Context: an optimization exercise on an open-source flow, tuned for small area. The choices shown serve that exercise and are no tape-out recipe. In this exercise RTL edits were held to simulation tests only and were not proved equivalent to the original. Some runs may be left out. An edit can pass the tests and still lose a function that they never use. Power figures rest on the tool's default switching activity, not on a simulated workload. The flow treats the clock pin as an ideal source, which a real chip does not have.

==> flow/config.mk <==
export PLATFORM = sky130hd
export DESIGN_NAME = VGA_Controller
export DESIGN_NICKNAME = VGA_Controller
export VERILOG_FILES = /design/flow/design.v
export SDC_FILE = /design/flow/constraint.sdc
export NUM_CORES = 4
export LEC_CHECK = 0
export CAP_MARGIN = 20
export CORE_MARGIN = 2
export CORE_UTILIZATION = 50
export SLEW_MARGIN = 20
==> flow/design.v <==
module	VGA_Controller(
						iRed,
						iGreen,
						iBlue,
						oRequest,
						oVGA_R,
						oVGA_G,
						oVGA_B,
						oVGA_H_SYNC,
						oVGA_V_SYNC,
						oVGA_SYNC,
						oVGA_BLANK,
						iCLK,
						iRST_N,
						iZOOM_MODE_SW,
						oDATA_TO_FLASH,
						oSTART_WRITE,
						oDATA_COUNT,
						pixel_counter,
						iDraw,
						i_key_up,
						i_key_down,
						i_sobel,
						o_vga_test
							);
input		[9:0]	iRed;
input		[9:0]	iGreen;
input		[9:0]	iBlue;
output	reg			oRequest;
output	reg	[9:0]	oVGA_R;
output	reg	[9:0]	oVGA_G;
output	reg	[9:0]	oVGA_B;
output	reg			oVGA_H_SYNC;
output	reg			oVGA_V_SYNC;
output	wire		oVGA_SYNC;
output	reg			oVGA_BLANK;
input				iCLK;
input				iRST_N;
input				iZOOM_MODE_SW;
output	reg	[15:0]	oDATA_TO_FLASH;
output	reg			oSTART_WRITE;
output	reg	[12:0]	oDATA_COUNT;
output	reg	[16:0]	pixel_counter;
input				iDraw;
input				i_key_down;
input				i_key_up;
input				i_sobel;
output	wire [11:0]	o_vga_test;
assign oVGA_SYNC  = 1'b0;
assign o_vga_test = 12'd0;
reg		[9:0]	H_Cont;		 
reg		[9:0]	V_Cont;		 
reg				mVGA_H_SYNC;
reg				mVGA_V_SYNC;
always @(posedge iCLK or negedge iRST_N) begin
	if (!iRST_N) begin
		H_Cont <= 0;
		mVGA_H_SYNC <= 0;
	end else begin
		H_Cont <= (H_Cont < 800) ? H_Cont + 10'd1 : 10'd0;
		mVGA_H_SYNC <= (H_Cont >= 96);
	end
end
always @(posedge iCLK or negedge iRST_N) begin
	if (!iRST_N) begin
		V_Cont <= 0;
		mVGA_V_SYNC <= 0;
	end else if (H_Cont == 0) begin
		V_Cont <= (V_Cont < 527) ? V_Cont + 10'd1 : 10'd0;
		mVGA_V_SYNC <= (V_Cont >= 4);
	end
end
wire h_act = (H_Cont >= 144) && (H_Cont < 784);
wire v_act = (V_Cont >= 35) && (V_Cont < 515);
wire act   = h_act && v_act;
wire c_odd = H_Cont[0];			 
wire c0    = (H_Cont == 144);	 
wire c_hi  = (H_Cont >= 782);	 
wire c_end = (H_Cont == 783);	 
wire v_odd = V_Cont[0];
reg		[1:0]	lc;
always @(posedge iCLK or negedge iRST_N) begin
	if (!iRST_N) lc <= 0;
	else if (act && c_end && !lc[1]) lc <= lc + 2'd1;
end
wire v1 = lc != 0;
wire v2 = lc[1];
reg		[5:0]	k;
always @(posedge iCLK or negedge iRST_N) begin
	if (!iRST_N) k <= 6'd15;
	else if (i_key_up) k <= (k <= 50) ? k + 6'd1 : k;
	else if (i_key_down) k <= (k >= 1) ? k - 6'd1 : k;
end
reg		[9:0]	ring [0:1601];
integer i;
always @(posedge iCLK) begin
	ring[0] <= act ? iGreen : ring[1601];
	for (i = 1; i < 1602; i = i + 1) ring[i] <= ring[i-1];
end
wire	[9:0]	x640  = v1 ? ring[800]  : 10'd0;
wire	[9:0]	x1280 = v2 ? ring[1601] : 10'd0;
reg		[9:0]	p1, p2, x641, x642, x1281, x1282;
always @(posedge iCLK or negedge iRST_N) begin
	if (!iRST_N) begin
		p1 <= 0; p2 <= 0; x641 <= 0; x642 <= 0; x1281 <= 0; x1282 <= 0;
	end else if (act) begin
		p1 <= iGreen;  p2 <= p1;
		x641 <= x640;  x642 <= x641;
		x1281 <= x1280; x1282 <= x1281;
	end
end
function [9:0] abs10;
	input [9:0] d;
	abs10 = d[9] ? (~d + 10'd1) : d;
endfunction
wire	[9:0]	gx = iGreen + {p1[8:0], 1'b0} + p2 - x1280 - {x1281[8:0], 1'b0} - x1282;
wire	[9:0]	gy = p2 + {x642[8:0], 1'b0} + x1282 - iGreen - {x640[8:0], 1'b0} - x1280;
wire	[9:0]	sum = abs10(gx) + abs10(gy);
wire	[10:0]	q11 = ({1'b0, sum} + 11'd19) / 11'd20;
wire	[5:0]	q = q11[5:0];
reg		[5:0]	qring [0:800];
always @(posedge iCLK) begin
	qring[0] <= act ? q : qring[800];
	for (i = 1; i < 801; i = i + 1) qring[i] <= qring[i-1];
end
wire	[5:0]	qd = c_hi ? qring[637] : qring[798];
wire			qv = c_hi | v1;
wire			e  = qv && (qd > k);
reg				eo;		 
always @(posedge iCLK or negedge iRST_N) begin
	if (!iRST_N) eo <= 0;
	else if (act && c_odd) eo <= e;
end
wire pr     = eo | e;						 
wire prow_odd = c0 ? v_odd : ~v_odd;		 
reg		[319:0]	bsr;	 
reg		[319:0]	dsr;	 
wire shift = act && !c_odd;
always @(posedge iCLK) begin
	if (shift) begin
		bsr <= {bsr[318:0], pr};
		dsr <= {dsr[318:0], prow_odd ? dsr[319] : ((v1 & bsr[319]) | pr)};
	end
end
wire fblk = v1 & dsr[318];
reg				Result;
reg		[15:0]	Ave;
reg		[4:0]	P_Cont;
reg				draw;
wire cap = act && draw && c_odd && v_odd;
always @(posedge iCLK or negedge iRST_N) begin
	if (!iRST_N) draw <= 0;
	else if (oDATA_COUNT >= 7500) draw <= 0;
	else if (H_Cont == 0 && V_Cont == 0 && iDraw) draw <= 1;
end
always @(posedge iCLK) begin
	if (cap) Ave <= {Ave[14:0], Result && (H_Cont > 244) && (V_Cont > 85)};
end
always @(posedge iCLK or negedge iRST_N) begin
	if (!iRST_N) begin
		Result <= 0;
		P_Cont <= 0;
		oDATA_TO_FLASH <= 0;
		oDATA_COUNT <= 0;
		oSTART_WRITE <= 0;
		pixel_counter <= 0;
	end else begin
		if (shift) Result <= fblk;
		if (!act) P_Cont <= 0;
		oSTART_WRITE <= 0;
		if (cap) begin
			if (Result && (H_Cont >= 244) && (V_Cont >= 85))
				pixel_counter <= pixel_counter + 17'd1;
			if (P_Cont[4]) begin
				P_Cont <= 1;
				oDATA_TO_FLASH <= Ave;
				oSTART_WRITE <= 1;
				oDATA_COUNT <= oDATA_COUNT + 13'd1;
			end else
				P_Cont <= P_Cont + 5'd1;
		end
	end
end
wire border = (H_Cont == 244 || V_Cont == 85) && (H_Cont >= 244) && (V_Cont >= 85);
wire [9:0] res10 = {10{Result}};
always @(posedge iCLK or negedge iRST_N) begin
	if (!iRST_N) begin
		oVGA_R <= 0;
		oVGA_G <= 0;
		oVGA_B <= 0;
		oVGA_BLANK <= 0;
		oVGA_H_SYNC <= 0;
		oVGA_V_SYNC <= 0;
		oRequest <= 0;
	end else begin
		oVGA_R <= border ? 10'd1023 : act ? (i_sobel ? res10 : iRed)   : 10'd0;
		oVGA_G <= border ? 10'd0    : act ? (i_sobel ? res10 : iGreen) : 10'd0;
		oVGA_B <= border ? 10'd0    : act ? (i_sobel ? res10 : iBlue)  : 10'd0;
		oVGA_BLANK <= mVGA_H_SYNC & mVGA_V_SYNC;
		oVGA_H_SYNC <= mVGA_H_SYNC;
		oVGA_V_SYNC <= mVGA_V_SYNC;
		oRequest <= (H_Cont >= 142) && (H_Cont < 782) && v_act;
	end
end
endmodule
==> flow/constraint.sdc <==
create_clock -name core_clock -period 20.0 [get_ports {iCLK}]
set_input_delay 4.0000 -clock core_clock [delete_from_list [all_inputs] [get_ports {iCLK}]]
set_output_delay 4.0000 -clock core_clock [all_outputs]
set_load 0.01 [all_outputs]
==> flow/run.sh <==
#!/bin/bash
# synth_recipe.tcl (not shown) runs the flow's synth.tcl, then flattens the netlist and writes it again
# the make line also repeats each setting of config.mk as NAME=value (left out here)
make -C /OpenROAD-flow-scripts/flow DESIGN_CONFIG=/design/flow/config.mk WORK_HOME=/design/flow/orfs CLKGATE_MAP_FILE= SYNTH_SCRIPT=/design/flow/synth_recipe.tcl finish
==> reports/metrics.csv, run 1 <==
stage,metric,value,unit
floorplanning,Ports,131,
drt,Via Count,150000,
drt,Via density,3.92,
floorplanning,Chip Width,952,um
global_routing,vias in the first global route,153000,
drt,ANT nets after route,0,
power_and_ir_drop,P_leak,210,nW
yosys,synthesized cell area,449000,um^2
run_status,outcome,"complete, no violations",
worst_setup_path,CP Class,input pin to register,
clock_network,clk sink count,21700,
global_routing,first-pass GRT wire length,794000,um
yosys,register area share after synthesis,98.2,%
placement,IO Port Bufs,116,
sta,Tmin final,12.26,ns
drt,final WL,470000,um
yosys,Adder-Cell Fraction of Synth Area,0.452,%
sta,Worst-Margin Slew,1.05,ns
drt,WL/cell,12.3,um
worst_setup_path,Crit path arrival time,13.28,ns
worst_setup_path,Slowest cell on crit path,xnor3_2,
yosys,post-synthesis mux area share,0.0443,%
yosys,"Async S/R FF share, synth",0.817,%
yosys,Synth Area per Inst,19.6,um^2
clock_network,CTS tree,built,
worst_setup_path,CP max stage delay,0.59,ns
sta,fmax,0.0816,GHz
sta,Final setup violation count,0,
worst_hold_path,min-delay worst type,register to register,
sta,final hold violations,0,
drt,initial drt markers,6374,
drt,DR pass1 iterations,5,
clock_network,hold buffers post-CTS,0,
yosys,synthesized instance count,22900,
power_and_ir_drop,PD cells,154,nW/um^2
yosys,XOR/XNOR share of the synthesized area,0.194,%
floorplanning,site row count,348,
worst_setup_path,Worst Path Required,21.02,ns
drt,DRC violations left,0,
yosys,Ys Warns,3,
clock_network,maximum buffer depth of the clock tree,5,
sta,Pins Over Slew Limit,0,
worst_setup_path,critical path capture point type,register,
sta,crit share post-route,61.3,%
global_routing,initial antenna violation count,19,
power_and_ir_drop,Pint,65.4,mW
power_and_ir_drop,Max IR drop VDD,0.000114,V
worst_setup_path,Worst Path Max Fanout,10,
placement,HPWL after detailed placement,212000,um
yosys,Synth Area in Simple Gates,0.523,%
global_routing,pin count of the biggest net entering global routing,205,
run 1: logic make-up after synthesis:
kind of cell,count (synthesis)
flops,21700
simple gates,501
compound gates,271
buf+inv,216
fa+ha+maj,122
xor+xnor,94
mux,18
other cells,1
run 1: cell type report:
cell class,instances,area share [%]
Inverter,162,0.115
Antenna cell,13,0.00614
Clock buffer,2772,10.5
Timing Repair Buffer,138,0.258
Clock inverter,679,1.72
Sequential cell,21700,83.2
Tap cell,11900,2.81
Multi-Input combinational cell,1019,1.38
run 1: state kept, by name, summed over array words and instances, names as in the netlist, 13 cells and up:
signal          count
bsr               320
oDATA_COUNT        13
pixel_counter      17
oDATA_TO_FLASH     16
qring            4806
ring            16020
Ave                16
dsr               320
run 1: stage by stage:
step | setup slack [ns] | cells | util [%]
3_3_place_gp | 6.09 | 34900 | 51.9
3_5_place_dp | 6.37 | 34900 | 51.9
5_1_grt | 7.18 | 38300 | 59.1
6_report | 7.74 | 38300 | 59.1
4_1_cts | 7.67 | 38300 | 59.1
2_1_floorplan | 0.737 | 22900 | -
run 1: path summary, 6_finish.rpt:
path                                    end         from  cells after the start
max in group asynchronous         V_Cont[4]       iRST_N                      2
min reg2reg                     ring[63][6]  ring[62][6]                      0
max reg2reg                     qring[0][1]        lc[1]                     30
min                             ring[63][6]  ring[62][6]                      0
max                             qring[0][1]    iGreen[2]                     28
min in group asynchronous  pixel_counter[9]       iRST_N                      1
run 1: power groups by stage:
stage	Combinational, mW	Clock [mW]	Sequential [mW]
global placement	2.30	0	44.3
detailed placement	2.20	0	44.3
global route	2.41	39.2	43.3
CTS	2.21	37.4	43.3
floorplan	1.49	0	44.3
finish	2.14	36.2	43.3
run 1: Yosys cell counts, drive strengths merged, types with 22 or more instances:
cell type      n  area (um^2)
dfrtp        173         4330
nand2        263          995
nor3          25          145
clkbuf        33          125
xor2          25          226
nand3         32          165
dfxtp      20800       417000
nor2b         22          140
fa            67         1340
a21oi         55          309
inv          162          608
xnor2         66          578
o21ai        104          524
nor2          64          248
ha            55          688
edfxtp       656        19700
run 1: cells in the final DEF (no fill, tap or decap), drive strengths merged, types with 25 or more instances in the layout:
| master | synthesis | routed |
|---|---|---|
| fa | 67 | 67 |
| nor3 | 25 | 25 |
| o21ai | 104 | 104 |
| clkinv | 0 | 447 |
| nor2 | 64 | 64 |
| nand3 | 32 | 32 |
| xnor2 | 66 | 66 |
| edfxtp | 656 | 656 |
| xor2 | 25 | 25 |
| clkdlybuf4s50 | 0 | 115 |
| nand2 | 263 | 263 |
| clkbuf | 33 | 2773 |
| bufinv | 0 | 160 |
| inv | 162 | 196 |
| dfxtp | 20800 | 20800 |
| clkinvlp | 0 | 38 |
| a21oi | 55 | 55 |
| dfrtp | 173 | 173 |
| ha | 55 | 55 |
run 1: per-layer routing:
metal | up-vias | GRT usage, % | share of wire [%]
met5 | - | 0 | 0.0072
met4 | 4 | 4.86 | 3.9
met3 | 1432 | 2.65 | 4.6
met2 | 2180 | 13.3 | 37
met1 | 70900 | 16.4 | 55
li1 | 75700 | - | -
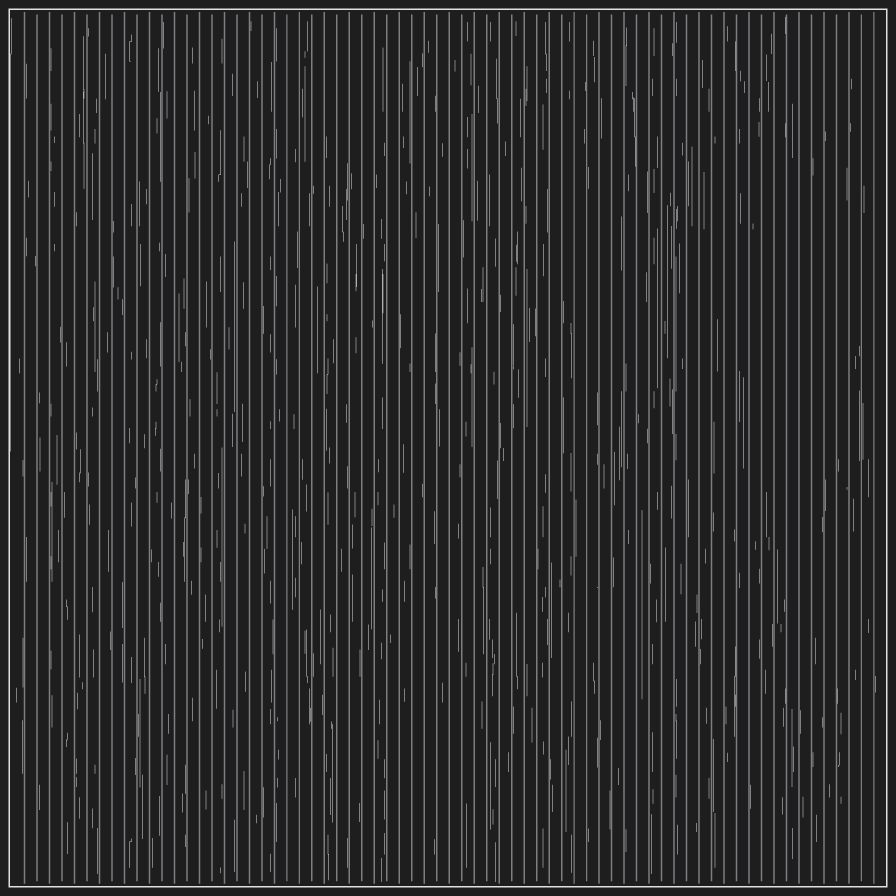
*The metal 4 layer, run 1*
Supply wires on this layer in gray.
- wire length on this layer: 18200 um
- longest straight run: 432 um

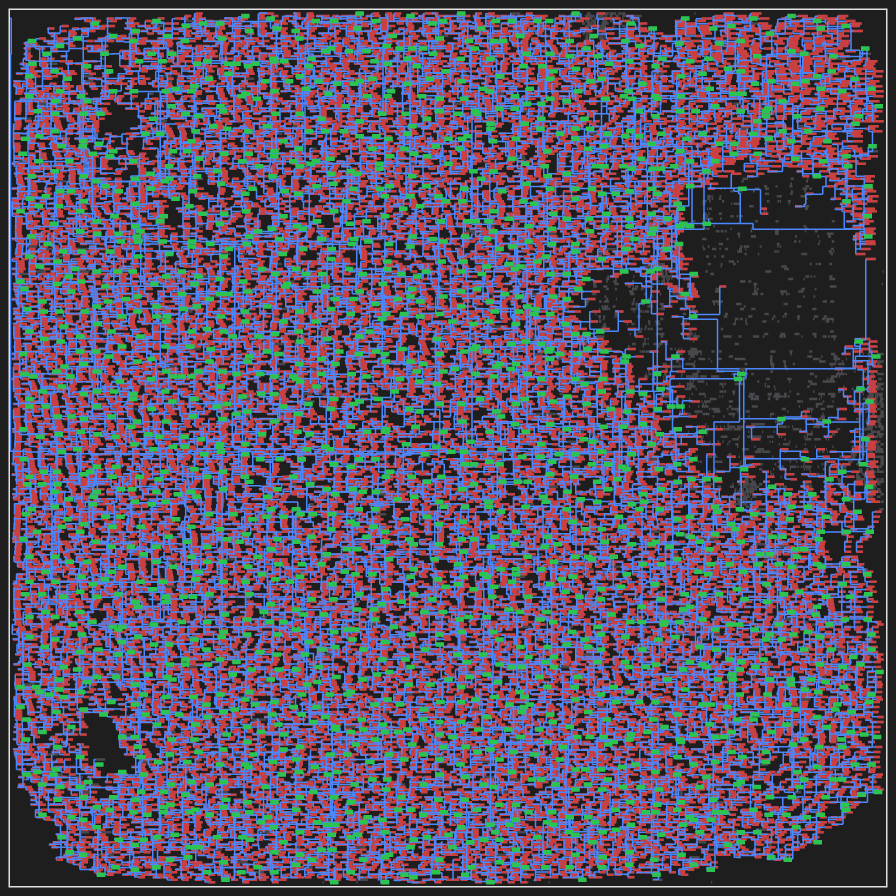
*Clock network drawn from the DEF, run 1*
- red: flip-flops (count 21659)
- blue: clock wires (length 200 mm)
- green: clock-net drivers (count 1877)
- routed clock nets: 1878

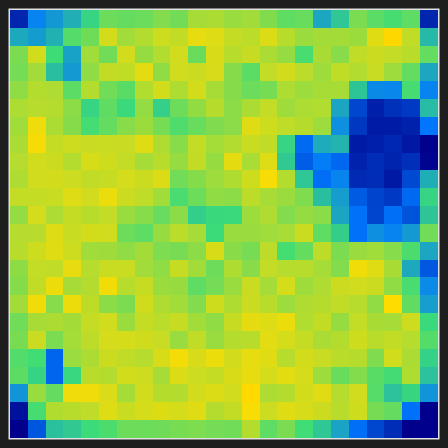
*Cell density map, run 1*
24 x 24 tiles, from dark blue (low) to red (high), 0 to 100% covered.
- nearly empty tiles: 1.0%
- mean over tiles: 57%
- fullest tile: 76%
Initial Utilization: 50.1%
Core ar.: 897000 um^2
Util after Layout: 59.1%

--- run 2 (diff from run 1) ---
--- a/flow/design.v
+++ b/flow/design.v
@@ -93,10 +93,20 @@
 end
-reg		[9:0]	ring [0:1601];
-integer i;
-always @(posedge iCLK) begin
-	ring[0] <= act ? iGreen : ring[1601];
-	for (i = 1; i < 1602; i = i + 1) ring[i] <= ring[i-1];
-end
-wire	[9:0]	x640  = v1 ? ring[800]  : 10'd0;
-wire	[9:0]	x1280 = v2 ? ring[1601] : 10'd0;
+wire	[1:0]	qtr = (H_Cont < 304) ? 2'd0 : (H_Cont < 464) ? 2'd1 :
+					  (H_Cont < 624) ? 2'd2 : 2'd3;
+wire	[7:0]	t1_lo, t2_lo, t1_hi, t2_hi;
+genvar g;
+generate for (g = 0; g < 8; g = g + 1) begin : PL
+	localparam integer K = 161 + 160 * (g % 4);
+	reg		[1601:0]	r;
+	always @(posedge iCLK) begin
+		r <= {r[1600:0], act ? iGreen[g] : r[1601]};
+		if (act && qtr == (g % 4)) r[K] <= iGreen[8 + g / 4];
+	end
+	assign t1_lo[g] = r[800];
+	assign t2_lo[g] = r[1601];
+	assign t1_hi[g] = r[K + 800];
+	assign t2_hi[g] = r[K - 1];
+end endgenerate
+wire	[9:0]	x640  = v1 ? {t1_hi[4 + qtr], t1_hi[qtr], t1_lo} : 10'd0;
+wire	[9:0]	x1280 = v2 ? {t2_hi[4 + qtr], t2_hi[qtr], t2_lo} : 10'd0;
 reg		[9:0]	p1, p2, x641, x642, x1281, x1282;
@@ -120,8 +130,23 @@
 wire	[5:0]	q = q11[5:0];
-reg		[5:0]	qring [0:800];
-always @(posedge iCLK) begin
-	qring[0] <= act ? q : qring[800];
-	for (i = 1; i < 801; i = i + 1) qring[i] <= qring[i-1];
-end
-wire	[5:0]	qd = c_hi ? qring[637] : qring[798];
+wire	[2:0]	fw = (H_Cont < 272) ? 3'd0 : (H_Cont < 400) ? 3'd1 :
+					 (H_Cont < 528) ? 3'd2 : (H_Cont < 656) ? 3'd3 : 3'd4;
+wire	[2:0]	fr = (H_Cont < 270) ? 3'd0 : (H_Cont < 398) ? 3'd1 :
+					 (H_Cont < 526) ? 3'd2 : (H_Cont < 654) ? 3'd3 : 3'd4;
+wire	[4:0]	qa_lo, qb_lo, qa_hi;
+wire			qb_hi;
+generate for (g = 0; g < 5; g = g + 1) begin : QL
+	localparam integer K = 161 + 128 * g;
+	reg		[800:0]		r;
+	always @(posedge iCLK) begin
+		r <= {r[799:0], act ? q[g] : r[800]};
+		if (act && fw == g) r[K] <= q[5];
+	end
+	assign qa_lo[g] = r[798];
+	assign qb_lo[g] = r[637];
+	assign qa_hi[g] = r[K - 3];
+	if (g == 0) begin : B0
+		assign qb_hi = r[K + 637];
+	end
+end endgenerate
+wire	[5:0]	qd = c_hi ? {qb_hi, qb_lo} : {qa_hi[fr], qa_lo};
 wire			qv = c_hi | v1;
@@ -133,14 +158,11 @@
 end
-wire pr     = eo | e;						 
+wire pr       = eo | e;						 
 wire prow_odd = c0 ? v_odd : ~v_odd;		 
-reg		[319:0]	bsr;	 
-reg		[319:0]	dsr;	 
-wire shift = act && !c_odd;
+wire shift    = act && !c_odd;
+reg		[800:0]	sp;
 always @(posedge iCLK) begin
-	if (shift) begin
-		bsr <= {bsr[318:0], pr};
-		dsr <= {dsr[318:0], prow_odd ? dsr[319] : ((v1 & bsr[319]) | pr)};
-	end
-end
-wire fblk = v1 & dsr[318];
+	sp <= {sp[799:0], shift ? pr : sp[800]};
+	if (shift && !prow_odd) sp[1] <= (v1 & sp[800]) | pr;
+end
+wire fblk = v1 & (c_hi ? sp[638] : sp[799]);
 reg				Result;
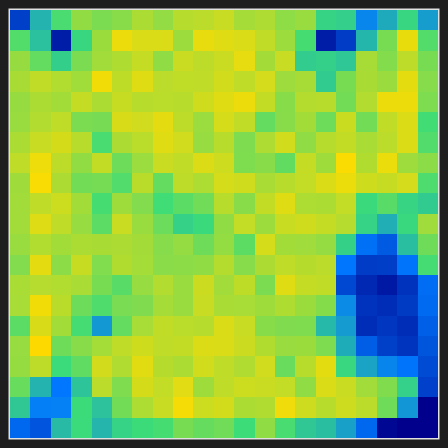
*Cell density map, run 2*
21 x 21 tiles, from dark blue (low) to red (high), 0 to 100% covered.
- fullest tile: 75%
- tiles over 75% full: 0.20%
- nearly empty tiles: 0.90%
- mean over tiles: 57%
Initial Utilization: 50.1%
Util after Layout: 59.4%
Core ar.: 730000 um^2

==> reports/metrics.csv, run 2 <==
stage,metric,value,unit,change
run_status,outcome,"complete, no violations",,
yosys,post-synthesis mux area share,0.137,%,+0.092 points
yosys,Ys Warns,1,,-2
global_routing,initial antenna violation count,23,,+4
worst_hold_path,Worst Hold Depth,0,,unchanged
placement,pre-CTS setup slack,5.39,ns,-0.982 ns
worst_setup_path,crit path launch,iGreen[2],,
drt,DR pass1 iterations,5,,unchanged
yosys,register area share after synthesis,97.7,%,-0.51 points
yosys,post-synth top area share,96.3,%,+3.5 points
sta,crit share post-route,66.1,%,+4.8 points
clock_network,maximum buffer depth of the clock tree,5,,unchanged
yosys,Area contributors post-synth,"dfxtp_1 96%, dfrtp_1 1.2%, fa_1 0.37%, nand2_1 0.25%, ha_1 0.19%",,
worst_setup_path,CP max stage delay,0.91,ns,+0.32 ns
drt,ANT nets after route,0,,unchanged
yosys,"Async S/R FF share, synth",0.994,%,+0.18 points
yosys,XOR/XNOR share of the synthesized area,0.252,%,+0.057 points
drt,Via density,3.94,,+0.57%
power_and_ir_drop,PD cells,158,nW/um^2,+2.2%
floorplanning,Chip Width,860,um,-9.7%
final_layout,register bank with the most flops,PL.r,,
worst_setup_path,CP Class,input pin to register,,
worst_setup_path,worst reg-to-reg path cell count,30,,unchanged
floorplanning,site row count,314,,-9.8%
yosys,Synth Area in Simple Gates,0.676,%,+0.15 points
global_routing,first-pass GRT wire length,653000,um,-18%
yosys,"top cells by count, synth","17600 x dfxtp_1, 241 x nand2_1, 173 x dfrtp_1",,
worst_hold_path,min-delay worst type,register to register,,
clock_network,clk sink count,17800,,-18%
yosys,synthesized instance count,19100,,-17%
worst_setup_path,Crit path arrival time,14.22,ns,+0.94 ns
final_layout,Largest regs,"PL.r (12816), QL.r (4005), sp (801)",,
yosys,"count leader, synth",dfxtp_1,,
power_and_ir_drop,P_leak,175,nW,-16%
worst_setup_path,Slowest cell on crit path,clkdlybuf4s50_1,,
worst_setup_path,critical path capture point type,register,,
placement,IO Port Bufs,116,,unchanged
worst_setup_path,Worst Path Required,21.00,ns,-0.02 ns
final_layout,"commonest cells after routing, fill and taps aside","17600 x dfxtp_1, 1648 x clkbuf_16, 359 x clkbuf_8, 293 x clkinv_2, 288 x clkbuf_1",,
worst_hold_path,min-delay src,PL[7].r[642],,
final_layout,"commonest non-fill, non-tap cell in the layout",dfxtp_1,,
worst_hold_path,hold path endpoint,PL[7].r[643],,
yosys,synthesized cell area,366000,um^2,-18%
drt,DRC violations left,0,,unchanged
yosys,Synth Area per Inst,19.2,um^2,-2.1%
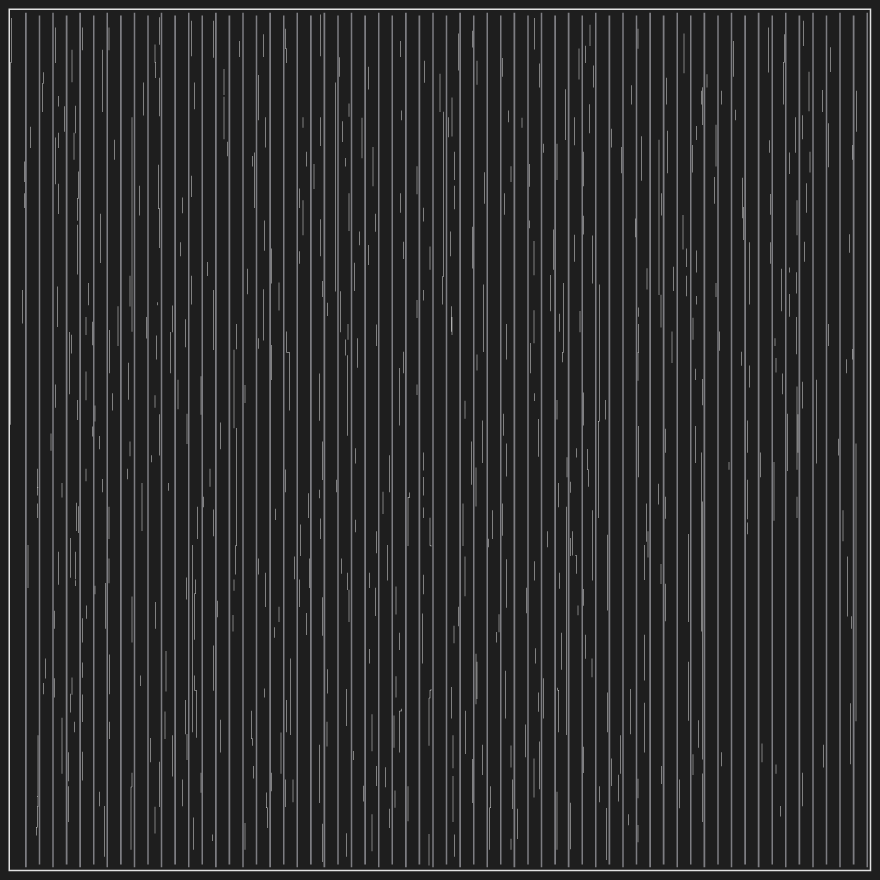
*The metal 4 layer, run 2*
Scale: 1 px per um. Supply wires on this layer in gray.
- share of all routed wire: 4.4%
- nets with wire on the layer: 202
- wire length on this layer: 17000 um
- main direction: vertical
- longest straight run: 362 um
Via Count: 125000
final WL: 386000 um

run 2: cell types whose count changed after synthesis, moves of 18 or more:
cell | previous run | this run
dfxtp_1 | 20826 | 17622
edfxtp_1 | 656 | 16
inv_1 | 161 | 109
nor2_1 | 61 | 96
a21oi_1 | 50 | 73
nand2_1 | 262 | 241
mux2_2 | 15 | 35
o21ai_0 | 97 | 79
run 2: layout make-up:
class / instances / area, um^2 / area share [%]
Inverter: 109 / 409 / 0.0943
Clock inverter: 557 / 7060 / 1.63
Antenna cell: 15 / 37.5 / 0.00866
Sequential cell: 17800 / 358000 / 82.5
Tap cell: 9638 / 12100 / 2.78
Timing Repair Buffer: 143 / 1370 / 0.315
Multi-Input combinational cell: 1084 / 7810 / 1.80
Clock buffer: 2294 / 47200 / 10.9
run 2: stage by stage:
stage,cells,hold slack (ns),power (mW)
after detailed placement,28800,0.312,38.7
after global placement,28800,0.310,38.8
final,31700,0.257,68.3
after floorplan,19100,0.310,37.8
after CTS,31600,0.232,69.4
after global routing,31600,0.243,71.0
run 2: per-layer routing:
| layer | up-vias | part of all wire, % | global-route usage, % |
|---|---|---|---|
| met5 | - | 0.0034 | 0 |
| met4 | 2 | 4.4 | 6.08 |
| met3 | 1331 | 4.9 | 3.01 |
| met2 | 1975 | 36 | 13.4 |
| met1 | 58600 | 55 | 16.5 |
| li1 | 62800 | - | - |
run 2: worst max-delay path: cells and delay by family:
| family | cells | cell delay (ns) |
|---|---|---|
| simple gates | 9 | 2.30 |
| compound gates | 9 | 2.78 |
| fa+ha+maj | 5 | 2.46 |
| xor+xnor | 3 | 0.88 |
| mux | 2 | 0.59 |
| buf+inv | 4 | 1.19 |
run 2: worst max-delay path by stage:
stage | depth (start not counted) | slack, ns | endpoint
after floorplan | 28 | 8.39 | QL[0].r[0]
after detailed placement | 32 | 5.39 | QL[0].r[0]
after global placement | 32 | 5.15 | QL[0].r[0]
after global routing | 32 | 6.00 | QL[0].r[0]
final | 32 | 6.78 | QL[0].r[0]
after CTS | 32 | 6.65 | QL[0].r[0]
run 2: where the power goes:
part / leakage (nW) / internal (mW) / switching, mW
combinational: 4.16 / 0.787 / 1.54
sequential: 144 / 35.5 / 0.0113
clock: 26.8 / 18.4 / 12.1
run 2: cells by family after synthesis:
kind of cell             count (synthesis)
AND/OR/NAND/NOR                        529
adder cells (fa/ha/maj)                122
XOR/XNOR                                97
other                                    1
multiplexers                            45
AO/OA/AOI/OAI                          278
buffers and inverters                  174
flip-flops                           17800
### The whole layout, all layers, run 2

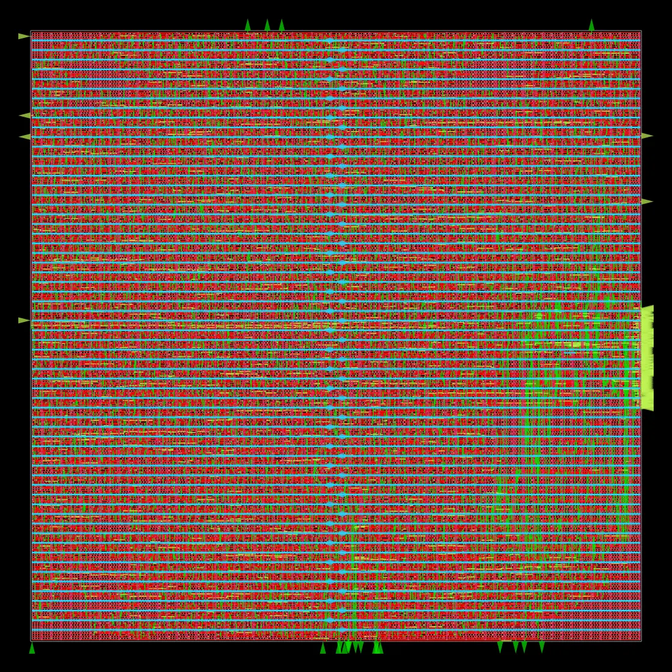

--- run 3 (diff from run 2) ---
--- a/flow/config.mk
+++ b/flow/config.mk
@@ -7,5 +7,8 @@
 export LEC_CHECK = 0
+export ABC_AREA = 1
 export CAP_MARGIN = 20
 export CORE_MARGIN = 2
-export CORE_UTILIZATION = 50
+export CORE_UTILIZATION = 70
+export CTS_CLUSTER_DIAMETER = 60
+export CTS_CLUSTER_SIZE = 30
 export SLEW_MARGIN = 20
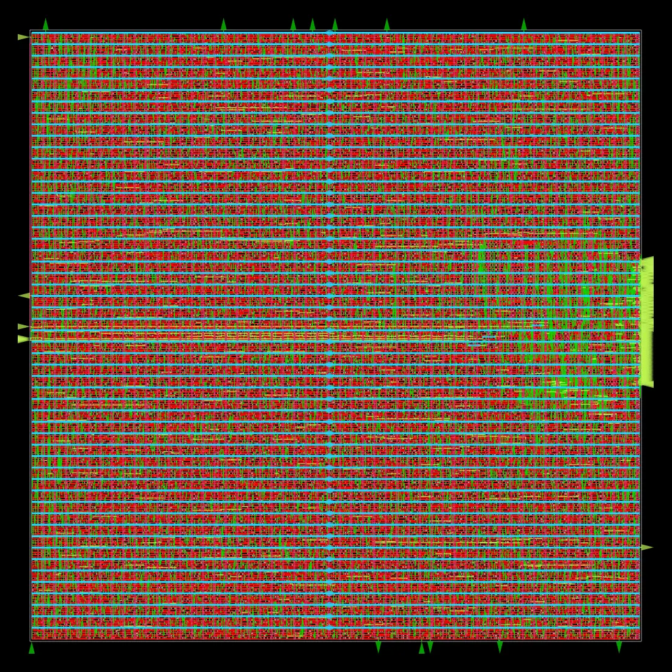
*The whole layout, all layers, run 3*
site row count: 265
Chip Width: 727 um

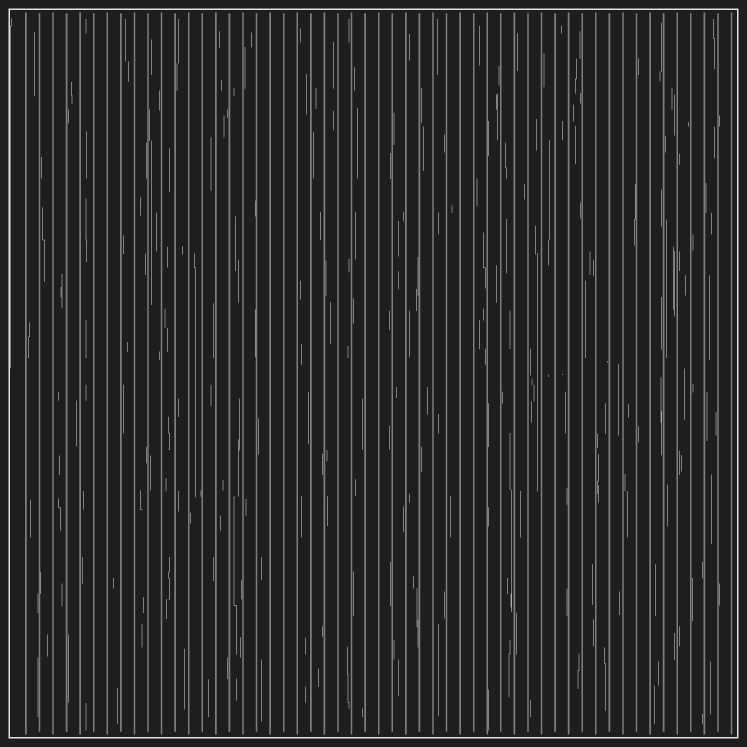
*The metal 4 layer, run 3*
Scale: 1 px per um. Supply wires on this layer in gray.
- main direction: vertical
- nets with wire on the layer: 81
- longest straight run: 342 um
- wire length on this layer: 9310 um
Via Count: 116000
final WL: 362000 um

==> reports/metrics.csv, run 3 <==
stage,metric,value,unit,change
final_layout,Largest regs,"PL.r (12816), QL.r (4005), sp (801)",,
worst_setup_path,Worst Path Max Fanout,9,,
run_status,outcome,"complete, no violations",,
yosys,post-synth top area share,96.4,%,about the same
final_layout,final non-filler cell total,27200,,-14%
yosys,register area share after synthesis,97.8,%,about the same
power_and_ir_drop,Max IR drop VDD,0.000246,V,
worst_setup_path,Worst Path Required,20.99,ns,about the same
clock_network,CTS tree,built,,
clock_network,clk root buf,clkbuf_16,,
clock_network,Post-CTS Resized,0,,
power_and_ir_drop,PD cells,136,nW/um^2,-14%
clock_network,maximum buffer depth of the clock tree,4,,-1
worst_setup_path,Crit path arrival time,12.10,ns,-2.12 ns
global_routing,vias in the first global route,114000,,
worst_setup_path,CP max stage delay,0.68,ns,-0.23 ns
placement,Area after DPL,376000,um^2,
yosys,Ys Warns,1,,unchanged
global_routing,GRT Util Overall,13.7,%,
sta,Worst Skew,0.0548,ns,
global_routing,pin count of the biggest net entering global routing,96,,
power_and_ir_drop,P_leak,159,nW,-9.4%
yosys,"count leader, synth",dfxtp_1,,
yosys,synthesized instance count,19200,,+0.86%
sta,Worst-Margin Slew,0.986,ns,
sta,Tmin final,11.11,ns,
yosys,"Distinct cells, synth",56,,
final_layout,post-route design area,396000,um^2,
drt,Met1 Wirelength,206000,um,-2.9%
clock_network,clock latency (worst-skew pair),1.06,ns,
drt,initial drt markers,5221,,
worst_setup_path,CP Launch Type,input pin,,
global_routing,Congestion Overflow GR,0,,
drt,DRC violations left,0,,unchanged
worst_setup_path,crit path launch,iGreen[2],,
yosys,"Async S/R FF share, synth",0.994,%,unchanged
final_layout,register bank with the most flops,PL.r,,
drt,Via density,4.27,,+8.4%
floorplanning,Initial Utilization,70.3,%,+20 points
clock_network,Num CTS Buffers,694,,
sta,Final WS setup,8.89,ns,
placement,HPWL after detailed placement,172000,um,
yosys,number of flops mapped to enable cells by yosys,16,,
drt,met3 wire len,13400,um,-29%
placement,RD Place Congestion,0.739,,
clock_network,hold buffers post-CTS,0,,
worst_hold_path,min-delay worst type,register to register,,
worst_hold_path,min-delay src,QL[1].r[795],,
drt,top routing layer used,met5,,
sta,crit share post-route,55.5,%,-11 points
worst_setup_path,CP Class,input pin to register,,
global_routing,first-pass GRT wire length,601000,um,-8.0%
sta,Final setup violation count,0,,
sta,fmax,0.0900,GHz,
sta,RSZ-0062 raised after global routing,no,,
drt,DR pass1 iterations,6,,+1
yosys,Synth Area per Inst,19.0,um^2,-0.95%
worst_setup_path,critical path capture point type,register,,
floorplanning,Ports,131,,
floorplanning,die area,528000,um^2,
drt,WL/cell,13.3,um,
sta,final hold violations,0,,
yosys,Yosys reg bits,17800,,
sta,setup TNS,0,ns,
final_layout,max reg flops,12800,,
clock_network,H-tree depth,6,,
flow_run,Max Cap Violations,0,,
drt,met2 WL post-DR,133000,um,-3.5%
drt,ANT nets after route,0,,unchanged
worst_setup_path,FF-to-FF Start,lc[1],,
clock_network,clk sink count,17800,,unchanged
yosys,"top cells by count, synth","17600 x dfxtp_1, 398 x nand2_1, 241 x inv_1",,
placement,pre-CTS setup slack,7.76,ns,+2.37 ns
placement,Placed Cells,26300,,-8.8%
yosys,Area contributors post-synth,"dfxtp_1 96%, dfrtp_1 1.2%, nand2_1 0.41%, fa_1 0.37%, inv_1 0.25%",,
clock_network,"Setup Fix Bufs, Post-CTS",0,,
clock_network,"CTS clk-pin slew, worst paths",0.10,ns,
final_layout,area delta synth->final,8.21,%,
global_routing,initial antenna violation count,9,,-61%
sta,Pins Over Slew Limit,0,,
final_layout,Nets,20200,,
final_layout,"commonest non-fill, non-tap cell in the layout",dfxtp_1,,
yosys,synthesized cell area,366000,um^2,about the same
power_and_ir_drop,"Power, Total",53.7,mW,-21%
floorplanning,Core ar.,521000,um^2,-29%
sta,relative slew slack,34.2,%,
worst_setup_path,Slowest cell on crit path,clkdlybuf4s50_1,,
final_layout,share of layout cells above drive strength 1,4.61,%,
placement,IO Port Bufs,116,,unchanged
yosys,leading area contributor after synthesis,dfxtp_1,,
final_layout,"commonest cells after routing, fill and taps aside","17600 x dfxtp_1, 701 x clkbuf_16, 397 x nand2_1, 240 x inv_1, 173 x dfrtp_1",,
yosys,ys flop type,dfxtp_1,,
## run 3: cell types whose count changed after synthesis, sizes merged, moves of 33 or more
cell    delta
inv      +136
mux2      -37
nand2    +181
nand2b    -33
nand3     +63
xnor2     -43
## run 3: kinds of logic (layout without fill, tap and decap cells)
family | after synthesis | count (layout) | synth area share, %
compound gates | 205 | 205 | 0.312
xor+xnor | 78 | 78 | 0.187
buf+inv | 293 | 1274 | 0.319
simple gates | 710 | 710 | 0.839
flops | 17800 | 17800 | 97.8
other cells | 1 | 23 | 0.00103
mux | 1 | 1 | 0.00274
fa+ha+maj | 122 | 122 | 0.555
## run 3: path summary, 6_finish.rpt
check                      cells past startpoint        endpoint  slack, ns
max                                           52      QL[0].r[0]       8.89
min                                            0    QL[1].r[796]       0.29
max reg2reg                                   54      QL[0].r[0]      10.71
min reg2reg                                    0    QL[1].r[796]       0.29
max in group asynchronous                      2  oDATA_COUNT[3]      15.70
min in group asynchronous                      1       V_Cont[6]       2.96
## run 3: final cells by class
| cell class | count | area (um^2) |
|---|---|---|
| antenna | 10 | 25.0 |
| clock buffer | 752 | 17900 |
| clock inverter | 152 | 2380 |
| fill | 29300 | 125000 |
| inverter | 249 | 935 |
| multi-input combinational | 1129 | 6990 |
| sequential | 17800 | 358000 |
| tap | 6942 | 8690 |
| timing repair buffer | 121 | 1200 |
## run 3: power by group
group	internal [mW]	switching, mW	total, mW	leakage, nW
logic	0.536	1.07	1.60	4.53
registers	35.5	0.00907	35.5	144
clock network	6.82	9.85	16.7	9.88
total	42.8	10.9	53.7	159
## run 3: metal layers
layer  vias up  track usage, %
met4         6            3.82
met5         -               0
met2      1061            18.2
li1      60100               -
met1     54200            23.0
met3       716            2.48
## run 3: critical path: cells and delay by family
kind / cells / cell delay (ns)
buffers and inverters: 8 / 1.24
XOR/XNOR: 2 / 0.32
AND/OR/NAND/NOR: 33 / 3.26
AO/OA/AOI/OAI: 4 / 0.81
adder cells (fa/ha/maj): 5 / 2.45
## run 3: stage by stage
| stage | hold WS [ns] | utilization, % |
|---|---|---|
| 3_3_place_gp | 0.310 | 72.1 |
| 6_report | 0.287 | 76.0 |
| 3_5_place_dp | 0.312 | 72.1 |
| 2_1_floorplan | 0.310 | - |
| 5_1_grt | 0.305 | 76.0 |
| 4_1_cts | 0.296 | 76.0 |
### Signal wires on met3, run 3

Scale: 1 px per um. Cells faint in the background.
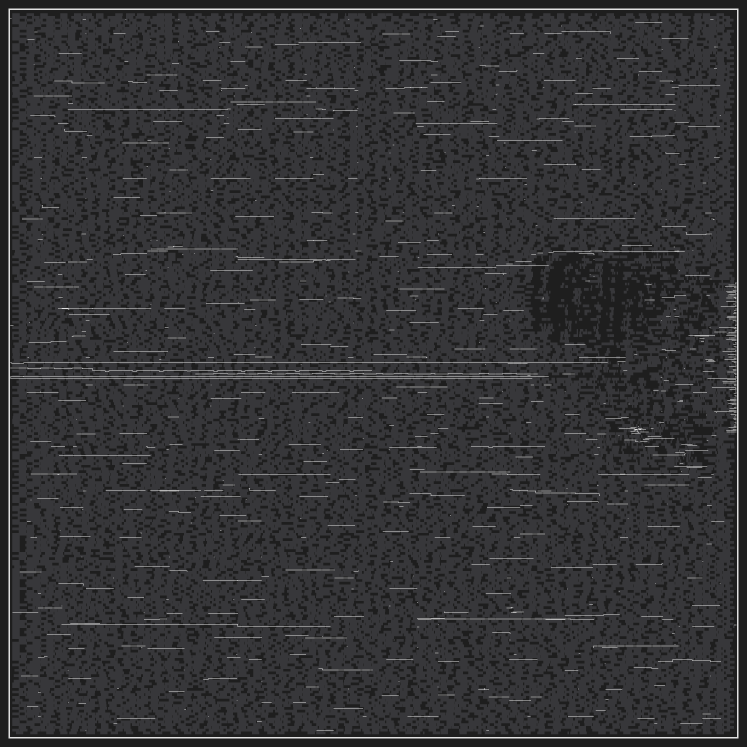

--- run 4 (diff from run 3) ---
--- a/flow/design.v
+++ b/flow/design.v
@@ -130,39 +130,59 @@
 wire	[5:0]	q = q11[5:0];
-wire	[2:0]	fw = (H_Cont < 272) ? 3'd0 : (H_Cont < 400) ? 3'd1 :
-					 (H_Cont < 528) ? 3'd2 : (H_Cont < 656) ? 3'd3 : 3'd4;
-wire	[2:0]	fr = (H_Cont < 270) ? 3'd0 : (H_Cont < 398) ? 3'd1 :
-					 (H_Cont < 526) ? 3'd2 : (H_Cont < 654) ? 3'd3 : 3'd4;
-wire	[4:0]	qa_lo, qb_lo, qa_hi;
-wire			qb_hi;
-generate for (g = 0; g < 5; g = g + 1) begin : QL
-	localparam integer K = 161 + 128 * g;
+reg		[5:0]	qp;			 
+reg		[5:0]	q1h;		 
+always @(posedge iCLK or negedge iRST_N) begin
+	if (!iRST_N) qp <= 0;
+	else if (act && c_odd) qp <= q;
+end
+always @(posedge iCLK) begin
+	if (act && H_Cont == 145) q1h <= q;
+end
+wire	c2   = (H_Cont == 146);
+wire	[5:0]	pm  = c2 ? q : ((qp >= q) ? qp : q);
+wire	[7:0]	pd  = {c2 | (q >= qp), !c2 && (qp >= q), pm};	 
+wire	[3:0]	pd_h = pd[3:0];
+wire	[3:0]	pd_p = pd[7:4];
+wire	[1:0]	qtr2 = (H_Cont < 302) ? 2'd0 : (H_Cont < 462) ? 2'd1 :
+					   (H_Cont < 622) ? 2'd2 : 2'd3;
+wire shift    = act && !c_odd;
+wire prow_odd = c0 ? v_odd : ~v_odd;		 
+wire pr;									 
+wire	[3:0]	h1n, h1l, h2n, h2l, p1n, p1l, p2n, p2l, bq, dq;
+wire			dl;
+generate for (g = 0; g < 4; g = g + 1) begin : QL
+	localparam integer D = 160 + 160 * g;
 	reg		[800:0]		r;
 	always @(posedge iCLK) begin
-		r <= {r[799:0], act ? q[g] : r[800]};
-		if (act && fw == g) r[K] <= q[5];
-	end
-	assign qa_lo[g] = r[798];
-	assign qb_lo[g] = r[637];
-	assign qa_hi[g] = r[K - 3];
-	if (g == 0) begin : B0
-		assign qb_hi = r[K + 637];
+		r <= {r[799:0], shift ? pd_h[g] : r[800]};
+		if (shift) r[1] <= pd_p[g];
+		if (shift && qtr == g) begin
+			r[D] <= pr;
+			if (!prow_odd) r[D + 1] <= (v1 & bq[qtr]) | pr;
+		end
+	end
+	assign h1n[g] = r[797];  assign h1l[g] = r[636];
+	assign h2n[g] = r[798];  assign h2l[g] = r[637];
+	assign p1n[g] = r[798];  assign p1l[g] = r[637];
+	assign p2n[g] = r[799];  assign p2l[g] = r[638];
+	assign bq[g]  = r[D - 1];
+	assign dq[g]  = r[D - 2];
+	if (g == 0) begin : L0
+		assign dl = r[798];
 	end
 end endgenerate
-wire	[5:0]	qd = c_hi ? {qb_hi, qb_lo} : {qa_hi[fr], qa_lo};
-wire			qv = c_hi | v1;
-wire			e  = qv && (qd > k);
-reg				eo;		 
-always @(posedge iCLK or negedge iRST_N) begin
-	if (!iRST_N) eo <= 0;
-	else if (act && c_odd) eo <= e;
-end
-wire pr       = eo | e;						 
-wire prow_odd = c0 ? v_odd : ~v_odd;		 
-wire shift    = act && !c_odd;
-reg		[800:0]	sp;
-always @(posedge iCLK) begin
-	sp <= {sp[799:0], shift ? pr : sp[800]};
-	if (shift && !prow_odd) sp[1] <= (v1 & sp[800]) | pr;
-end
-wire fblk = v1 & (c_hi ? sp[638] : sp[799]);
+wire	late1 = (H_Cont == 781);		 
+wire	late2 = (H_Cont == 782);		 
+wire	c639  = (H_Cont == 783);
+wire	[3:0]	hh = c_odd ? (late1 ? h1l : h1n) : (late2 ? h2l : h2n);
+wire	[3:0]	pp = c_odd ? (late1 ? p1l : p1n) : (late2 ? p2l : p2n);
+wire	[5:0]	mq = c639 ? q1h : {pp[1:0], hh};
+wire			sq = c639 | (c_odd ? pp[2] : pp[3]);
+wire			hit = (v1 | late1 | late2 | c639) && sq && (mq > k);
+reg				t1;			 
+always @(posedge iCLK or negedge iRST_N) begin
+	if (!iRST_N) t1 <= 0;
+	else if (act && c_odd) t1 <= hit;
+end
+assign pr = t1 | hit;
+wire fblk = v1 & (c_hi ? dl : dq[qtr2]);
 reg				Result;
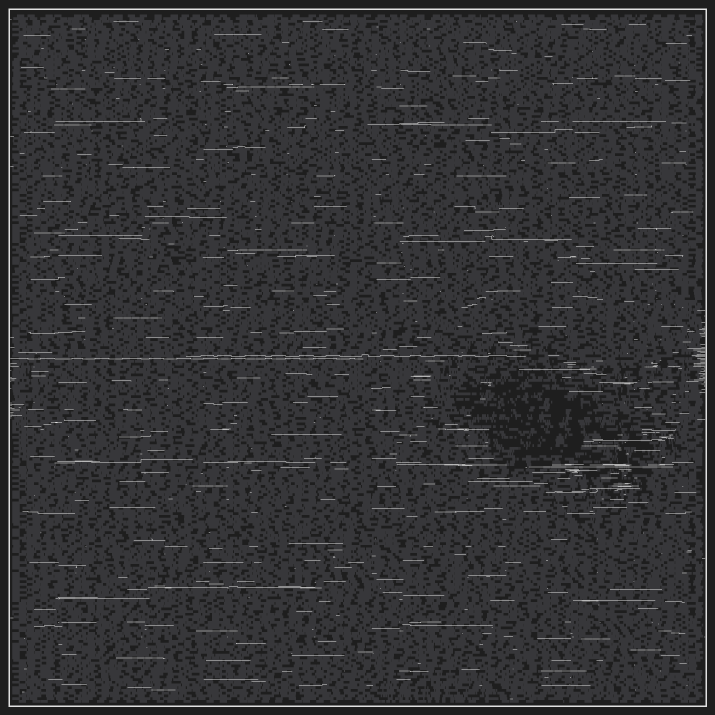
*Signal wires on met3, run 4*
Scale: 1 px per um. Cells faint in the background.
- nets with wire on the layer: 243
- longest straight run: 144 um
- share of all routed wire: 3.3%
- main direction: horizontal
- wire length on this layer: 11700 um
global routing usage on met3: 2.23%
final WL: 353000 um
Via Count: 107000

==> reports/metrics.csv, run 4 <==
stage,metric,value,unit,change
clock_network,maximum buffer depth of the clock tree,4,,unchanged
global_routing,GRT Util Overall,14.6,%,+0.89 points
power_and_ir_drop,clock network power share,30.2,%,-0.8 points
sta,relative slew slack,27.9,%,-6.3 points
worst_setup_path,Worst Path Max Fanout,9,,unchanged
yosys,Area contributors post-synth,"dfxtp_1 96%, dfrtp_1 1.3%, nand2_1 0.48%, fa_1 0.40%, inv_1 0.28%",,
drt,DRC violations left,0,,unchanged
drt,ANT nets after route,0,,unchanged
sta,RSZ-0062 raised after global routing,no,,
clock_network,H-tree depth,6,,unchanged
floorplanning,Core ar.,475000,um^2,-8.7%
global_routing,vias in the first global route,106000,,-7.2%
final_layout,max reg flops,12800,,unchanged
floorplanning,Chip Width,695,um,-4.3%
clock_network,CTS tree,built,,
sta,Tmin final,12.94,ns,+1.83 ns
worst_setup_path,Reg2Reg Capture Point,QL[1].r[1],,
final_layout,share of layout cells above drive strength 1,4.56,%,-0.055 points
global_routing,pin count of the biggest net entering global routing,105,,+9.4%
clock_network,hold buffers post-CTS,0,,unchanged
final_layout,"commonest cells after routing, fill and taps aside","16000 x dfxtp_1, 661 x clkbuf_16, 429 x nand2_1, 247 x inv_1, 179 x dfrtp_1",,
yosys,"top cells by count, synth","16000 x dfxtp_1, 430 x nand2_1, 247 x inv_1",,
sta,setup TNS,0,ns,unchanged
global_routing,initial antenna violation count,25,,+16
floorplanning,Ports,131,,unchanged
sta,fmax,0.0773,GHz,-14%
global_routing,Congestion Overflow GR,0,,unchanged
power_and_ir_drop,switch share,21.1,%,+0.79 points
yosys,number of flops mapped to enable cells by yosys,22,,+6
power_and_ir_drop,Pint,39.4,mW,-7.9%
yosys,Ys Warns,1,,unchanged
drt,Via density,4.30,,+0.61%
yosys,post-synth top area share,95.8,%,-0.59 points
worst_hold_path,hold path endpoint,QL[3].r[3],,
power_and_ir_drop,Logic pwr share,5.1,%,+2.1 points
flow_run,Max Cap Violations,0,,unchanged
worst_hold_path,min-delay src,QL[3].r[2],,
final_layout,"commonest non-fill, non-tap cell in the layout",dfxtp_1,,
clock_network,Num CTS Buffers,631,,-9.1%
floorplanning,die area,484000,um^2,-8.5%
power_and_ir_drop,P_leak,145,nW,-8.4%
sta,Pins Over Slew Limit,0,,unchanged
worst_setup_path,Slowest cell on crit path,clkdlybuf4s50_1,,
yosys,synthesized cell area,335000,um^2,-8.5%
final_layout,register bank with the most flops,PL.r,,
run_status,outcome,"complete, no violations",,
sta,Worst Skew,0.0499,ns,-0.00488 ns
final_layout,area delta synth->final,8.12,%,about the same
worst_setup_path,CP Launch Type,input pin,,
drt,initial drt markers,5180,,-0.79%
sta,crit share post-route,64.7,%,+9.1 points
yosys,Synth Area per Inst,18.9,um^2,-0.77%
power_and_ir_drop,Switch Pwr,10.6,mW,-3.3%
yosys,Yosys reg bits,16200,,-8.9%
drt,WL/cell,14.1,um,+5.8%
yosys,"Async S/R FF share, synth",1.13,%,+0.13 points
clock_network,Post-CTS Resized,0,,unchanged
worst_hold_path,min-delay worst type,register to register,,
clock_network,"CTS clk-pin slew, worst paths",0.10,ns,about the same
worst_setup_path,critical path capture point type,register,,
yosys,"Distinct cells, synth",55,,-1.8%
floorplanning,Initial Utilization,70.4,%,+0.10 points
worst_setup_path,CP max stage delay,0.78,ns,+0.10 ns
final_layout,fillers,26900,,-8.4%
drt,DR pass1 iterations,5,,-1
worst_hold_path,Worst Hold Depth,0,,unchanged
power_and_ir_drop,Max IR drop VDD,0.000336,V,+37%
global_routing,first-pass GRT wire length,569000,um,-5.2%
yosys,register area share after synthesis,97.4,%,-0.37 points
yosys,leading area contributor after synthesis,dfxtp_1,,
power_and_ir_drop,Sequential Power Share,64.7,%,-1.3 points
placement,HPWL after detailed placement,180000,um,+4.3%
worst_setup_path,Worst Path Required,20.94,ns,-0.05 ns
placement,RD Place Congestion,0.754,,+1.9%
yosys,ys flop type,dfxtp_1,,
yosys,"count leader, synth",dfxtp_1,,
worst_setup_path,worst reg-to-reg path cell count,64,,+19%
sta,final hold violations,0,,unchanged
placement,IO Port Bufs,116,,unchanged
worst_setup_path,CP Class,input pin to register,,
clock_network,clock latency (worst-skew pair),1.07,ns,about the same
clock_network,clk root buf,clkbuf_16,,
worst_setup_path,Crit path arrival time,13.88,ns,+1.78 ns
yosys,synthesized instance count,17700,,-7.8%
final_layout,Nets,18600,,-7.7%
worst_setup_path,FF-to-FF Start,lc[1],,
clock_network,"Setup Fix Bufs, Post-CTS",0,,unchanged
sta,Worst-Margin Slew,1.08,ns,+0.0895 ns
clock_network,clk sink count,16200,,-8.9%
power_and_ir_drop,"Power, Total",50.0,mW,-7.0%
worst_setup_path,reg-to-reg setup timing slack,8.89,ns,-1.82 ns
power_and_ir_drop,PD cells,138,nW/um^2,+1.8%
final_layout,Largest regs,"PL.r (12816), QL.r (3204), pixel_counter (17)",,
sta,Final setup violation count,0,,unchanged
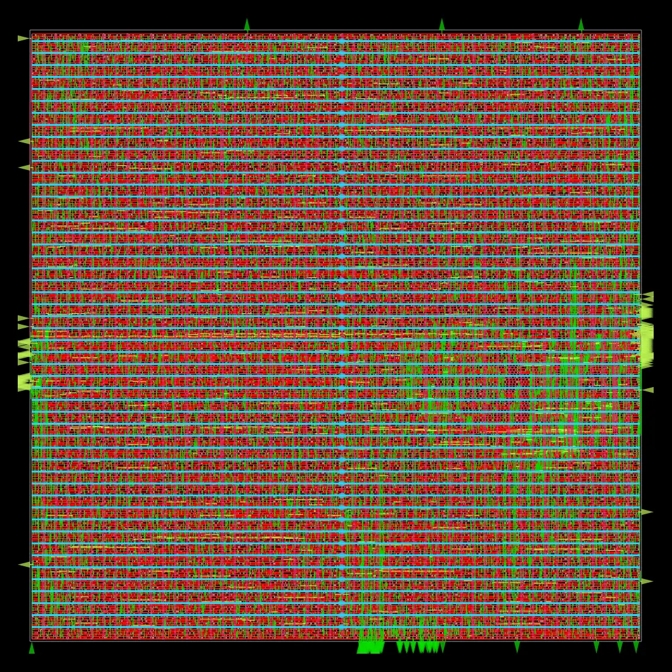
*The whole layout, all layers, run 4*
site row count: 253
Die Height: 695 um
final non-filler cell total: 25000

[run 4: cell count changes after synthesis, sizes merged, moves of 8 or more]
cell	before	now
inv	245	258
ha	55	63
o21ai	93	107
nand4	25	17
nor3	35	26
dfxtp	17622	16020
nand2	423	459
xor2	54	66
nand3	99	111
[run 4: worst max path at each step]
stage               from  cells past startpoint          to  slack (ns)
6_report       iGreen[2]                     62  QL[1].r[1]        7.06
5_1_grt        iGreen[2]                     62  QL[1].r[1]        6.08
3_3_place_gp   iGreen[6]                     60  QL[2].r[0]        6.01
4_1_cts        iGreen[2]                     62  QL[1].r[1]        7.10
2_1_floorplan  iGreen[2]                     61  QL[0].r[1]        8.24
3_5_place_dp   iGreen[6]                     60  QL[1].r[1]        5.94
[run 4: cell type report]
class | instances | area [um^2] | share of cell area, %
Tap cell | 6375 | 7980 | 2.20
Inverter | 269 | 1010 | 0.280
Clock inverter | 90 | 1180 | 0.326
Sequential cell | 16200 | 326000 | 90.1
Multi-Input combinational cell | 1198 | 7500 | 2.07
Timing Repair Buffer | 129 | 1260 | 0.349
Antenna cell | 7 | 17.5 | 0.00484
Clock buffer | 710 | 16900 | 4.66
[run 4: metal layers]
metal	vias up	routed length, um	part of all wire [%]	track usage [%]
met2	1111	131000	37	19.5
li1	55400	-	-	-
met4	0	10800	3.1	4.73
met3	664	11700	3.3	2.23
met5	-	0	0	0
met1	50300	199000	56	24.3
[run 4: critical path: cells and delay by family]
kind	cells	cell delay [ns]
xor+xnor	2	0.33
buf+inv	12	1.58
simple gates	33	3.95
compound gates	9	1.45
fa+ha+maj	6	2.58
[run 4: logic make-up (layout without fill, tap and decap cells)]
group,after synthesis,after routing,share of synthesized area (%)
buf+inv,311,1198,0.366
simple gates,745,745,0.980
compound gates,222,222,0.371
xor+xnor,88,88,0.230
fa+ha+maj,130,130,0.636
other cells,1,20,0.00112
flops,16200,16200,97.4
[run 4: power by group through the flow]
stage          logic [mW]  clock network, mW  registers [mW]
2_1_floorplan        2.06                  0            33.1
3_3_place_gp         2.57                  0            33.1
3_5_place_dp         2.58                  0            33.1
4_1_cts              2.59               15.5            32.4
5_1_grt              2.92               16.6            32.4
6_report             2.55               15.1            32.4
[run 4: through the flow]
step / cell area (um^2) / cells / hold slack [ns] / setup WS [ns] / utilization [%]
5_1_grt: 362000 / 25000 / 0.303 / 6.08 / 76.1
3_3_place_gp: 344000 / 24200 / 0.310 / 6.01 / 72.3
4_1_cts: 362000 / 25000 / 0.300 / 7.10 / 76.1
3_5_place_dp: 344000 / 24200 / 0.312 / 5.94 / 72.3
6_report: 362000 / 25000 / 0.303 / 7.06 / 76.1
2_1_floorplan: 335000 / 17700 / 0.310 / 8.24 / -
--- run 5 (diff from run 4) ---
--- a/flow/design.v
+++ b/flow/design.v
@@ -111,10 +111,11 @@
 wire	[9:0]	x1280 = v2 ? {t2_hi[4 + qtr], t2_hi[qtr], t2_lo} : 10'd0;
-reg		[9:0]	p1, p2, x641, x642, x1281, x1282;
-always @(posedge iCLK or negedge iRST_N) begin
-	if (!iRST_N) begin
-		p1 <= 0; p2 <= 0; x641 <= 0; x642 <= 0; x1281 <= 0; x1282 <= 0;
+wire	[9:0]	u = iGreen - x1280;
+wire	[9:0]	z = iGreen + x1280 + {x640[8:0], 1'b0};
+reg		[9:0]	u1, u2, z1, z2;
+always @(posedge iCLK or negedge iRST_N) begin
+	if (!iRST_N) begin
+		u1 <= 0; u2 <= 0; z1 <= 0; z2 <= 0;
 	end else if (act) begin
-		p1 <= iGreen;  p2 <= p1;
-		x641 <= x640;  x642 <= x641;
-		x1281 <= x1280; x1282 <= x1281;
+		u1 <= u;  u2 <= u1;
+		z1 <= z;  z2 <= z1;
 	end
@@ -125,4 +126,4 @@
 endfunction
-wire	[9:0]	gx = iGreen + {p1[8:0], 1'b0} + p2 - x1280 - {x1281[8:0], 1'b0} - x1282;
-wire	[9:0]	gy = p2 + {x642[8:0], 1'b0} + x1282 - iGreen - {x640[8:0], 1'b0} - x1280;
+wire	[9:0]	gx = u + {u1[8:0], 1'b0} + u2;
+wire	[9:0]	gy = z2 - z;
 wire	[9:0]	sum = abs10(gx) + abs10(gy);
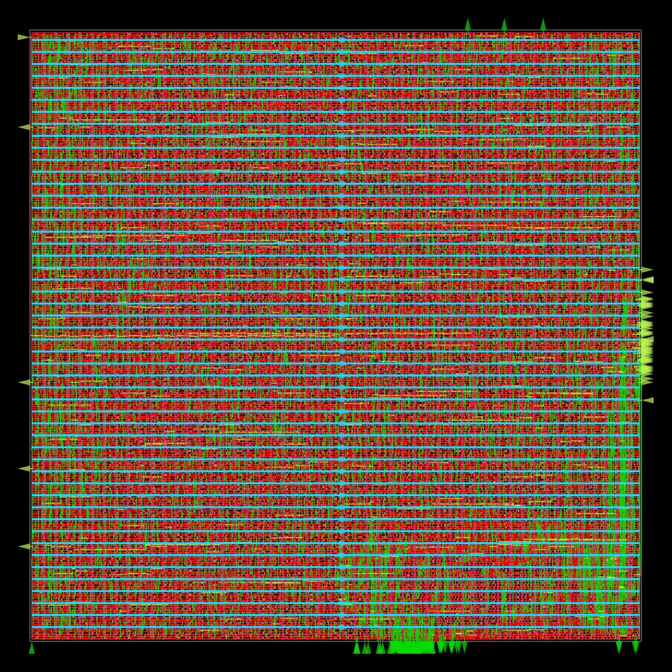
*The whole layout, all layers, run 5*
final non-filler cell total: 24800
Ports: 131
Chip Width: 694 um
post-route design area: 360000 um^2

==> reports/metrics.csv, run 5 <==
stage,metric,value,unit,change
sta,Final setup violation count,0,,unchanged
placement,Placed Cells,24000,,-0.87%
drt,Via Count,107000,,-0.68%
yosys,synthesized instance count,17600,,-0.43%
power_and_ir_drop,P_leak,145,nW,-0.34%
floorplanning,die area,482000,um^2,-0.38%
final_layout,max reg flops,12800,,unchanged
worst_setup_path,reg-to-reg setup timing slack,9.33,ns,+0.44 ns
sta,setup TNS,0,ns,unchanged
yosys,"top cells by count, synth","16000 x dfxtp_1, 395 x nand2_1, 240 x inv_1",,
global_routing,first-pass GRT wire length,564000,um,-0.90%
yosys,largest family of logic cells by synthesized area,simple AND/OR/NAND/NOR gates,,
worst_hold_path,hold path endpoint,QL[0].r[360],,
drt,DRC violations left,0,,unchanged
placement,HPWL after detailed placement,165000,um,-8.4%
worst_setup_path,Crit path arrival time,14.25,ns,+0.37 ns
yosys,leading area contributor after synthesis,dfxtp_1,,
yosys,ys flop type,dfxtp_1,,
drt,ANT nets after route,0,,unchanged
floorplanning,Initial Utilization,70.2,%,-0.13 points
global_routing,Congestion Overflow GR,0,,unchanged
clock_network,Post-CTS Resized,0,,unchanged
yosys,synthesized cell area,333000,um^2,-0.38%
worst_setup_path,Slowest cell on crit path,clkdlybuf4s50_1,,
placement,pre-CTS setup slack,5.48,ns,-0.464 ns
run_status,outcome,"complete, no violations",,
yosys,register area share after synthesis,97.6,%,+0.22 points
placement,RD Place Congestion,0.736,,-2.3%
yosys,Synth Area per Inst,18.9,um^2,about the same
worst_setup_path,Worst Path Required,20.95,ns,about the same
sta,fmax,0.0752,GHz,-2.7%
clock_network,"CTS clk-pin slew, worst paths",0.10,ns,about the same
drt,WL/cell,13.9,um,-1.5%
drt,final WL,344000,um,-2.3%
clock_network,Num CTS Buffers,636,,+0.79%
clock_network,maximum buffer depth of the clock tree,4,,unchanged
clock_network,hold buffers post-CTS,0,,unchanged
drt,DR pass1 iterations,5,,unchanged
yosys,Adder-Cell Fraction of Synth Area,0.408,%,-0.23 points
final_layout,Nets,18500,,-0.60%
final_layout,share of layout cells above drive strength 1,4.54,%,-0.024 points
global_routing,GRT Util Overall,14.3,%,-0.30 points
final_layout,Largest regs,"PL.r (12816), QL.r (3204), pixel_counter (17)",,
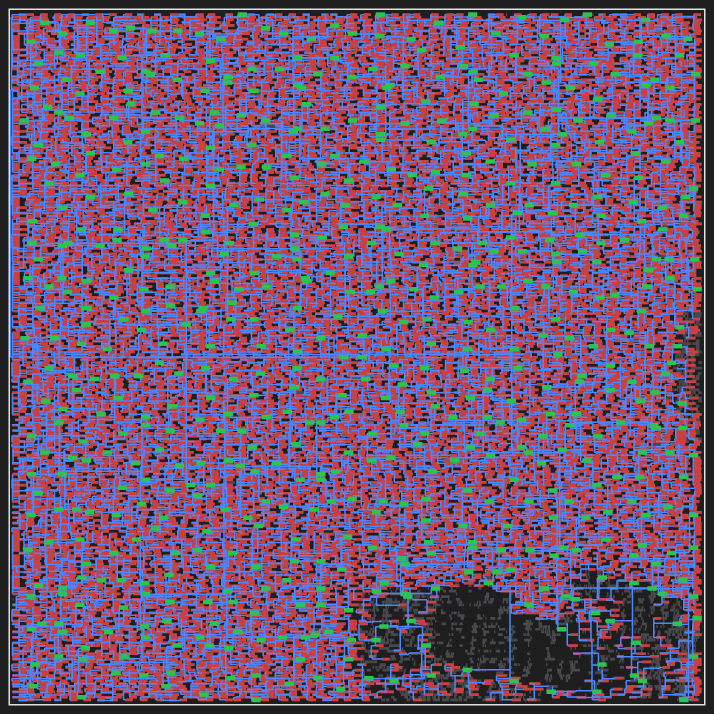
*Clock network drawn from the DEF, run 5*
Scale: 1 px per um.
- blue: clock wires (length 126 mm)
- red: flip-flops (count 16205)
- green: clock-net drivers (count 636)
- flops lie: all over the die

## run 5: worst max path at each step
stage | start | cells after the start | to | slack, ns
after floorplan | iGreen[0] | 72 | QL[0].r[1] | 7.90
after global placement | iGreen[0] | 76 | QL[1].r[0] | 5.47
after detailed placement | iGreen[0] | 76 | QL[3].r[0] | 5.48
after CTS | iGreen[0] | 76 | QL[1].r[1] | 6.64
after global routing | iGreen[0] | 75 | QL[1].r[1] | 5.29
final | iGreen[0] | 76 | QL[1].r[1] | 6.70
## run 5: cell families after synthesis
group	count (synthesis)
AO/OA/AOI/OAI	230
XOR/XNOR	87
adder cells (fa/ha/maj)	96
buffers and inverters	298
flip-flops	16200
other	2
AND/OR/NAND/NOR	728
## run 5: cell type report
type	count	area, um^2
Clock buffer	708	16900
Timing Repair Buffer	124	1220
Multi-Input combinational cell	1155	6760
Fill cell	26400	114000
Sequential cell	16200	325000
Clock inverter	96	1280
Inverter	254	955
Antenna cell	5	12.5
Tap cell	6247	7820
## run 5: metal layers
metal | share of wire, % | wire length [um] | vias up | global-route usage [%]
li1 | - | - | 55300 | -
met1 | 56 | 193000 | 49800 | 23.6
met5 | 0 | 0 | - | 0
met3 | 3.2 | 11100 | 681 | 2.28
met2 | 38 | 132000 | 947 | 19.6
met4 | 2.4 | 8230 | 0 | 3.83
## run 5: power breakdown
group / total (mW) / switching, mW / internal, mW
logic: 1.76 / 1.20 / 0.563
registers: 32.3 / 0.00751 / 32.3
clock network: 15.1 / 8.88 / 6.22
## run 5: critical path, delay by kind of cell
kind	cells	cell delay, ns
and+or+nand+nor	42	4.58
xor gates and xnor gates	2	0.34
adders and majority gates	6	1.59
buffers and inverters	14	1.55
AOI/OAI and AO/OA	12	2.17
## run 5: metrics by stage
step	util, %	power (mW)	hold slack (ns)
2_1_floorplan	-	34.5	0.310
3_3_place_gp	72.1	34.9	0.310
3_5_place_dp	72.1	34.9	0.312
4_1_cts	75.9	49.7	0.293
5_1_grt	75.9	51.0	0.302
6_report	75.9	49.2	0.291
--- run 6 (diff from run 5) ---
==> flow/flow/run.sh (new file) <==
#!/bin/bash
set -uo pipefail
export CTS_ARGS="-sink_clustering_enable -repair_clock_nets -sink_clustering_size 28 -sink_clustering_max_diameter 60 -dont_use_dummy_load"
export BUFFER_PORTS_ARGS="-buffer_cell sky130_fd_sc_hd__buf_1"
bash standard.sh > standard.log 2>&1
rc=$?
cp -r orfs/logs flow_logs 2>/dev/null
exit $rc
==> flow/standard.sh (new file) <==
#!/bin/bash
# synth_recipe.tcl (not shown) runs the flow's synth.tcl, then flattens the netlist and writes it again
# the make line also repeats each setting of config.mk as NAME=value (left out here)
make -C /OpenROAD-flow-scripts/flow DESIGN_CONFIG=/design/flow/config.mk WORK_HOME=/design/flow/orfs CLKGATE_MAP_FILE= SYNTH_SCRIPT=/design/flow/synth_recipe.tcl "${@:-finish}"
--- a/flow/config.mk
+++ b/flow/config.mk
@@ -11,4 +11,2 @@
 export CORE_UTILIZATION = 70
-export CTS_CLUSTER_DIAMETER = 60
-export CTS_CLUSTER_SIZE = 30
 export SLEW_MARGIN = 20
removed: flow/run.sh
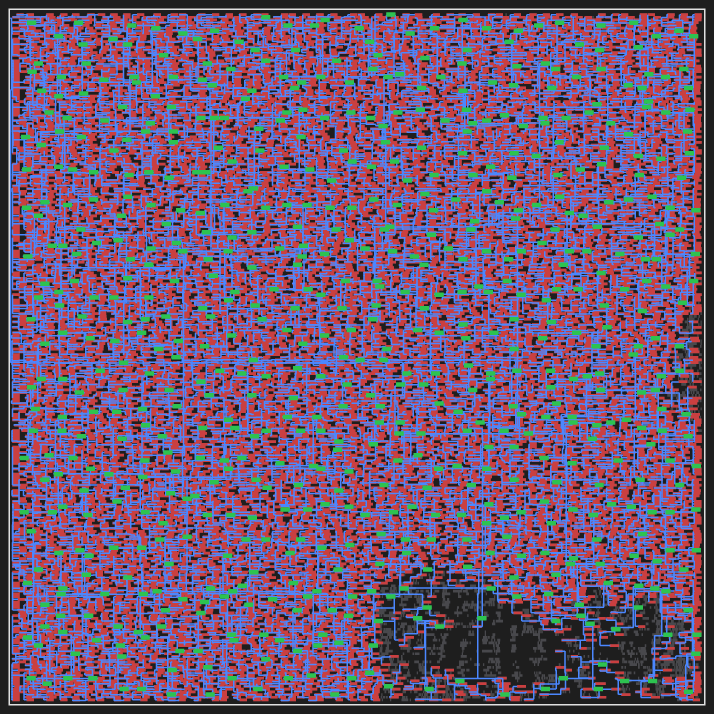
*Clock network drawn from the DEF, run 6*
Scale: 1 px per um.
- blue: clock wires (length 126 mm)
- red: flip-flops (count 16205)
- green: clock-net drivers (count 671)
- flops lie: all over the die
- routed clock nets: 672
clock latency (worst-skew pair): 1.07 ns
Worst Skew: 0.108 ns
Power Clock: 14.6 mW
clock network power share: 30.0%

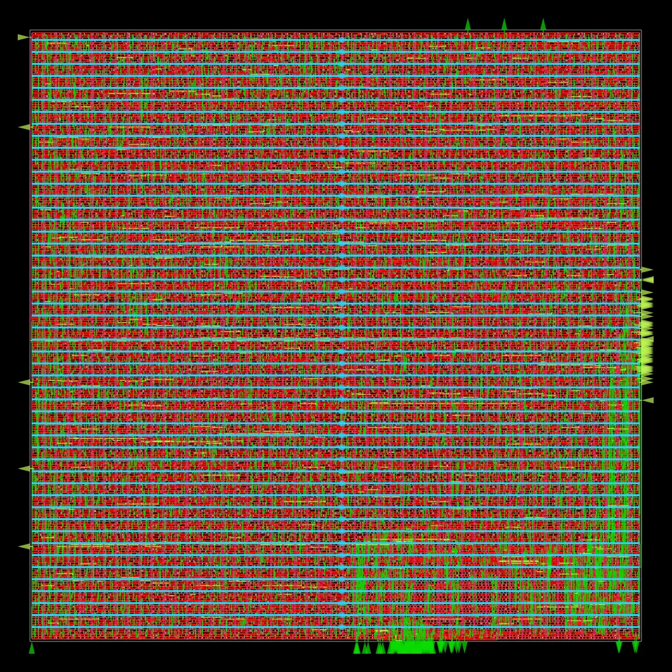
*The whole layout, all layers, run 6*
post-route design area: 358000 um^2
final non-filler cell total: 24700
Die Height: 694 um
Util after Layout: 75.5%
die area: 482000 um^2

==> reports/metrics.csv, run 6 <==
stage,metric,value,unit,change
run_status,outcome,"complete, no violations",,
worst_setup_path,crit path launch,iGreen[0],,
worst_hold_path,min-delay worst type,register to register,,
worst_setup_path,Worst Path Max Fanout,6,,
sta,Final setup violation count,0,,unchanged
placement,HPWL after detailed placement,163000,um,-1.2%
yosys,leading area contributor after synthesis,dfxtp_1,,
clock_network,"CTS clk-pin slew, worst paths",0.09,ns,about the same
sta,setup TNS,0,ns,unchanged
yosys,"Distinct cells, synth",59,,
worst_setup_path,CP max stage delay,0.50,ns,
placement,RD Place Congestion,0.749,,+1.8%
yosys,"Async S/R FF share, synth",1.01,%,
floorplanning,site row count,253,,
yosys,"count leader, synth",dfxtp_1,,
worst_setup_path,critical path capture point type,register,,
power_and_ir_drop,Pint,38.9,mW,-0.54%
final_layout,area delta synth->final,7.49,%,
yosys,post-synth top area share,96.2,%,
final_layout,max reg flops,12800,,unchanged
worst_setup_path,FF-to-FF Start,lc[1],,
clock_network,hold buffers post-CTS,0,,unchanged
sta,Pins Over Slew Limit,0,,
power_and_ir_drop,"Power, Total",48.7,mW,-1.0%
yosys,Area contributors post-synth,"dfxtp_1 96%, dfrtp_1 1.2%, nand2_1 0.44%, ha_1 0.28%, inv_1 0.27%",,
yosys,ys flop type,dfxtp_1,,
clock_network,Num CTS Buffers,671,,+5.5%
drt,ANT nets after route,0,,unchanged
final_layout,register bank with the most flops,PL.r,,
sta,crit share post-route,63.7,%,
global_routing,first-pass GRT wire length,555000,um,-1.6%
yosys,"top cells by count, synth","16000 x dfxtp_1, 395 x nand2_1, 240 x inv_1",,
power_and_ir_drop,P_leak,144,nW,-0.62%
worst_setup_path,CP Launch Type,input pin,,
worst_setup_path,CP Class,input pin to register,,
power_and_ir_drop,Switch Pwr,9.80,mW,-2.9%
clock_network,CTS tree,built,,
drt,Via density,4.32,,
global_routing,initial antenna violation count,4,,
drt,final WL,337000,um,-2.1%
worst_setup_path,Slowest cell on crit path,fa_1,,
clock_network,clk sink count,16200,,
final_layout,share of layout cells above drive strength 1,4.01,%,-0.53 points
yosys,number of flops mapped to enable cells by yosys,22,,
power_and_ir_drop,Sequential Power Share,66.4,%,+0.7 points
yosys,Ys Warns,1,,
power_and_ir_drop,PD cells,136,nW/um^2,
worst_setup_path,worst reg-to-reg path cell count,74,,
final_layout,Nets,18500,,+0.18%
floorplanning,Core ar.,475000,um^2,
worst_setup_path,Crit path arrival time,13.66,ns,-0.59 ns
worst_setup_path,CP Capture Point,QL[2].r[0],,
clock_network,Post-CTS Resized,0,,unchanged
drt,DR pass1 iterations,5,,unchanged
final_layout,Largest regs,"PL.r (12816), QL.r (3204), pixel_counter (17)",,
final_layout,"commonest cells after routing, fill and taps aside","16000 x dfxtp_1, 671 x clkbuf_16, 395 x nand2_1, 239 x inv_1, 159 x dfrtp_1",,
global_routing,Congestion Overflow GR,0,,unchanged
power_and_ir_drop,switch share,20.1,%,-0.39 points
worst_setup_path,reg-to-reg setup timing slack,9.61,ns,+0.28 ns
drt,Via Count,107000,,-0.13%
worst_setup_path,Worst Path Required,20.92,ns,-0.03 ns
placement,Area after DPL,341000,um^2,
floorplanning,Initial Utilization,70.2,%,unchanged
yosys,synthesized cell area,333000,um^2,unchanged
sta,Worst-Margin Slew,0.963,ns,
flow_run,Max Cap Violations,0,,
power_and_ir_drop,Logic pwr share,3.6,%,about the same
placement,IO Port Bufs,116,,
clock_network,"Setup Fix Bufs, Post-CTS",0,,
worst_setup_path,Reg2Reg Capture Point,QL[2].r[0],,
sta,relative slew slack,35.5,%,
drt,initial drt markers,4880,,
yosys,Synth Area per Inst,18.9,um^2,unchanged
yosys,register area share after synthesis,97.6,%,unchanged
drt,WL/cell,13.7,um,-1.6%
sta,worst hold margin,0.271,ns,-0.0201 ns
sta,final hold violations,0,,
floorplanning,Chip Width,694,um,unchanged
floorplanning,Ports,131,,unchanged
drt,DRC violations left,0,,unchanged
sta,fmax,0.0785,GHz,+4.4%
final_layout,"commonest non-fill, non-tap cell in the layout",dfxtp_1,,
clock_network,maximum buffer depth of the clock tree,4,,unchanged
clock_network,clk root buf,clkbuf_16,,
global_routing,pin count of the biggest net entering global routing,65,,
global_routing,GRT Util Overall,14.0,%,-0.25 points
final_layout,fillers,26800,,+1.8%
worst_setup_path,Crit path top cell by count,nand2_1,,
yosys,synthesized instance count,17600,,unchanged
[run 6: power groups by stage]
stage | registers (mW) | clock network [mW] | logic (mW)
2_1_floorplan | 33.1 | 0 | 1.39
3_3_place_gp | 33.1 | 0 | 1.81
3_5_place_dp | 33.1 | 0 | 1.79
4_1_cts | 32.3 | 15.1 | 1.80
5_1_grt | 32.3 | 16.1 | 2.03
6_report | 32.3 | 14.6 | 1.77
[run 6: layer usage]
layer / vias to the layer above / GRT usage, % / share of wire (%)
met3: 656 / 2.27 / 3.3
met2: 971 / 19.0 / 38
met4: 0 / 4.04 / 2.6
met5: - / 0 / 0
li1: 55200 / - / -
met1: 49800 / 23.3 / 56
[run 6: cell type report]
cell class	count	area (um^2)	share of cell area, %
Timing Repair Buffer	123	492	0.137
Tap cell	6247	7820	2.18
Antenna cell	4	10.0	0.00279
Inverter	254	955	0.266
Clock buffer	671	16800	4.69
Sequential cell	16200	325000	90.8
Multi-Input combinational cell	1155	6760	1.89
[run 6: kinds of logic (layout without fill, tap and decap cells)]
family / Yosys count / after routing / synth area share (%)
compound gates: 230 / 230 / 0.404
xor+xnor: 87 / 87 / 0.229
fa+ha+maj: 96 / 96 / 0.408
buf+inv: 298 / 1048 / 0.352
flops: 16200 / 16200 / 97.6
other cells: 2 / 18 / 0.00225
simple gates: 728 / 728 / 0.967
[run 6: how the worst min path moves through the flow]
stage | from | endpoint | cells after the start
after detailed placement | PL[0].r[1120] | PL[0].r[1121] | 0
after CTS | PL[3].r[644] | PL[3].r[645] | 0
after global placement | PL[6].r[780] | PL[6].r[781] | 0
final | PL[3].r[644] | PL[3].r[645] | 0
after floorplan | PL[0].r[999] | PL[0].r[1000] | 0
after global routing | PL[3].r[644] | PL[3].r[645] | 0
[run 6: through the flow]
step,setup WS (ns),util (%),instances
5_1_grt,6.10,75.5,24700
4_1_cts,7.23,75.5,24700
3_3_place_gp,5.98,72.0,24000
3_5_place_dp,6.09,72.0,24000
2_1_floorplan,7.90,-,17700
6_report,7.26,75.5,24700
[run 6: worst max-delay path, delay by kind of cell]
| family | cells | cell delay, ns |
|---|---|---|
| adders and majority gates | 6 | 1.87 |
| xor gates and xnor gates | 2 | 0.35 |
| AOI/OAI and AO/OA | 12 | 1.79 |
| and+or+nand+nor | 40 | 4.47 |
| buffers and inverters | 14 | 1.15 |
--- run 7 (diff from run 6) ---
--- a/flow/design.v
+++ b/flow/design.v
@@ -122,9 +122,5 @@
 end
-function [9:0] abs10;
-	input [9:0] d;
-	abs10 = d[9] ? (~d + 10'd1) : d;
-endfunction
 wire	[9:0]	gx = u + {u1[8:0], 1'b0} + u2;
 wire	[9:0]	gy = z2 - z;
-wire	[9:0]	sum = abs10(gx) + abs10(gy);
+wire	[9:0]	sum = (gx ^ {10{gx[9]}}) + (gy ^ {10{gy[9]}}) + gx[9] + gy[9];
 wire	[10:0]	q11 = ({1'b0, sum} + 11'd19) / 11'd20;
==> flow/flow/run.sh (replaced) <==
#!/bin/bash
set -uo pipefail
export CTS_ARGS="-sink_clustering_enable -repair_clock_nets -sink_clustering_size 34 -sink_clustering_max_diameter 60 -dont_use_dummy_load"
export BUFFER_PORTS_ARGS="-buffer_cell sky130_fd_sc_hd__buf_1"
bash standard.sh > standard.log 2>&1
rc=$?
cp -r orfs/logs flow_logs 2>/dev/null
exit $rc
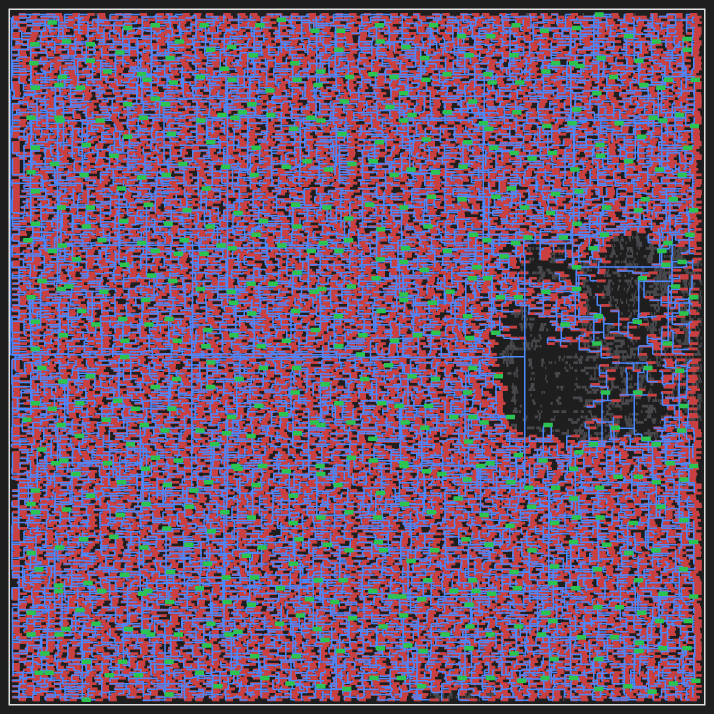
*Clock network drawn from the DEF, run 7*
Scale: 1 px per um.
- blue: clock wires (length 123 mm)
- green: clock-net drivers (count 574)
- red: flip-flops (count 16205)
- routed clock nets: 575

==> reports/metrics.csv, run 7 <==
stage,metric,value,unit,change
yosys,number of flops mapped to enable cells by yosys,22,,unchanged
floorplanning,Initial Utilization,70.2,%,about the same
yosys,post-synthesis mux area share,0,%,unchanged
final_layout,register bank with the most flops,PL.r,,
drt,DR pass1 iterations,5,,unchanged
clock_network,"CTS clk-pin slew, worst paths",0.11,ns,+0.02 ns
placement,pre-CTS setup slack,6.36,ns,+0.264 ns
yosys,"Distinct cells, synth",63,,+6.8%
sta,Worst-Margin Slew,1.15,ns,+0.186 ns
yosys,Synth Area in Simple Gates,0.906,%,-0.060 points
worst_setup_path,CP max stage delay,0.53,ns,+0.03 ns
sta,relative slew slack,23.4,%,-12 points
yosys,post-synth top area share,96.3,%,about the same
clock_network,maximum buffer depth of the clock tree,4,,unchanged
placement,HPWL after detailed placement,158000,um,-3.0%
clock_network,hold buffers post-CTS,0,,unchanged
worst_setup_path,Slowest cell on crit path,fa_1,,
yosys,Synth Area per Inst,18.9,um^2,+0.21%
worst_setup_path,Worst Path Max Fanout,10,,+4
final_layout,"commonest cells after routing, fill and taps aside","16000 x dfxtp_1, 574 x clkbuf_16, 383 x nand2_1, 229 x inv_1, 159 x dfrtp_1",,
yosys,synthesized cell area,333000,um^2,about the same
drt,Via density,4.29,,-0.69%
clock_network,"Setup Fix Bufs, Post-CTS",0,,unchanged
final_layout,Util after Layout,75.0,%,-0.54 points
run_status,outcome,"complete, no violations",,
global_routing,pin count of the biggest net entering global routing,81,,+25%
clock_network,Num CTS Buffers,574,,-14%
global_routing,Congestion Overflow GR,0,,unchanged
drt,DRC violations left,0,,unchanged
sta,Pins Over Slew Limit,0,,unchanged
worst_setup_path,CP Class,input pin to register,,
sta,crit share post-route,63.0,%,-0.75 points
worst_setup_path,critical path capture point type,register,,
global_routing,GRT Util Overall,13.4,%,-0.60 points
yosys,largest family of logic cells by synthesized area,simple AND/OR/NAND/NOR gates,,
sta,Worst Skew,0.125,ns,+0.0178 ns
power_and_ir_drop,PD cells,135,nW/um^2,-0.85%
yosys,XOR/XNOR share of the synthesized area,0.249,%,+0.021 points
global_routing,met2 usage,17.6,%,-1.3 points
drt,Via Count,105000,,-1.3%
yosys,synthesized instance count,17600,,-0.25%
clock_network,clock latency (worst-skew pair),1.06,ns,about the same
drt,WL/cell,13.2,um,-3.2%
placement,RD Place Congestion,0.744,,-0.72%
sta,fmax,0.0794,GHz,+1.2%
drt,final WL,324000,um,-3.8%
yosys,Ys Warns,1,,unchanged
yosys,"count leader, synth",dfxtp_1,,
global_routing,initial antenna violation count,7,,+3
clock_network,Post-CTS Resized,0,,unchanged
worst_setup_path,Crit path top cell by count,nand2_1,,
yosys,Adder-Cell Fraction of Synth Area,0.430,%,+0.023 points
sta,worst hold margin,0.252,ns,-0.0190 ns
floorplanning,site row count,253,,unchanged
drt,initial drt markers,5187,,+6.3%
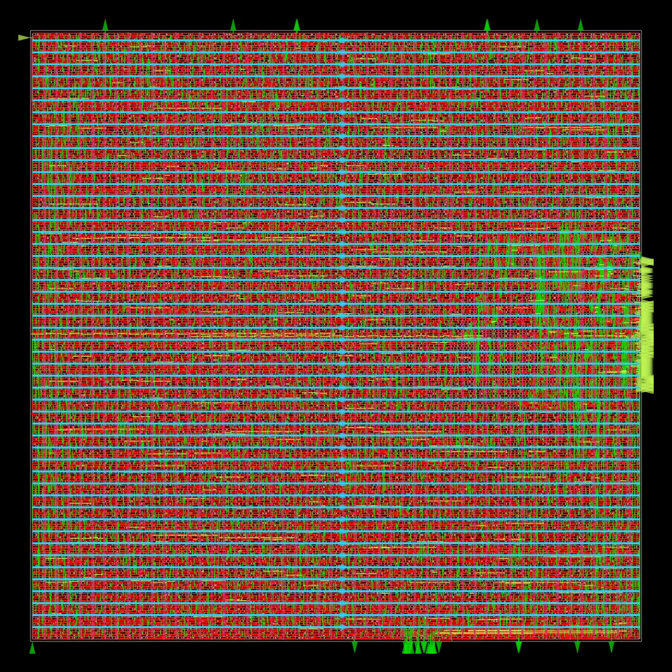
*The whole layout, all layers, run 7*
post-route design area: 356000 um^2
Chip Width: 694 um

==> run 7: cell count changes after synthesis, moves of 5 or more <==
cell	before	now
nand4_1	19	24
nor3_1	33	22
nand3_1	118	91
ha_1	75	81
nand2_1	395	383
a21oi_1	63	74
xor2_1	65	53
nand2_2	14	22
inv_1	240	229
nor2_1	105	94
xnor2_1	22	40
==> run 7: stage by stage <==
step	area (um^2)	std cells
floorplan	333000	17600
global placement	341000	23900
detailed placement	341000	23900
CTS	356000	24500
global route	356000	24500
finish	356000	24500
==> run 7: area by class of cell <==
class	count	area, um^2	area share (%)
antenna	2	5.00	0.00141
clock buffer	574	14400	4.04
inverter	245	920	0.259
multi-input combinational	1121	6660	1.87
sequential	16200	325000	91.5
tap	6247	7820	2.20
timing repair buffer	125	507	0.142
==> run 7: report_power, final <==
| group | switching [mW] | total [mW] | internal [mW] |
|---|---|---|---|
| Sequential | 0.00725 | 32.3 | 32.3 |
| Clock | 8.35 | 13.6 | 5.21 |
| Combinational | 1.40 | 2.03 | 0.627 |
==> run 7: critical path: cells and delay by family <==
| family | cells | cell delay (ns) |
|---|---|---|
| AO/OA/AOI/OAI | 11 | 2.05 |
| XOR/XNOR | 3 | 0.46 |
| adder cells (fa/ha/maj) | 8 | 2.66 |
| buffers and inverters | 9 | 0.73 |
| AND/OR/NAND/NOR | 31 | 3.61 |
==> run 7: worst paths after layout <==
check                              from            to  slack [ns]  cells past startpoint
setup / recovery              iGreen[0]    QL[1].r[0]        7.41                     62
hold / removal             PL[6].r[798]  PL[6].r[799]        0.25                      0
setup reg to reg                  lc[1]    QL[1].r[0]        9.41                     62
hold reg to reg            PL[6].r[798]  PL[6].r[799]        0.25                      0
max in group asynchronous        iRST_N         z2[4]       14.82                      3
min in group asynchronous        iRST_N         qp[5]        3.07                      1
==> run 7: layer usage <==
metal | vias up | share of wire, %
met5 | - | 0
met4 | 0 | 2.8
met3 | 637 | 3.3
met2 | 915 | 36
met1 | 49000 | 58
li1 | 54700 | -
==> run 7: cells by family (layout without fill, tap and decap cells) <==
kind of cell             Yosys count  after routing
buffers and inverters            288            944
XOR/XNOR                          94             94
adder cells (fa/ha/maj)          102            102
flip-flops                     16200          16200
AND/OR/NAND/NOR                  681            681
other                              1             15
AO/OA/AOI/OAI                    231            231
--- run 8 (diff from run 7) ---
--- a/flow/design.v
+++ b/flow/design.v
@@ -80,9 +80,7 @@
 wire v_odd = V_Cont[0];
-reg		[1:0]	lc;
-always @(posedge iCLK or negedge iRST_N) begin
-	if (!iRST_N) lc <= 0;
-	else if (act && c_end && !lc[1]) lc <= lc + 2'd1;
-end
-wire v1 = lc != 0;
-wire v2 = lc[1];
+reg				run;
+always @(posedge iCLK or negedge iRST_N) begin
+	if (!iRST_N) run <= 0;
+	else if (act) run <= 1;
+end
 reg		[5:0]	k;
@@ -101,3 +99,3 @@
 	always @(posedge iCLK) begin
-		r <= {r[1600:0], act ? iGreen[g] : r[1601]};
+		r <= {r[1600:0], act ? iGreen[g] : (run & r[1601])};
 		if (act && qtr == (g % 4)) r[K] <= iGreen[8 + g / 4];
@@ -109,4 +107,4 @@
 end endgenerate
-wire	[9:0]	x640  = v1 ? {t1_hi[4 + qtr], t1_hi[qtr], t1_lo} : 10'd0;
-wire	[9:0]	x1280 = v2 ? {t2_hi[4 + qtr], t2_hi[qtr], t2_lo} : 10'd0;
+wire	[9:0]	x640  = {t1_hi[4 + qtr], t1_hi[qtr], t1_lo};
+wire	[9:0]	x1280 = {t2_hi[4 + qtr], t2_hi[qtr], t2_lo};
 wire	[9:0]	u = iGreen - x1280;
@@ -152,3 +150,3 @@
 	always @(posedge iCLK) begin
-		r <= {r[799:0], shift ? pd_h[g] : r[800]};
+		r <= {r[799:0], shift ? pd_h[g] : (run & r[800])};
 		if (shift) r[1] <= pd_p[g];
@@ -156,3 +154,3 @@
 			r[D] <= pr;
-			if (!prow_odd) r[D + 1] <= (v1 & bq[qtr]) | pr;
+			if (!prow_odd) r[D + 1] <= bq[qtr] | pr;
 		end
@@ -176,3 +174,3 @@
 wire			sq = c639 | (c_odd ? pp[2] : pp[3]);
-wire			hit = (v1 | late1 | late2 | c639) && sq && (mq > k);
+wire			hit = sq && (mq > k);
 reg				t1;			 
@@ -183,3 +181,3 @@
 assign pr = t1 | hit;
-wire fblk = v1 & (c_hi ? dl : dq[qtr2]);
+wire fblk = c_hi ? dl : dq[qtr2];
 reg				Result;
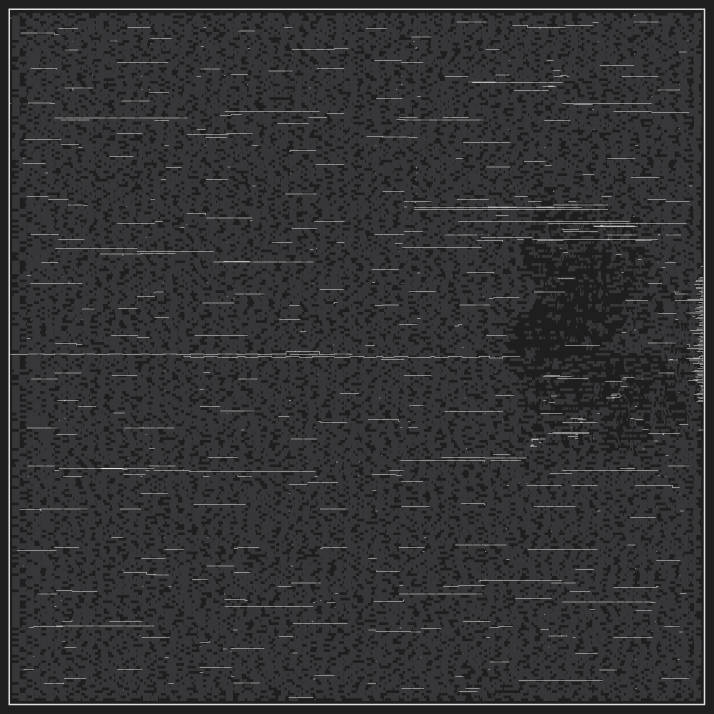
*Signal wires on met3, run 8*
Scale: 1 px per um. Cells faint in the background.
- main direction: horizontal
- longest straight run: 194 um
- share of all routed wire: 3.5%
- nets with wire on the layer: 225
- wire length on this layer: 11500 um

==> reports/metrics.csv, run 8 <==
stage,metric,value,unit,change
sta,crit share post-route,63.2,%,+0.23 points
sta,relative slew slack,31.1,%,+7.8 points
clock_network,Num CTS Buffers,584,,+1.7%
final_layout,max reg flops,12800,,
sta,final hold violations,0,,
drt,DR pass1 iterations,5,,unchanged
yosys,"Distinct cells, synth",61,,-3.2%
worst_setup_path,Crit path arrival time,13.52,ns,
yosys,"count leader, synth",dfxtp_1,,
sta,Final setup violation count,0,,
drt,ANT nets after route,0,,
clock_network,"CTS clk-pin slew, worst paths",0.11,ns,about the same
worst_setup_path,worst reg-to-reg path cell count,60,,-3.2%
final_layout,share of layout cells above drive strength 1,3.71,%,
worst_setup_path,CP Class,input pin to register,,
final_layout,Largest regs,"PL.r (12816), QL.r (3204), pixel_counter (17)",,
global_routing,pin count of the biggest net entering global routing,77,,-4.9%
final_layout,"commonest cells after routing, fill and taps aside","16000 x dfxtp_1, 584 x clkbuf_16, 326 x nand2_1, 227 x inv_1, 158 x dfrtp_1",,
worst_setup_path,FF-to-FF Start,PL[0].r[1601],,
drt,Via density,4.29,,about the same
clock_network,Post-CTS Resized,0,,unchanged
yosys,Synth Area per Inst,19.0,um^2,+0.29%
worst_hold_path,Worst Hold Depth,0,,unchanged
sta,RSZ-0062 raised after global routing,no,,
yosys,"Async S/R FF share, synth",1.00,%,
power_and_ir_drop,Sequential Power Share,67.1,%,-0.4 points
yosys,number of flops mapped to enable cells by yosys,22,,unchanged
power_and_ir_drop,Max IR drop VDD,0.000305,V,
floorplanning,Die Height,694,um,
yosys,Yosys reg bits,16200,,
clock_network,H-tree depth,6,,
global_routing,Congestion Overflow GR,0,,unchanged
floorplanning,site row count,253,,unchanged
power_and_ir_drop,PD cells,135,nW/um^2,+0.45%
global_routing,initial antenna violation count,18,,+11
clock_network,maximum buffer depth of the clock tree,4,,unchanged
final_layout,register bank with the most flops,PL.r,,
yosys,Area contributors post-synth,"dfxtp_1 96%, dfrtp_1 1.2%, nand2_1 0.37%, ha_1 0.31%, inv_1 0.26%",,
worst_hold_path,min-delay worst type,register to register,,
worst_setup_path,CP max stage delay,0.51,ns,-0.02 ns
yosys,synthesized instance count,17500,,-0.33%
drt,initial drt markers,5219,,+0.62%
sta,Worst Skew,0.0801,ns,-0.0453 ns
clock_network,clock latency (worst-skew pair),1.03,ns,-0.03 ns
drt,DRC violations left,0,,unchanged
global_routing,GRT Util Overall,13.7,%,+0.28 points
worst_setup_path,CP Launch Type,input pin,,
run_status,outcome,"complete, no violations",,
sta,Tmin final,12.64,ns,
drt,final WL,332000,um,+2.3%
power_and_ir_drop,Logic pwr share,4.4,%,+0.2 points
yosys,leading area contributor after synthesis,dfxtp_1,,
worst_setup_path,Crit path top cell by count,nand2_2,,
sta,setup TNS,0,ns,
clock_network,"Setup Fix Bufs, Post-CTS",0,,unchanged
worst_setup_path,Worst Path Required,20.88,ns,
yosys,ys flop type,dfxtp_1,,
power_and_ir_drop,Pint,38.3,mW,+0.38%
global_routing,vias in the first global route,103000,,
placement,HPWL after detailed placement,163000,um,+3.6%
power_and_ir_drop,switch share,20.5,%,+0.088 points
floorplanning,Initial Utilization,70.2,%,about the same
clock_network,clk root buf,clkbuf_16,,
final_layout,"commonest non-fill, non-tap cell in the layout",dfxtp_1,,
yosys,"top cells by count, synth","16000 x dfxtp_1, 327 x nand2_1, 228 x inv_1",,
floorplanning,Chip Width,694,um,about the same
sta,fmax,0.0791,GHz,-0.36%
final_layout,Nets,18400,,
floorplanning,die area,481000,um^2,
power_and_ir_drop,P_leak,143,nW,
clock_network,CTS tree,built,,
sta,worst hold margin,0.250,ns,-0.00214 ns
flow_run,Max Cap Violations,0,,
power_and_ir_drop,Switch Pwr,9.85,mW,+0.93%
final_layout,area delta synth->final,6.86,%,
power_and_ir_drop,clock network power share,28.5,%,+0.2 points
floorplanning,Core ar.,474000,um^2,
placement,IO Port Bufs,116,,
worst_setup_path,crit path launch,iGreen[0],,
placement,RD Place Congestion,0.732,,-1.5%
clock_network,hold buffers post-CTS,0,,unchanged
yosys,Ys Warns,1,,unchanged
global_routing,first-pass GRT wire length,542000,um,
drt,Via Count,105000,,-0.25%
worst_setup_path,critical path capture point type,register,,
drt,WL/cell,13.6,um,+2.4%
worst_setup_path,Slowest cell on crit path,fa_1,,
worst_hold_path,min-delay src,PL[2].r[503],,
floorplanning,Ports,131,,
yosys,synthesized cell area,333000,um^2,about the same
clock_network,clk sink count,16200,,
yosys,post-synth top area share,96.3,%,about the same
yosys,register area share after synthesis,97.7,%,
sta,Pins Over Slew Limit,0,,unchanged
worst_setup_path,Worst Path Max Fanout,10,,unchanged
sta,Worst-Margin Slew,1.03,ns,-0.123 ns
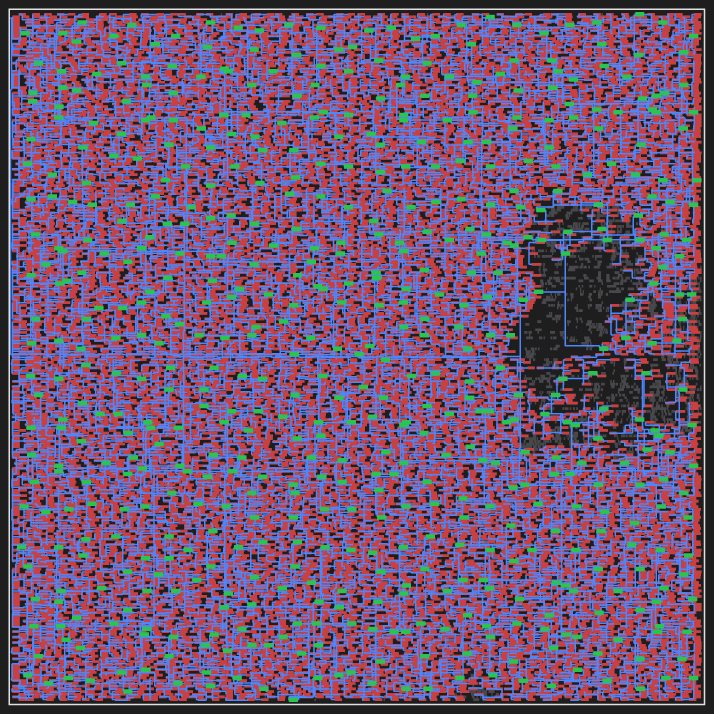
*Clock network drawn from the DEF, run 8*
Scale: 1 px per um.
- blue: clock wires (length 124 mm)
- green: clock-net drivers (count 584)
- red: flip-flops (count 16204)
- flops lie: all over the die
- routed clock nets: 585

run 8: cell types whose count changed after synthesis, moves of 5 or more:
cell / change
a21oi_1: -10
nand2_1: -56
nand2_2: +9
nand3_1: +10
nand4_1: -7
o211ai_1: +5
o21ai_0: -9
o22ai_1: +7
run 8: area by class of cell:
cell class / instances / area, um^2
Tap cell: 6247 / 7820
Inverter: 243 / 912
Fill cell: 27200 / 118000
Antenna cell: 8 / 20.0
Multi-Input combinational cell: 1070 / 6560
Clock buffer: 584 / 14600
Sequential cell: 16200 / 325000
Timing Repair Buffer: 126 / 518
run 8: cells by family after synthesis:
kind of cell / share of synthesized area, %
AOI/OAI and AO/OA: 0.389
xor gates and xnor gates: 0.257
adders and majority gates: 0.438
buffers and inverters: 0.333
DFF: 97.7
muxes: 0.0154
other: 0.00113
and+or+nand+nor: 0.852
run 8: power by group through the flow:
stage | Sequential [mW] | Combinational [mW] | Clock [mW]
2_1_floorplan | 33.1 | 1.71 | 0
3_3_place_gp | 33.1 | 2.18 | 0
3_5_place_dp | 33.1 | 2.15 | 0
4_1_cts | 32.3 | 2.17 | 14.1
5_1_grt | 32.3 | 2.45 | 15.2
6_report | 32.3 | 2.12 | 13.7
run 8: per-layer routing:
metal  wire [um]  track usage [%]
met2      122000             18.3
met1      190000             23.2
met3       11500             2.21
met5           0                0
met4        8520             3.69
run 8: final timing paths:
kind / slack, ns / endpoint
max: 7.36 / QL[1].r[1]
min: 0.25 / PL[2].r[504]
max reg2reg: 10.57 / QL[1].r[1]
min reg2reg: 0.25 / PL[2].r[504]
max in group asynchronous: 15.75 / mVGA_V_SYNC
min in group asynchronous: 3.00 / oDATA_COUNT[0]
run 8: worst max-delay path: cells and delay by family:
kind,cells,cell delay (ns)
compound gates,9,1.81
xor+xnor,4,0.76
fa+ha+maj,8,2.59
buf+inv,10,1.07
simple gates,31,3.22
run 8: stage by stage:
stage                     util, %  setup slack, ns  total power [mW]  area (um^2)  std cells
after floorplan                 -             8.07              34.8       333000      17600
after global placement       72.0             6.21              35.2       341000      23900
after detailed placement     72.0             6.28              35.2       341000      23900
after CTS                    75.0             7.34              48.6       356000      24500
after global routing         75.0             6.38              50.0       356000      24500
final                        75.0             7.36              48.2       356000      24500
--- run 9 (diff from run 8) ---
==> flow/flow/run.sh (replaced) <==
#!/bin/bash
set -uo pipefail
export CTS_ARGS="-sink_clustering_enable -repair_clock_nets -sink_clustering_size 36 -sink_clustering_max_diameter 60 -dont_use_dummy_load"
export BUFFER_PORTS_ARGS="-buffer_cell sky130_fd_sc_hd__buf_1"
bash standard.sh > standard.log 2>&1
rc=$?
cp -r orfs/logs flow_logs 2>/dev/null
exit $rc
==> reports/metrics.csv, run 9 <==
stage,metric,value,unit,change
clock_network,clk sink count,16200,,unchanged
yosys,Synth Area per Inst,19.0,um^2,unchanged
yosys,"Async S/R FF share, synth",1.00,%,unchanged
sta,RSZ-0062 raised after global routing,no,,
yosys,"top cells by count, synth","16000 x dfxtp_1, 327 x nand2_1, 228 x inv_1",,
yosys,ys flop type,dfxtp_1,,
clock_network,"Setup Fix Bufs, Post-CTS",0,,unchanged
worst_hold_path,min-delay worst type,register to register,,
final_layout,"commonest cells after routing, fill and taps aside","16000 x dfxtp_1, 571 x clkbuf_16, 326 x nand2_1, 227 x inv_1, 158 x dfrtp_1",,
worst_setup_path,FF-to-FF Start,PL[0].r[1601],,
sta,Pins Over Slew Limit,0,,unchanged
sta,final hold violations,0,,unchanged
final_layout,area delta synth->final,6.76,%,about the same
run_status,outcome,"complete, no violations",,
sta,Worst-Margin Slew,1.05,ns,+0.0194 ns
worst_hold_path,Worst Hold Depth,0,,unchanged
placement,IO Port Bufs,116,,unchanged
sta,fmax,0.0792,GHz,+0.15%
drt,Via density,4.29,,about the same
drt,WL/cell,13.5,um,-0.68%
placement,HPWL after detailed placement,163000,um,unchanged
global_routing,first-pass GRT wire length,539000,um,-0.66%
floorplanning,Chip Width,694,um,unchanged
yosys,synthesized instance count,17500,,unchanged
floorplanning,Core ar.,474000,um^2,unchanged
clock_network,Post-CTS Resized,0,,unchanged
clock_network,hold buffers post-CTS,0,,unchanged
placement,RD Place Congestion,0.732,,unchanged
floorplanning,Ports,131,,unchanged
sta,setup TNS,0,ns,unchanged
worst_setup_path,Reg2Reg Capture Point,QL[1].r[1],,
power_and_ir_drop,PD cells,135,nW/um^2,-0.22%
sta,worst hold margin,0.251,ns,+0.00134 ns
sta,relative slew slack,29.8,%,-1.3 points
drt,Via Count,105000,,-0.089%
global_routing,GRT Util Overall,13.6,%,-0.095 points
drt,ANT nets after route,0,,unchanged
floorplanning,Initial Utilization,70.2,%,unchanged
yosys,"Distinct cells, synth",61,,unchanged
worst_hold_path,min-delay src,PL[2].r[503],,
global_routing,pin count of the biggest net entering global routing,77,,unchanged
final_layout,share of layout cells above drive strength 1,3.64,%,-0.069 points
yosys,leading area contributor after synthesis,dfxtp_1,,
clock_network,maximum buffer depth of the clock tree,4,,unchanged
worst_setup_path,Crit path top cell by count,nand2_2,,
global_routing,vias in the first global route,102000,,-0.49%
final_layout,register bank with the most flops,PL.r,,
yosys,Area contributors post-synth,"dfxtp_1 96%, dfrtp_1 1.2%, nand2_1 0.37%, ha_1 0.31%, inv_1 0.26%",,
clock_network,CTS tree,built,,
yosys,"count leader, synth",dfxtp_1,,
power_and_ir_drop,Max IR drop VDD,0.000296,V,-2.7%
drt,DR pass1 iterations,5,,unchanged
clock_network,clk root buf,clkbuf_16,,
final_layout,max reg flops,12800,,unchanged
worst_setup_path,worst reg-to-reg path cell count,60,,unchanged
yosys,synthesized cell area,333000,um^2,unchanged
worst_setup_path,critical path capture point type,register,,
final_layout,"commonest non-fill, non-tap cell in the layout",dfxtp_1,,
worst_setup_path,CP Class,input pin to register,,
worst_setup_path,CP max stage delay,0.51,ns,about the same
yosys,Yosys reg bits,16200,,unchanged
worst_setup_path,reg-to-reg setup timing slack,10.58,ns,about the same
power_and_ir_drop,P_leak,143,nW,-0.11%
power_and_ir_drop,"Power, Total",48.0,mW,-0.31%
worst_setup_path,CP Launch Type,input pin,,
yosys,Ys Warns,1,,unchanged
worst_setup_path,Crit path arrival time,13.50,ns,-0.02 ns
flow_run,Max Cap Violations,0,,unchanged
sta,Final setup violation count,0,,unchanged
floorplanning,site row count,253,,unchanged
global_routing,initial antenna violation count,17,,-1
sta,Tmin final,12.62,ns,-0.0190 ns
global_routing,Congestion Overflow GR,0,,unchanged
drt,initial drt markers,5154,,-1.2%
yosys,register area share after synthesis,97.7,%,unchanged
worst_setup_path,Worst Path Required,20.88,ns,about the same
final_layout,Largest regs,"PL.r (12816), QL.r (3204), pixel_counter (17)",,
clock_network,Num CTS Buffers,571,,-2.2%
clock_network,"CTS clk-pin slew, worst paths",0.11,ns,about the same
final_layout,Nets,18400,,-0.071%
yosys,number of flops mapped to enable cells by yosys,22,,unchanged
worst_setup_path,Worst Path Max Fanout,10,,unchanged
yosys,post-synth top area share,96.3,%,unchanged
clock_network,H-tree depth,6,,unchanged
worst_hold_path,hold path endpoint,PL[2].r[504],,
worst_setup_path,Slowest cell on crit path,fa_1,,
drt,final WL,329000,um,-0.73%
drt,DRC violations left,0,,unchanged
sta,crit share post-route,63.1,%,-0.095 points
==> run 9: worst max-delay path by stage <==
stage	from	to	slack [ns]	cells after the start
detailed placement	iGreen[0]	QL[1].r[1]	6.28	62
global placement	iGreen[0]	QL[0].r[1]	6.21	62
CTS	iGreen[0]	QL[1].r[1]	7.34	62
finish	iGreen[0]	QL[1].r[1]	7.38	62
floorplan	iGreen[0]	QL[0].r[1]	8.07	58
global route	iGreen[0]	QL[1].r[1]	6.38	62
==> run 9: critical path, delay by kind of cell <==
kind / cells / cell delay (ns)
compound gates: 9 / 1.81
buf+inv: 10 / 1.07
simple gates: 31 / 3.24
xor+xnor: 4 / 0.76
fa+ha+maj: 8 / 2.59
==> run 9: cell type report <==
| type | instances | area (um^2) |
|---|---|---|
| Sequential cell | 16200 | 325000 |
| Fill cell | 27300 | 119000 |
| Clock buffer | 571 | 14300 |
| Tap cell | 6247 | 7820 |
| Multi-Input combinational cell | 1070 | 6560 |
| Inverter | 243 | 912 |
| Timing Repair Buffer | 126 | 518 |
| Antenna cell | 8 | 20.0 |
==> run 9: logic make-up after synthesis <==
family                     count (synthesis)  share of synthesized area (%)
DFF                                    16200                           97.7
and+or+nand+nor                          629                          0.852
buffers and inverters                    282                          0.333
AOI/OAI and AO/OA                        223                          0.389
adders and majority gates                104                          0.438
xor gates and xnor gates                  96                          0.257
muxes                                      5                         0.0154
other                                      1                        0.00113
==> run 9: metrics by stage <==
step	util (%)	std cells	cell area (um^2)	worst slack [ns]
after floorplan	-	17600	333000	8.07
after global placement	72.0	23900	341000	6.21
after detailed placement	72.0	23900	341000	6.28
after CTS	75.0	24500	356000	7.34
after global routing	75.0	24500	356000	6.38
final	75.0	24500	356000	7.38
==> run 9: where the power goes <==
part | internal, mW | switching, mW
Sequential | 32.3 | 0.00655
Combinational | 0.686 | 1.44
Clock | 5.18 | 8.37
==> run 9: layer usage <==
metal / track usage (%) / share of wire [%] / vias to the layer above
met5: 0 / 0 / -
met4: 3.75 / 2.7 / 0
met2: 18.1 / 36 / 908
li1: - / - / 54600
met3: 2.14 / 3.6 / 631
met1: 23.1 / 57 / 48800
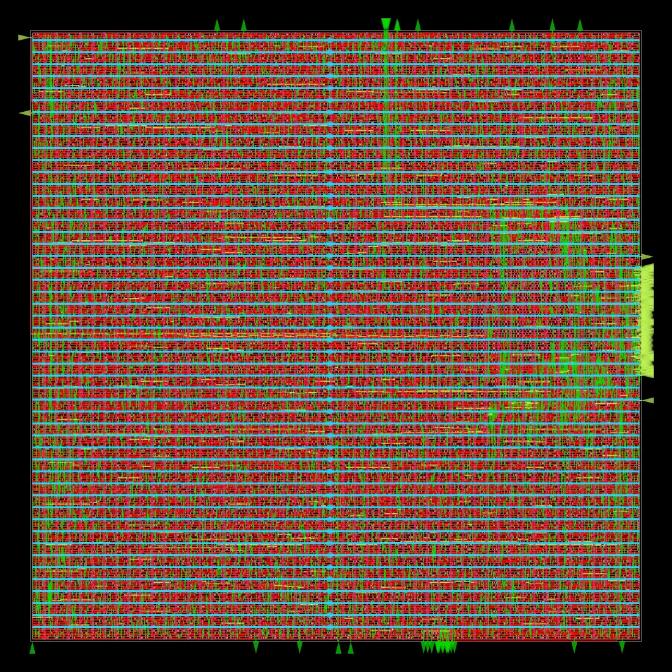
*The whole layout, all layers, run 9*
Die Height: 694 um
die area: 481000 um^2
Util after Layout: 75.0%

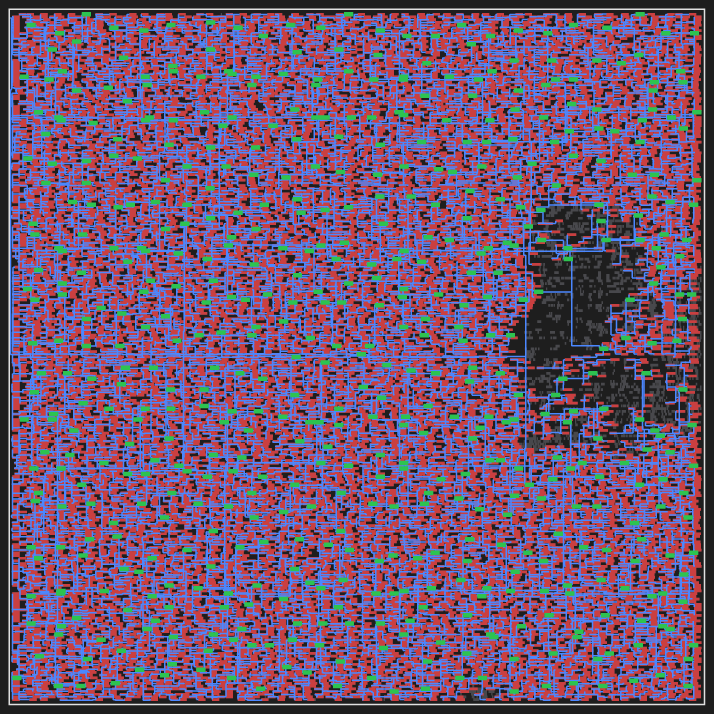
*Clock network drawn from the DEF, run 9*
Scale: 1 px per um.
- red: flip-flops (count 16204)
- blue: clock wires (length 123 mm)
- green: clock-net drivers (count 571)
- flops lie: all over the die
Worst Skew: 0.0843 ns
clock latency (worst-skew pair): 1.04 ns
clock network power share: 28.2%
Power Clock: 13.6 mW

-- separate check: timing with driven ports --
No port has a modelled driver above. Below, the same layouts with a new extraction and two added sets of constraints.
Step 1 (the two cells are an assumption about what drives the block):
set clk [get_ports {iCLK}]
set_driving_cell -lib_cell sky130_fd_sc_hd__clkbuf_16 $clk
set_driving_cell -lib_cell sky130_fd_sc_hd__buf_2 [delete_from_list [all_inputs] $clk]
Step 2 adds t to the input delays and takes it off the output delays; t is the mean of the earliest and latest rising clock arrival at the registers after step 1. Input paths then give back, and output paths get back, about the clock's delay inside the block.
a / b / c = ideal / step 1 / step 2; a / b = the first two.
| run | shift t [ns] | setup WS [ns] | worst setup path after step 2 | clock arrival spread, ns |
|---|---|---|---|---|
| run 1 | 1.257 | 7.743 / 7.651 / 6.394 | input to register | 0.153 / 0.152 |
| run 2 | 1.277 | 6.779 / 6.871 / 5.593 | input to register | 0.124 / 0.123 |
| run 3 | 1.171 | 8.891 / 8.653 / 7.482 | input to register | 0.091 / 0.091 |
| run 4 | 1.161 | 7.065 / 7.004 / 5.843 | input to register | 0.069 / 0.070 |
| run 5 | 1.161 | 6.699 / 6.794 / 5.633 | input to register | 0.051 / 0.051 |
| run 6 | 1.137 | 7.256 / 7.351 / 6.214 | input to register | 0.125 / 0.125 |
| run 7 | 1.106 | 7.406 / 7.490 / 6.384 | input to register | 0.128 / 0.128 |
| run 8 | 1.111 | 7.360 / 7.446 / 6.335 | input to register | 0.118 / 0.118 |
| run 9 | 1.121 | 7.380 / 7.466 / 6.346 | input to register | 0.121 / 0.121 |
After both steps setup and hold are still met in every run listed. The setup slack of run 3, which loses most, moves by -0.238 ns with the drivers and by -1.409 ns with both steps.
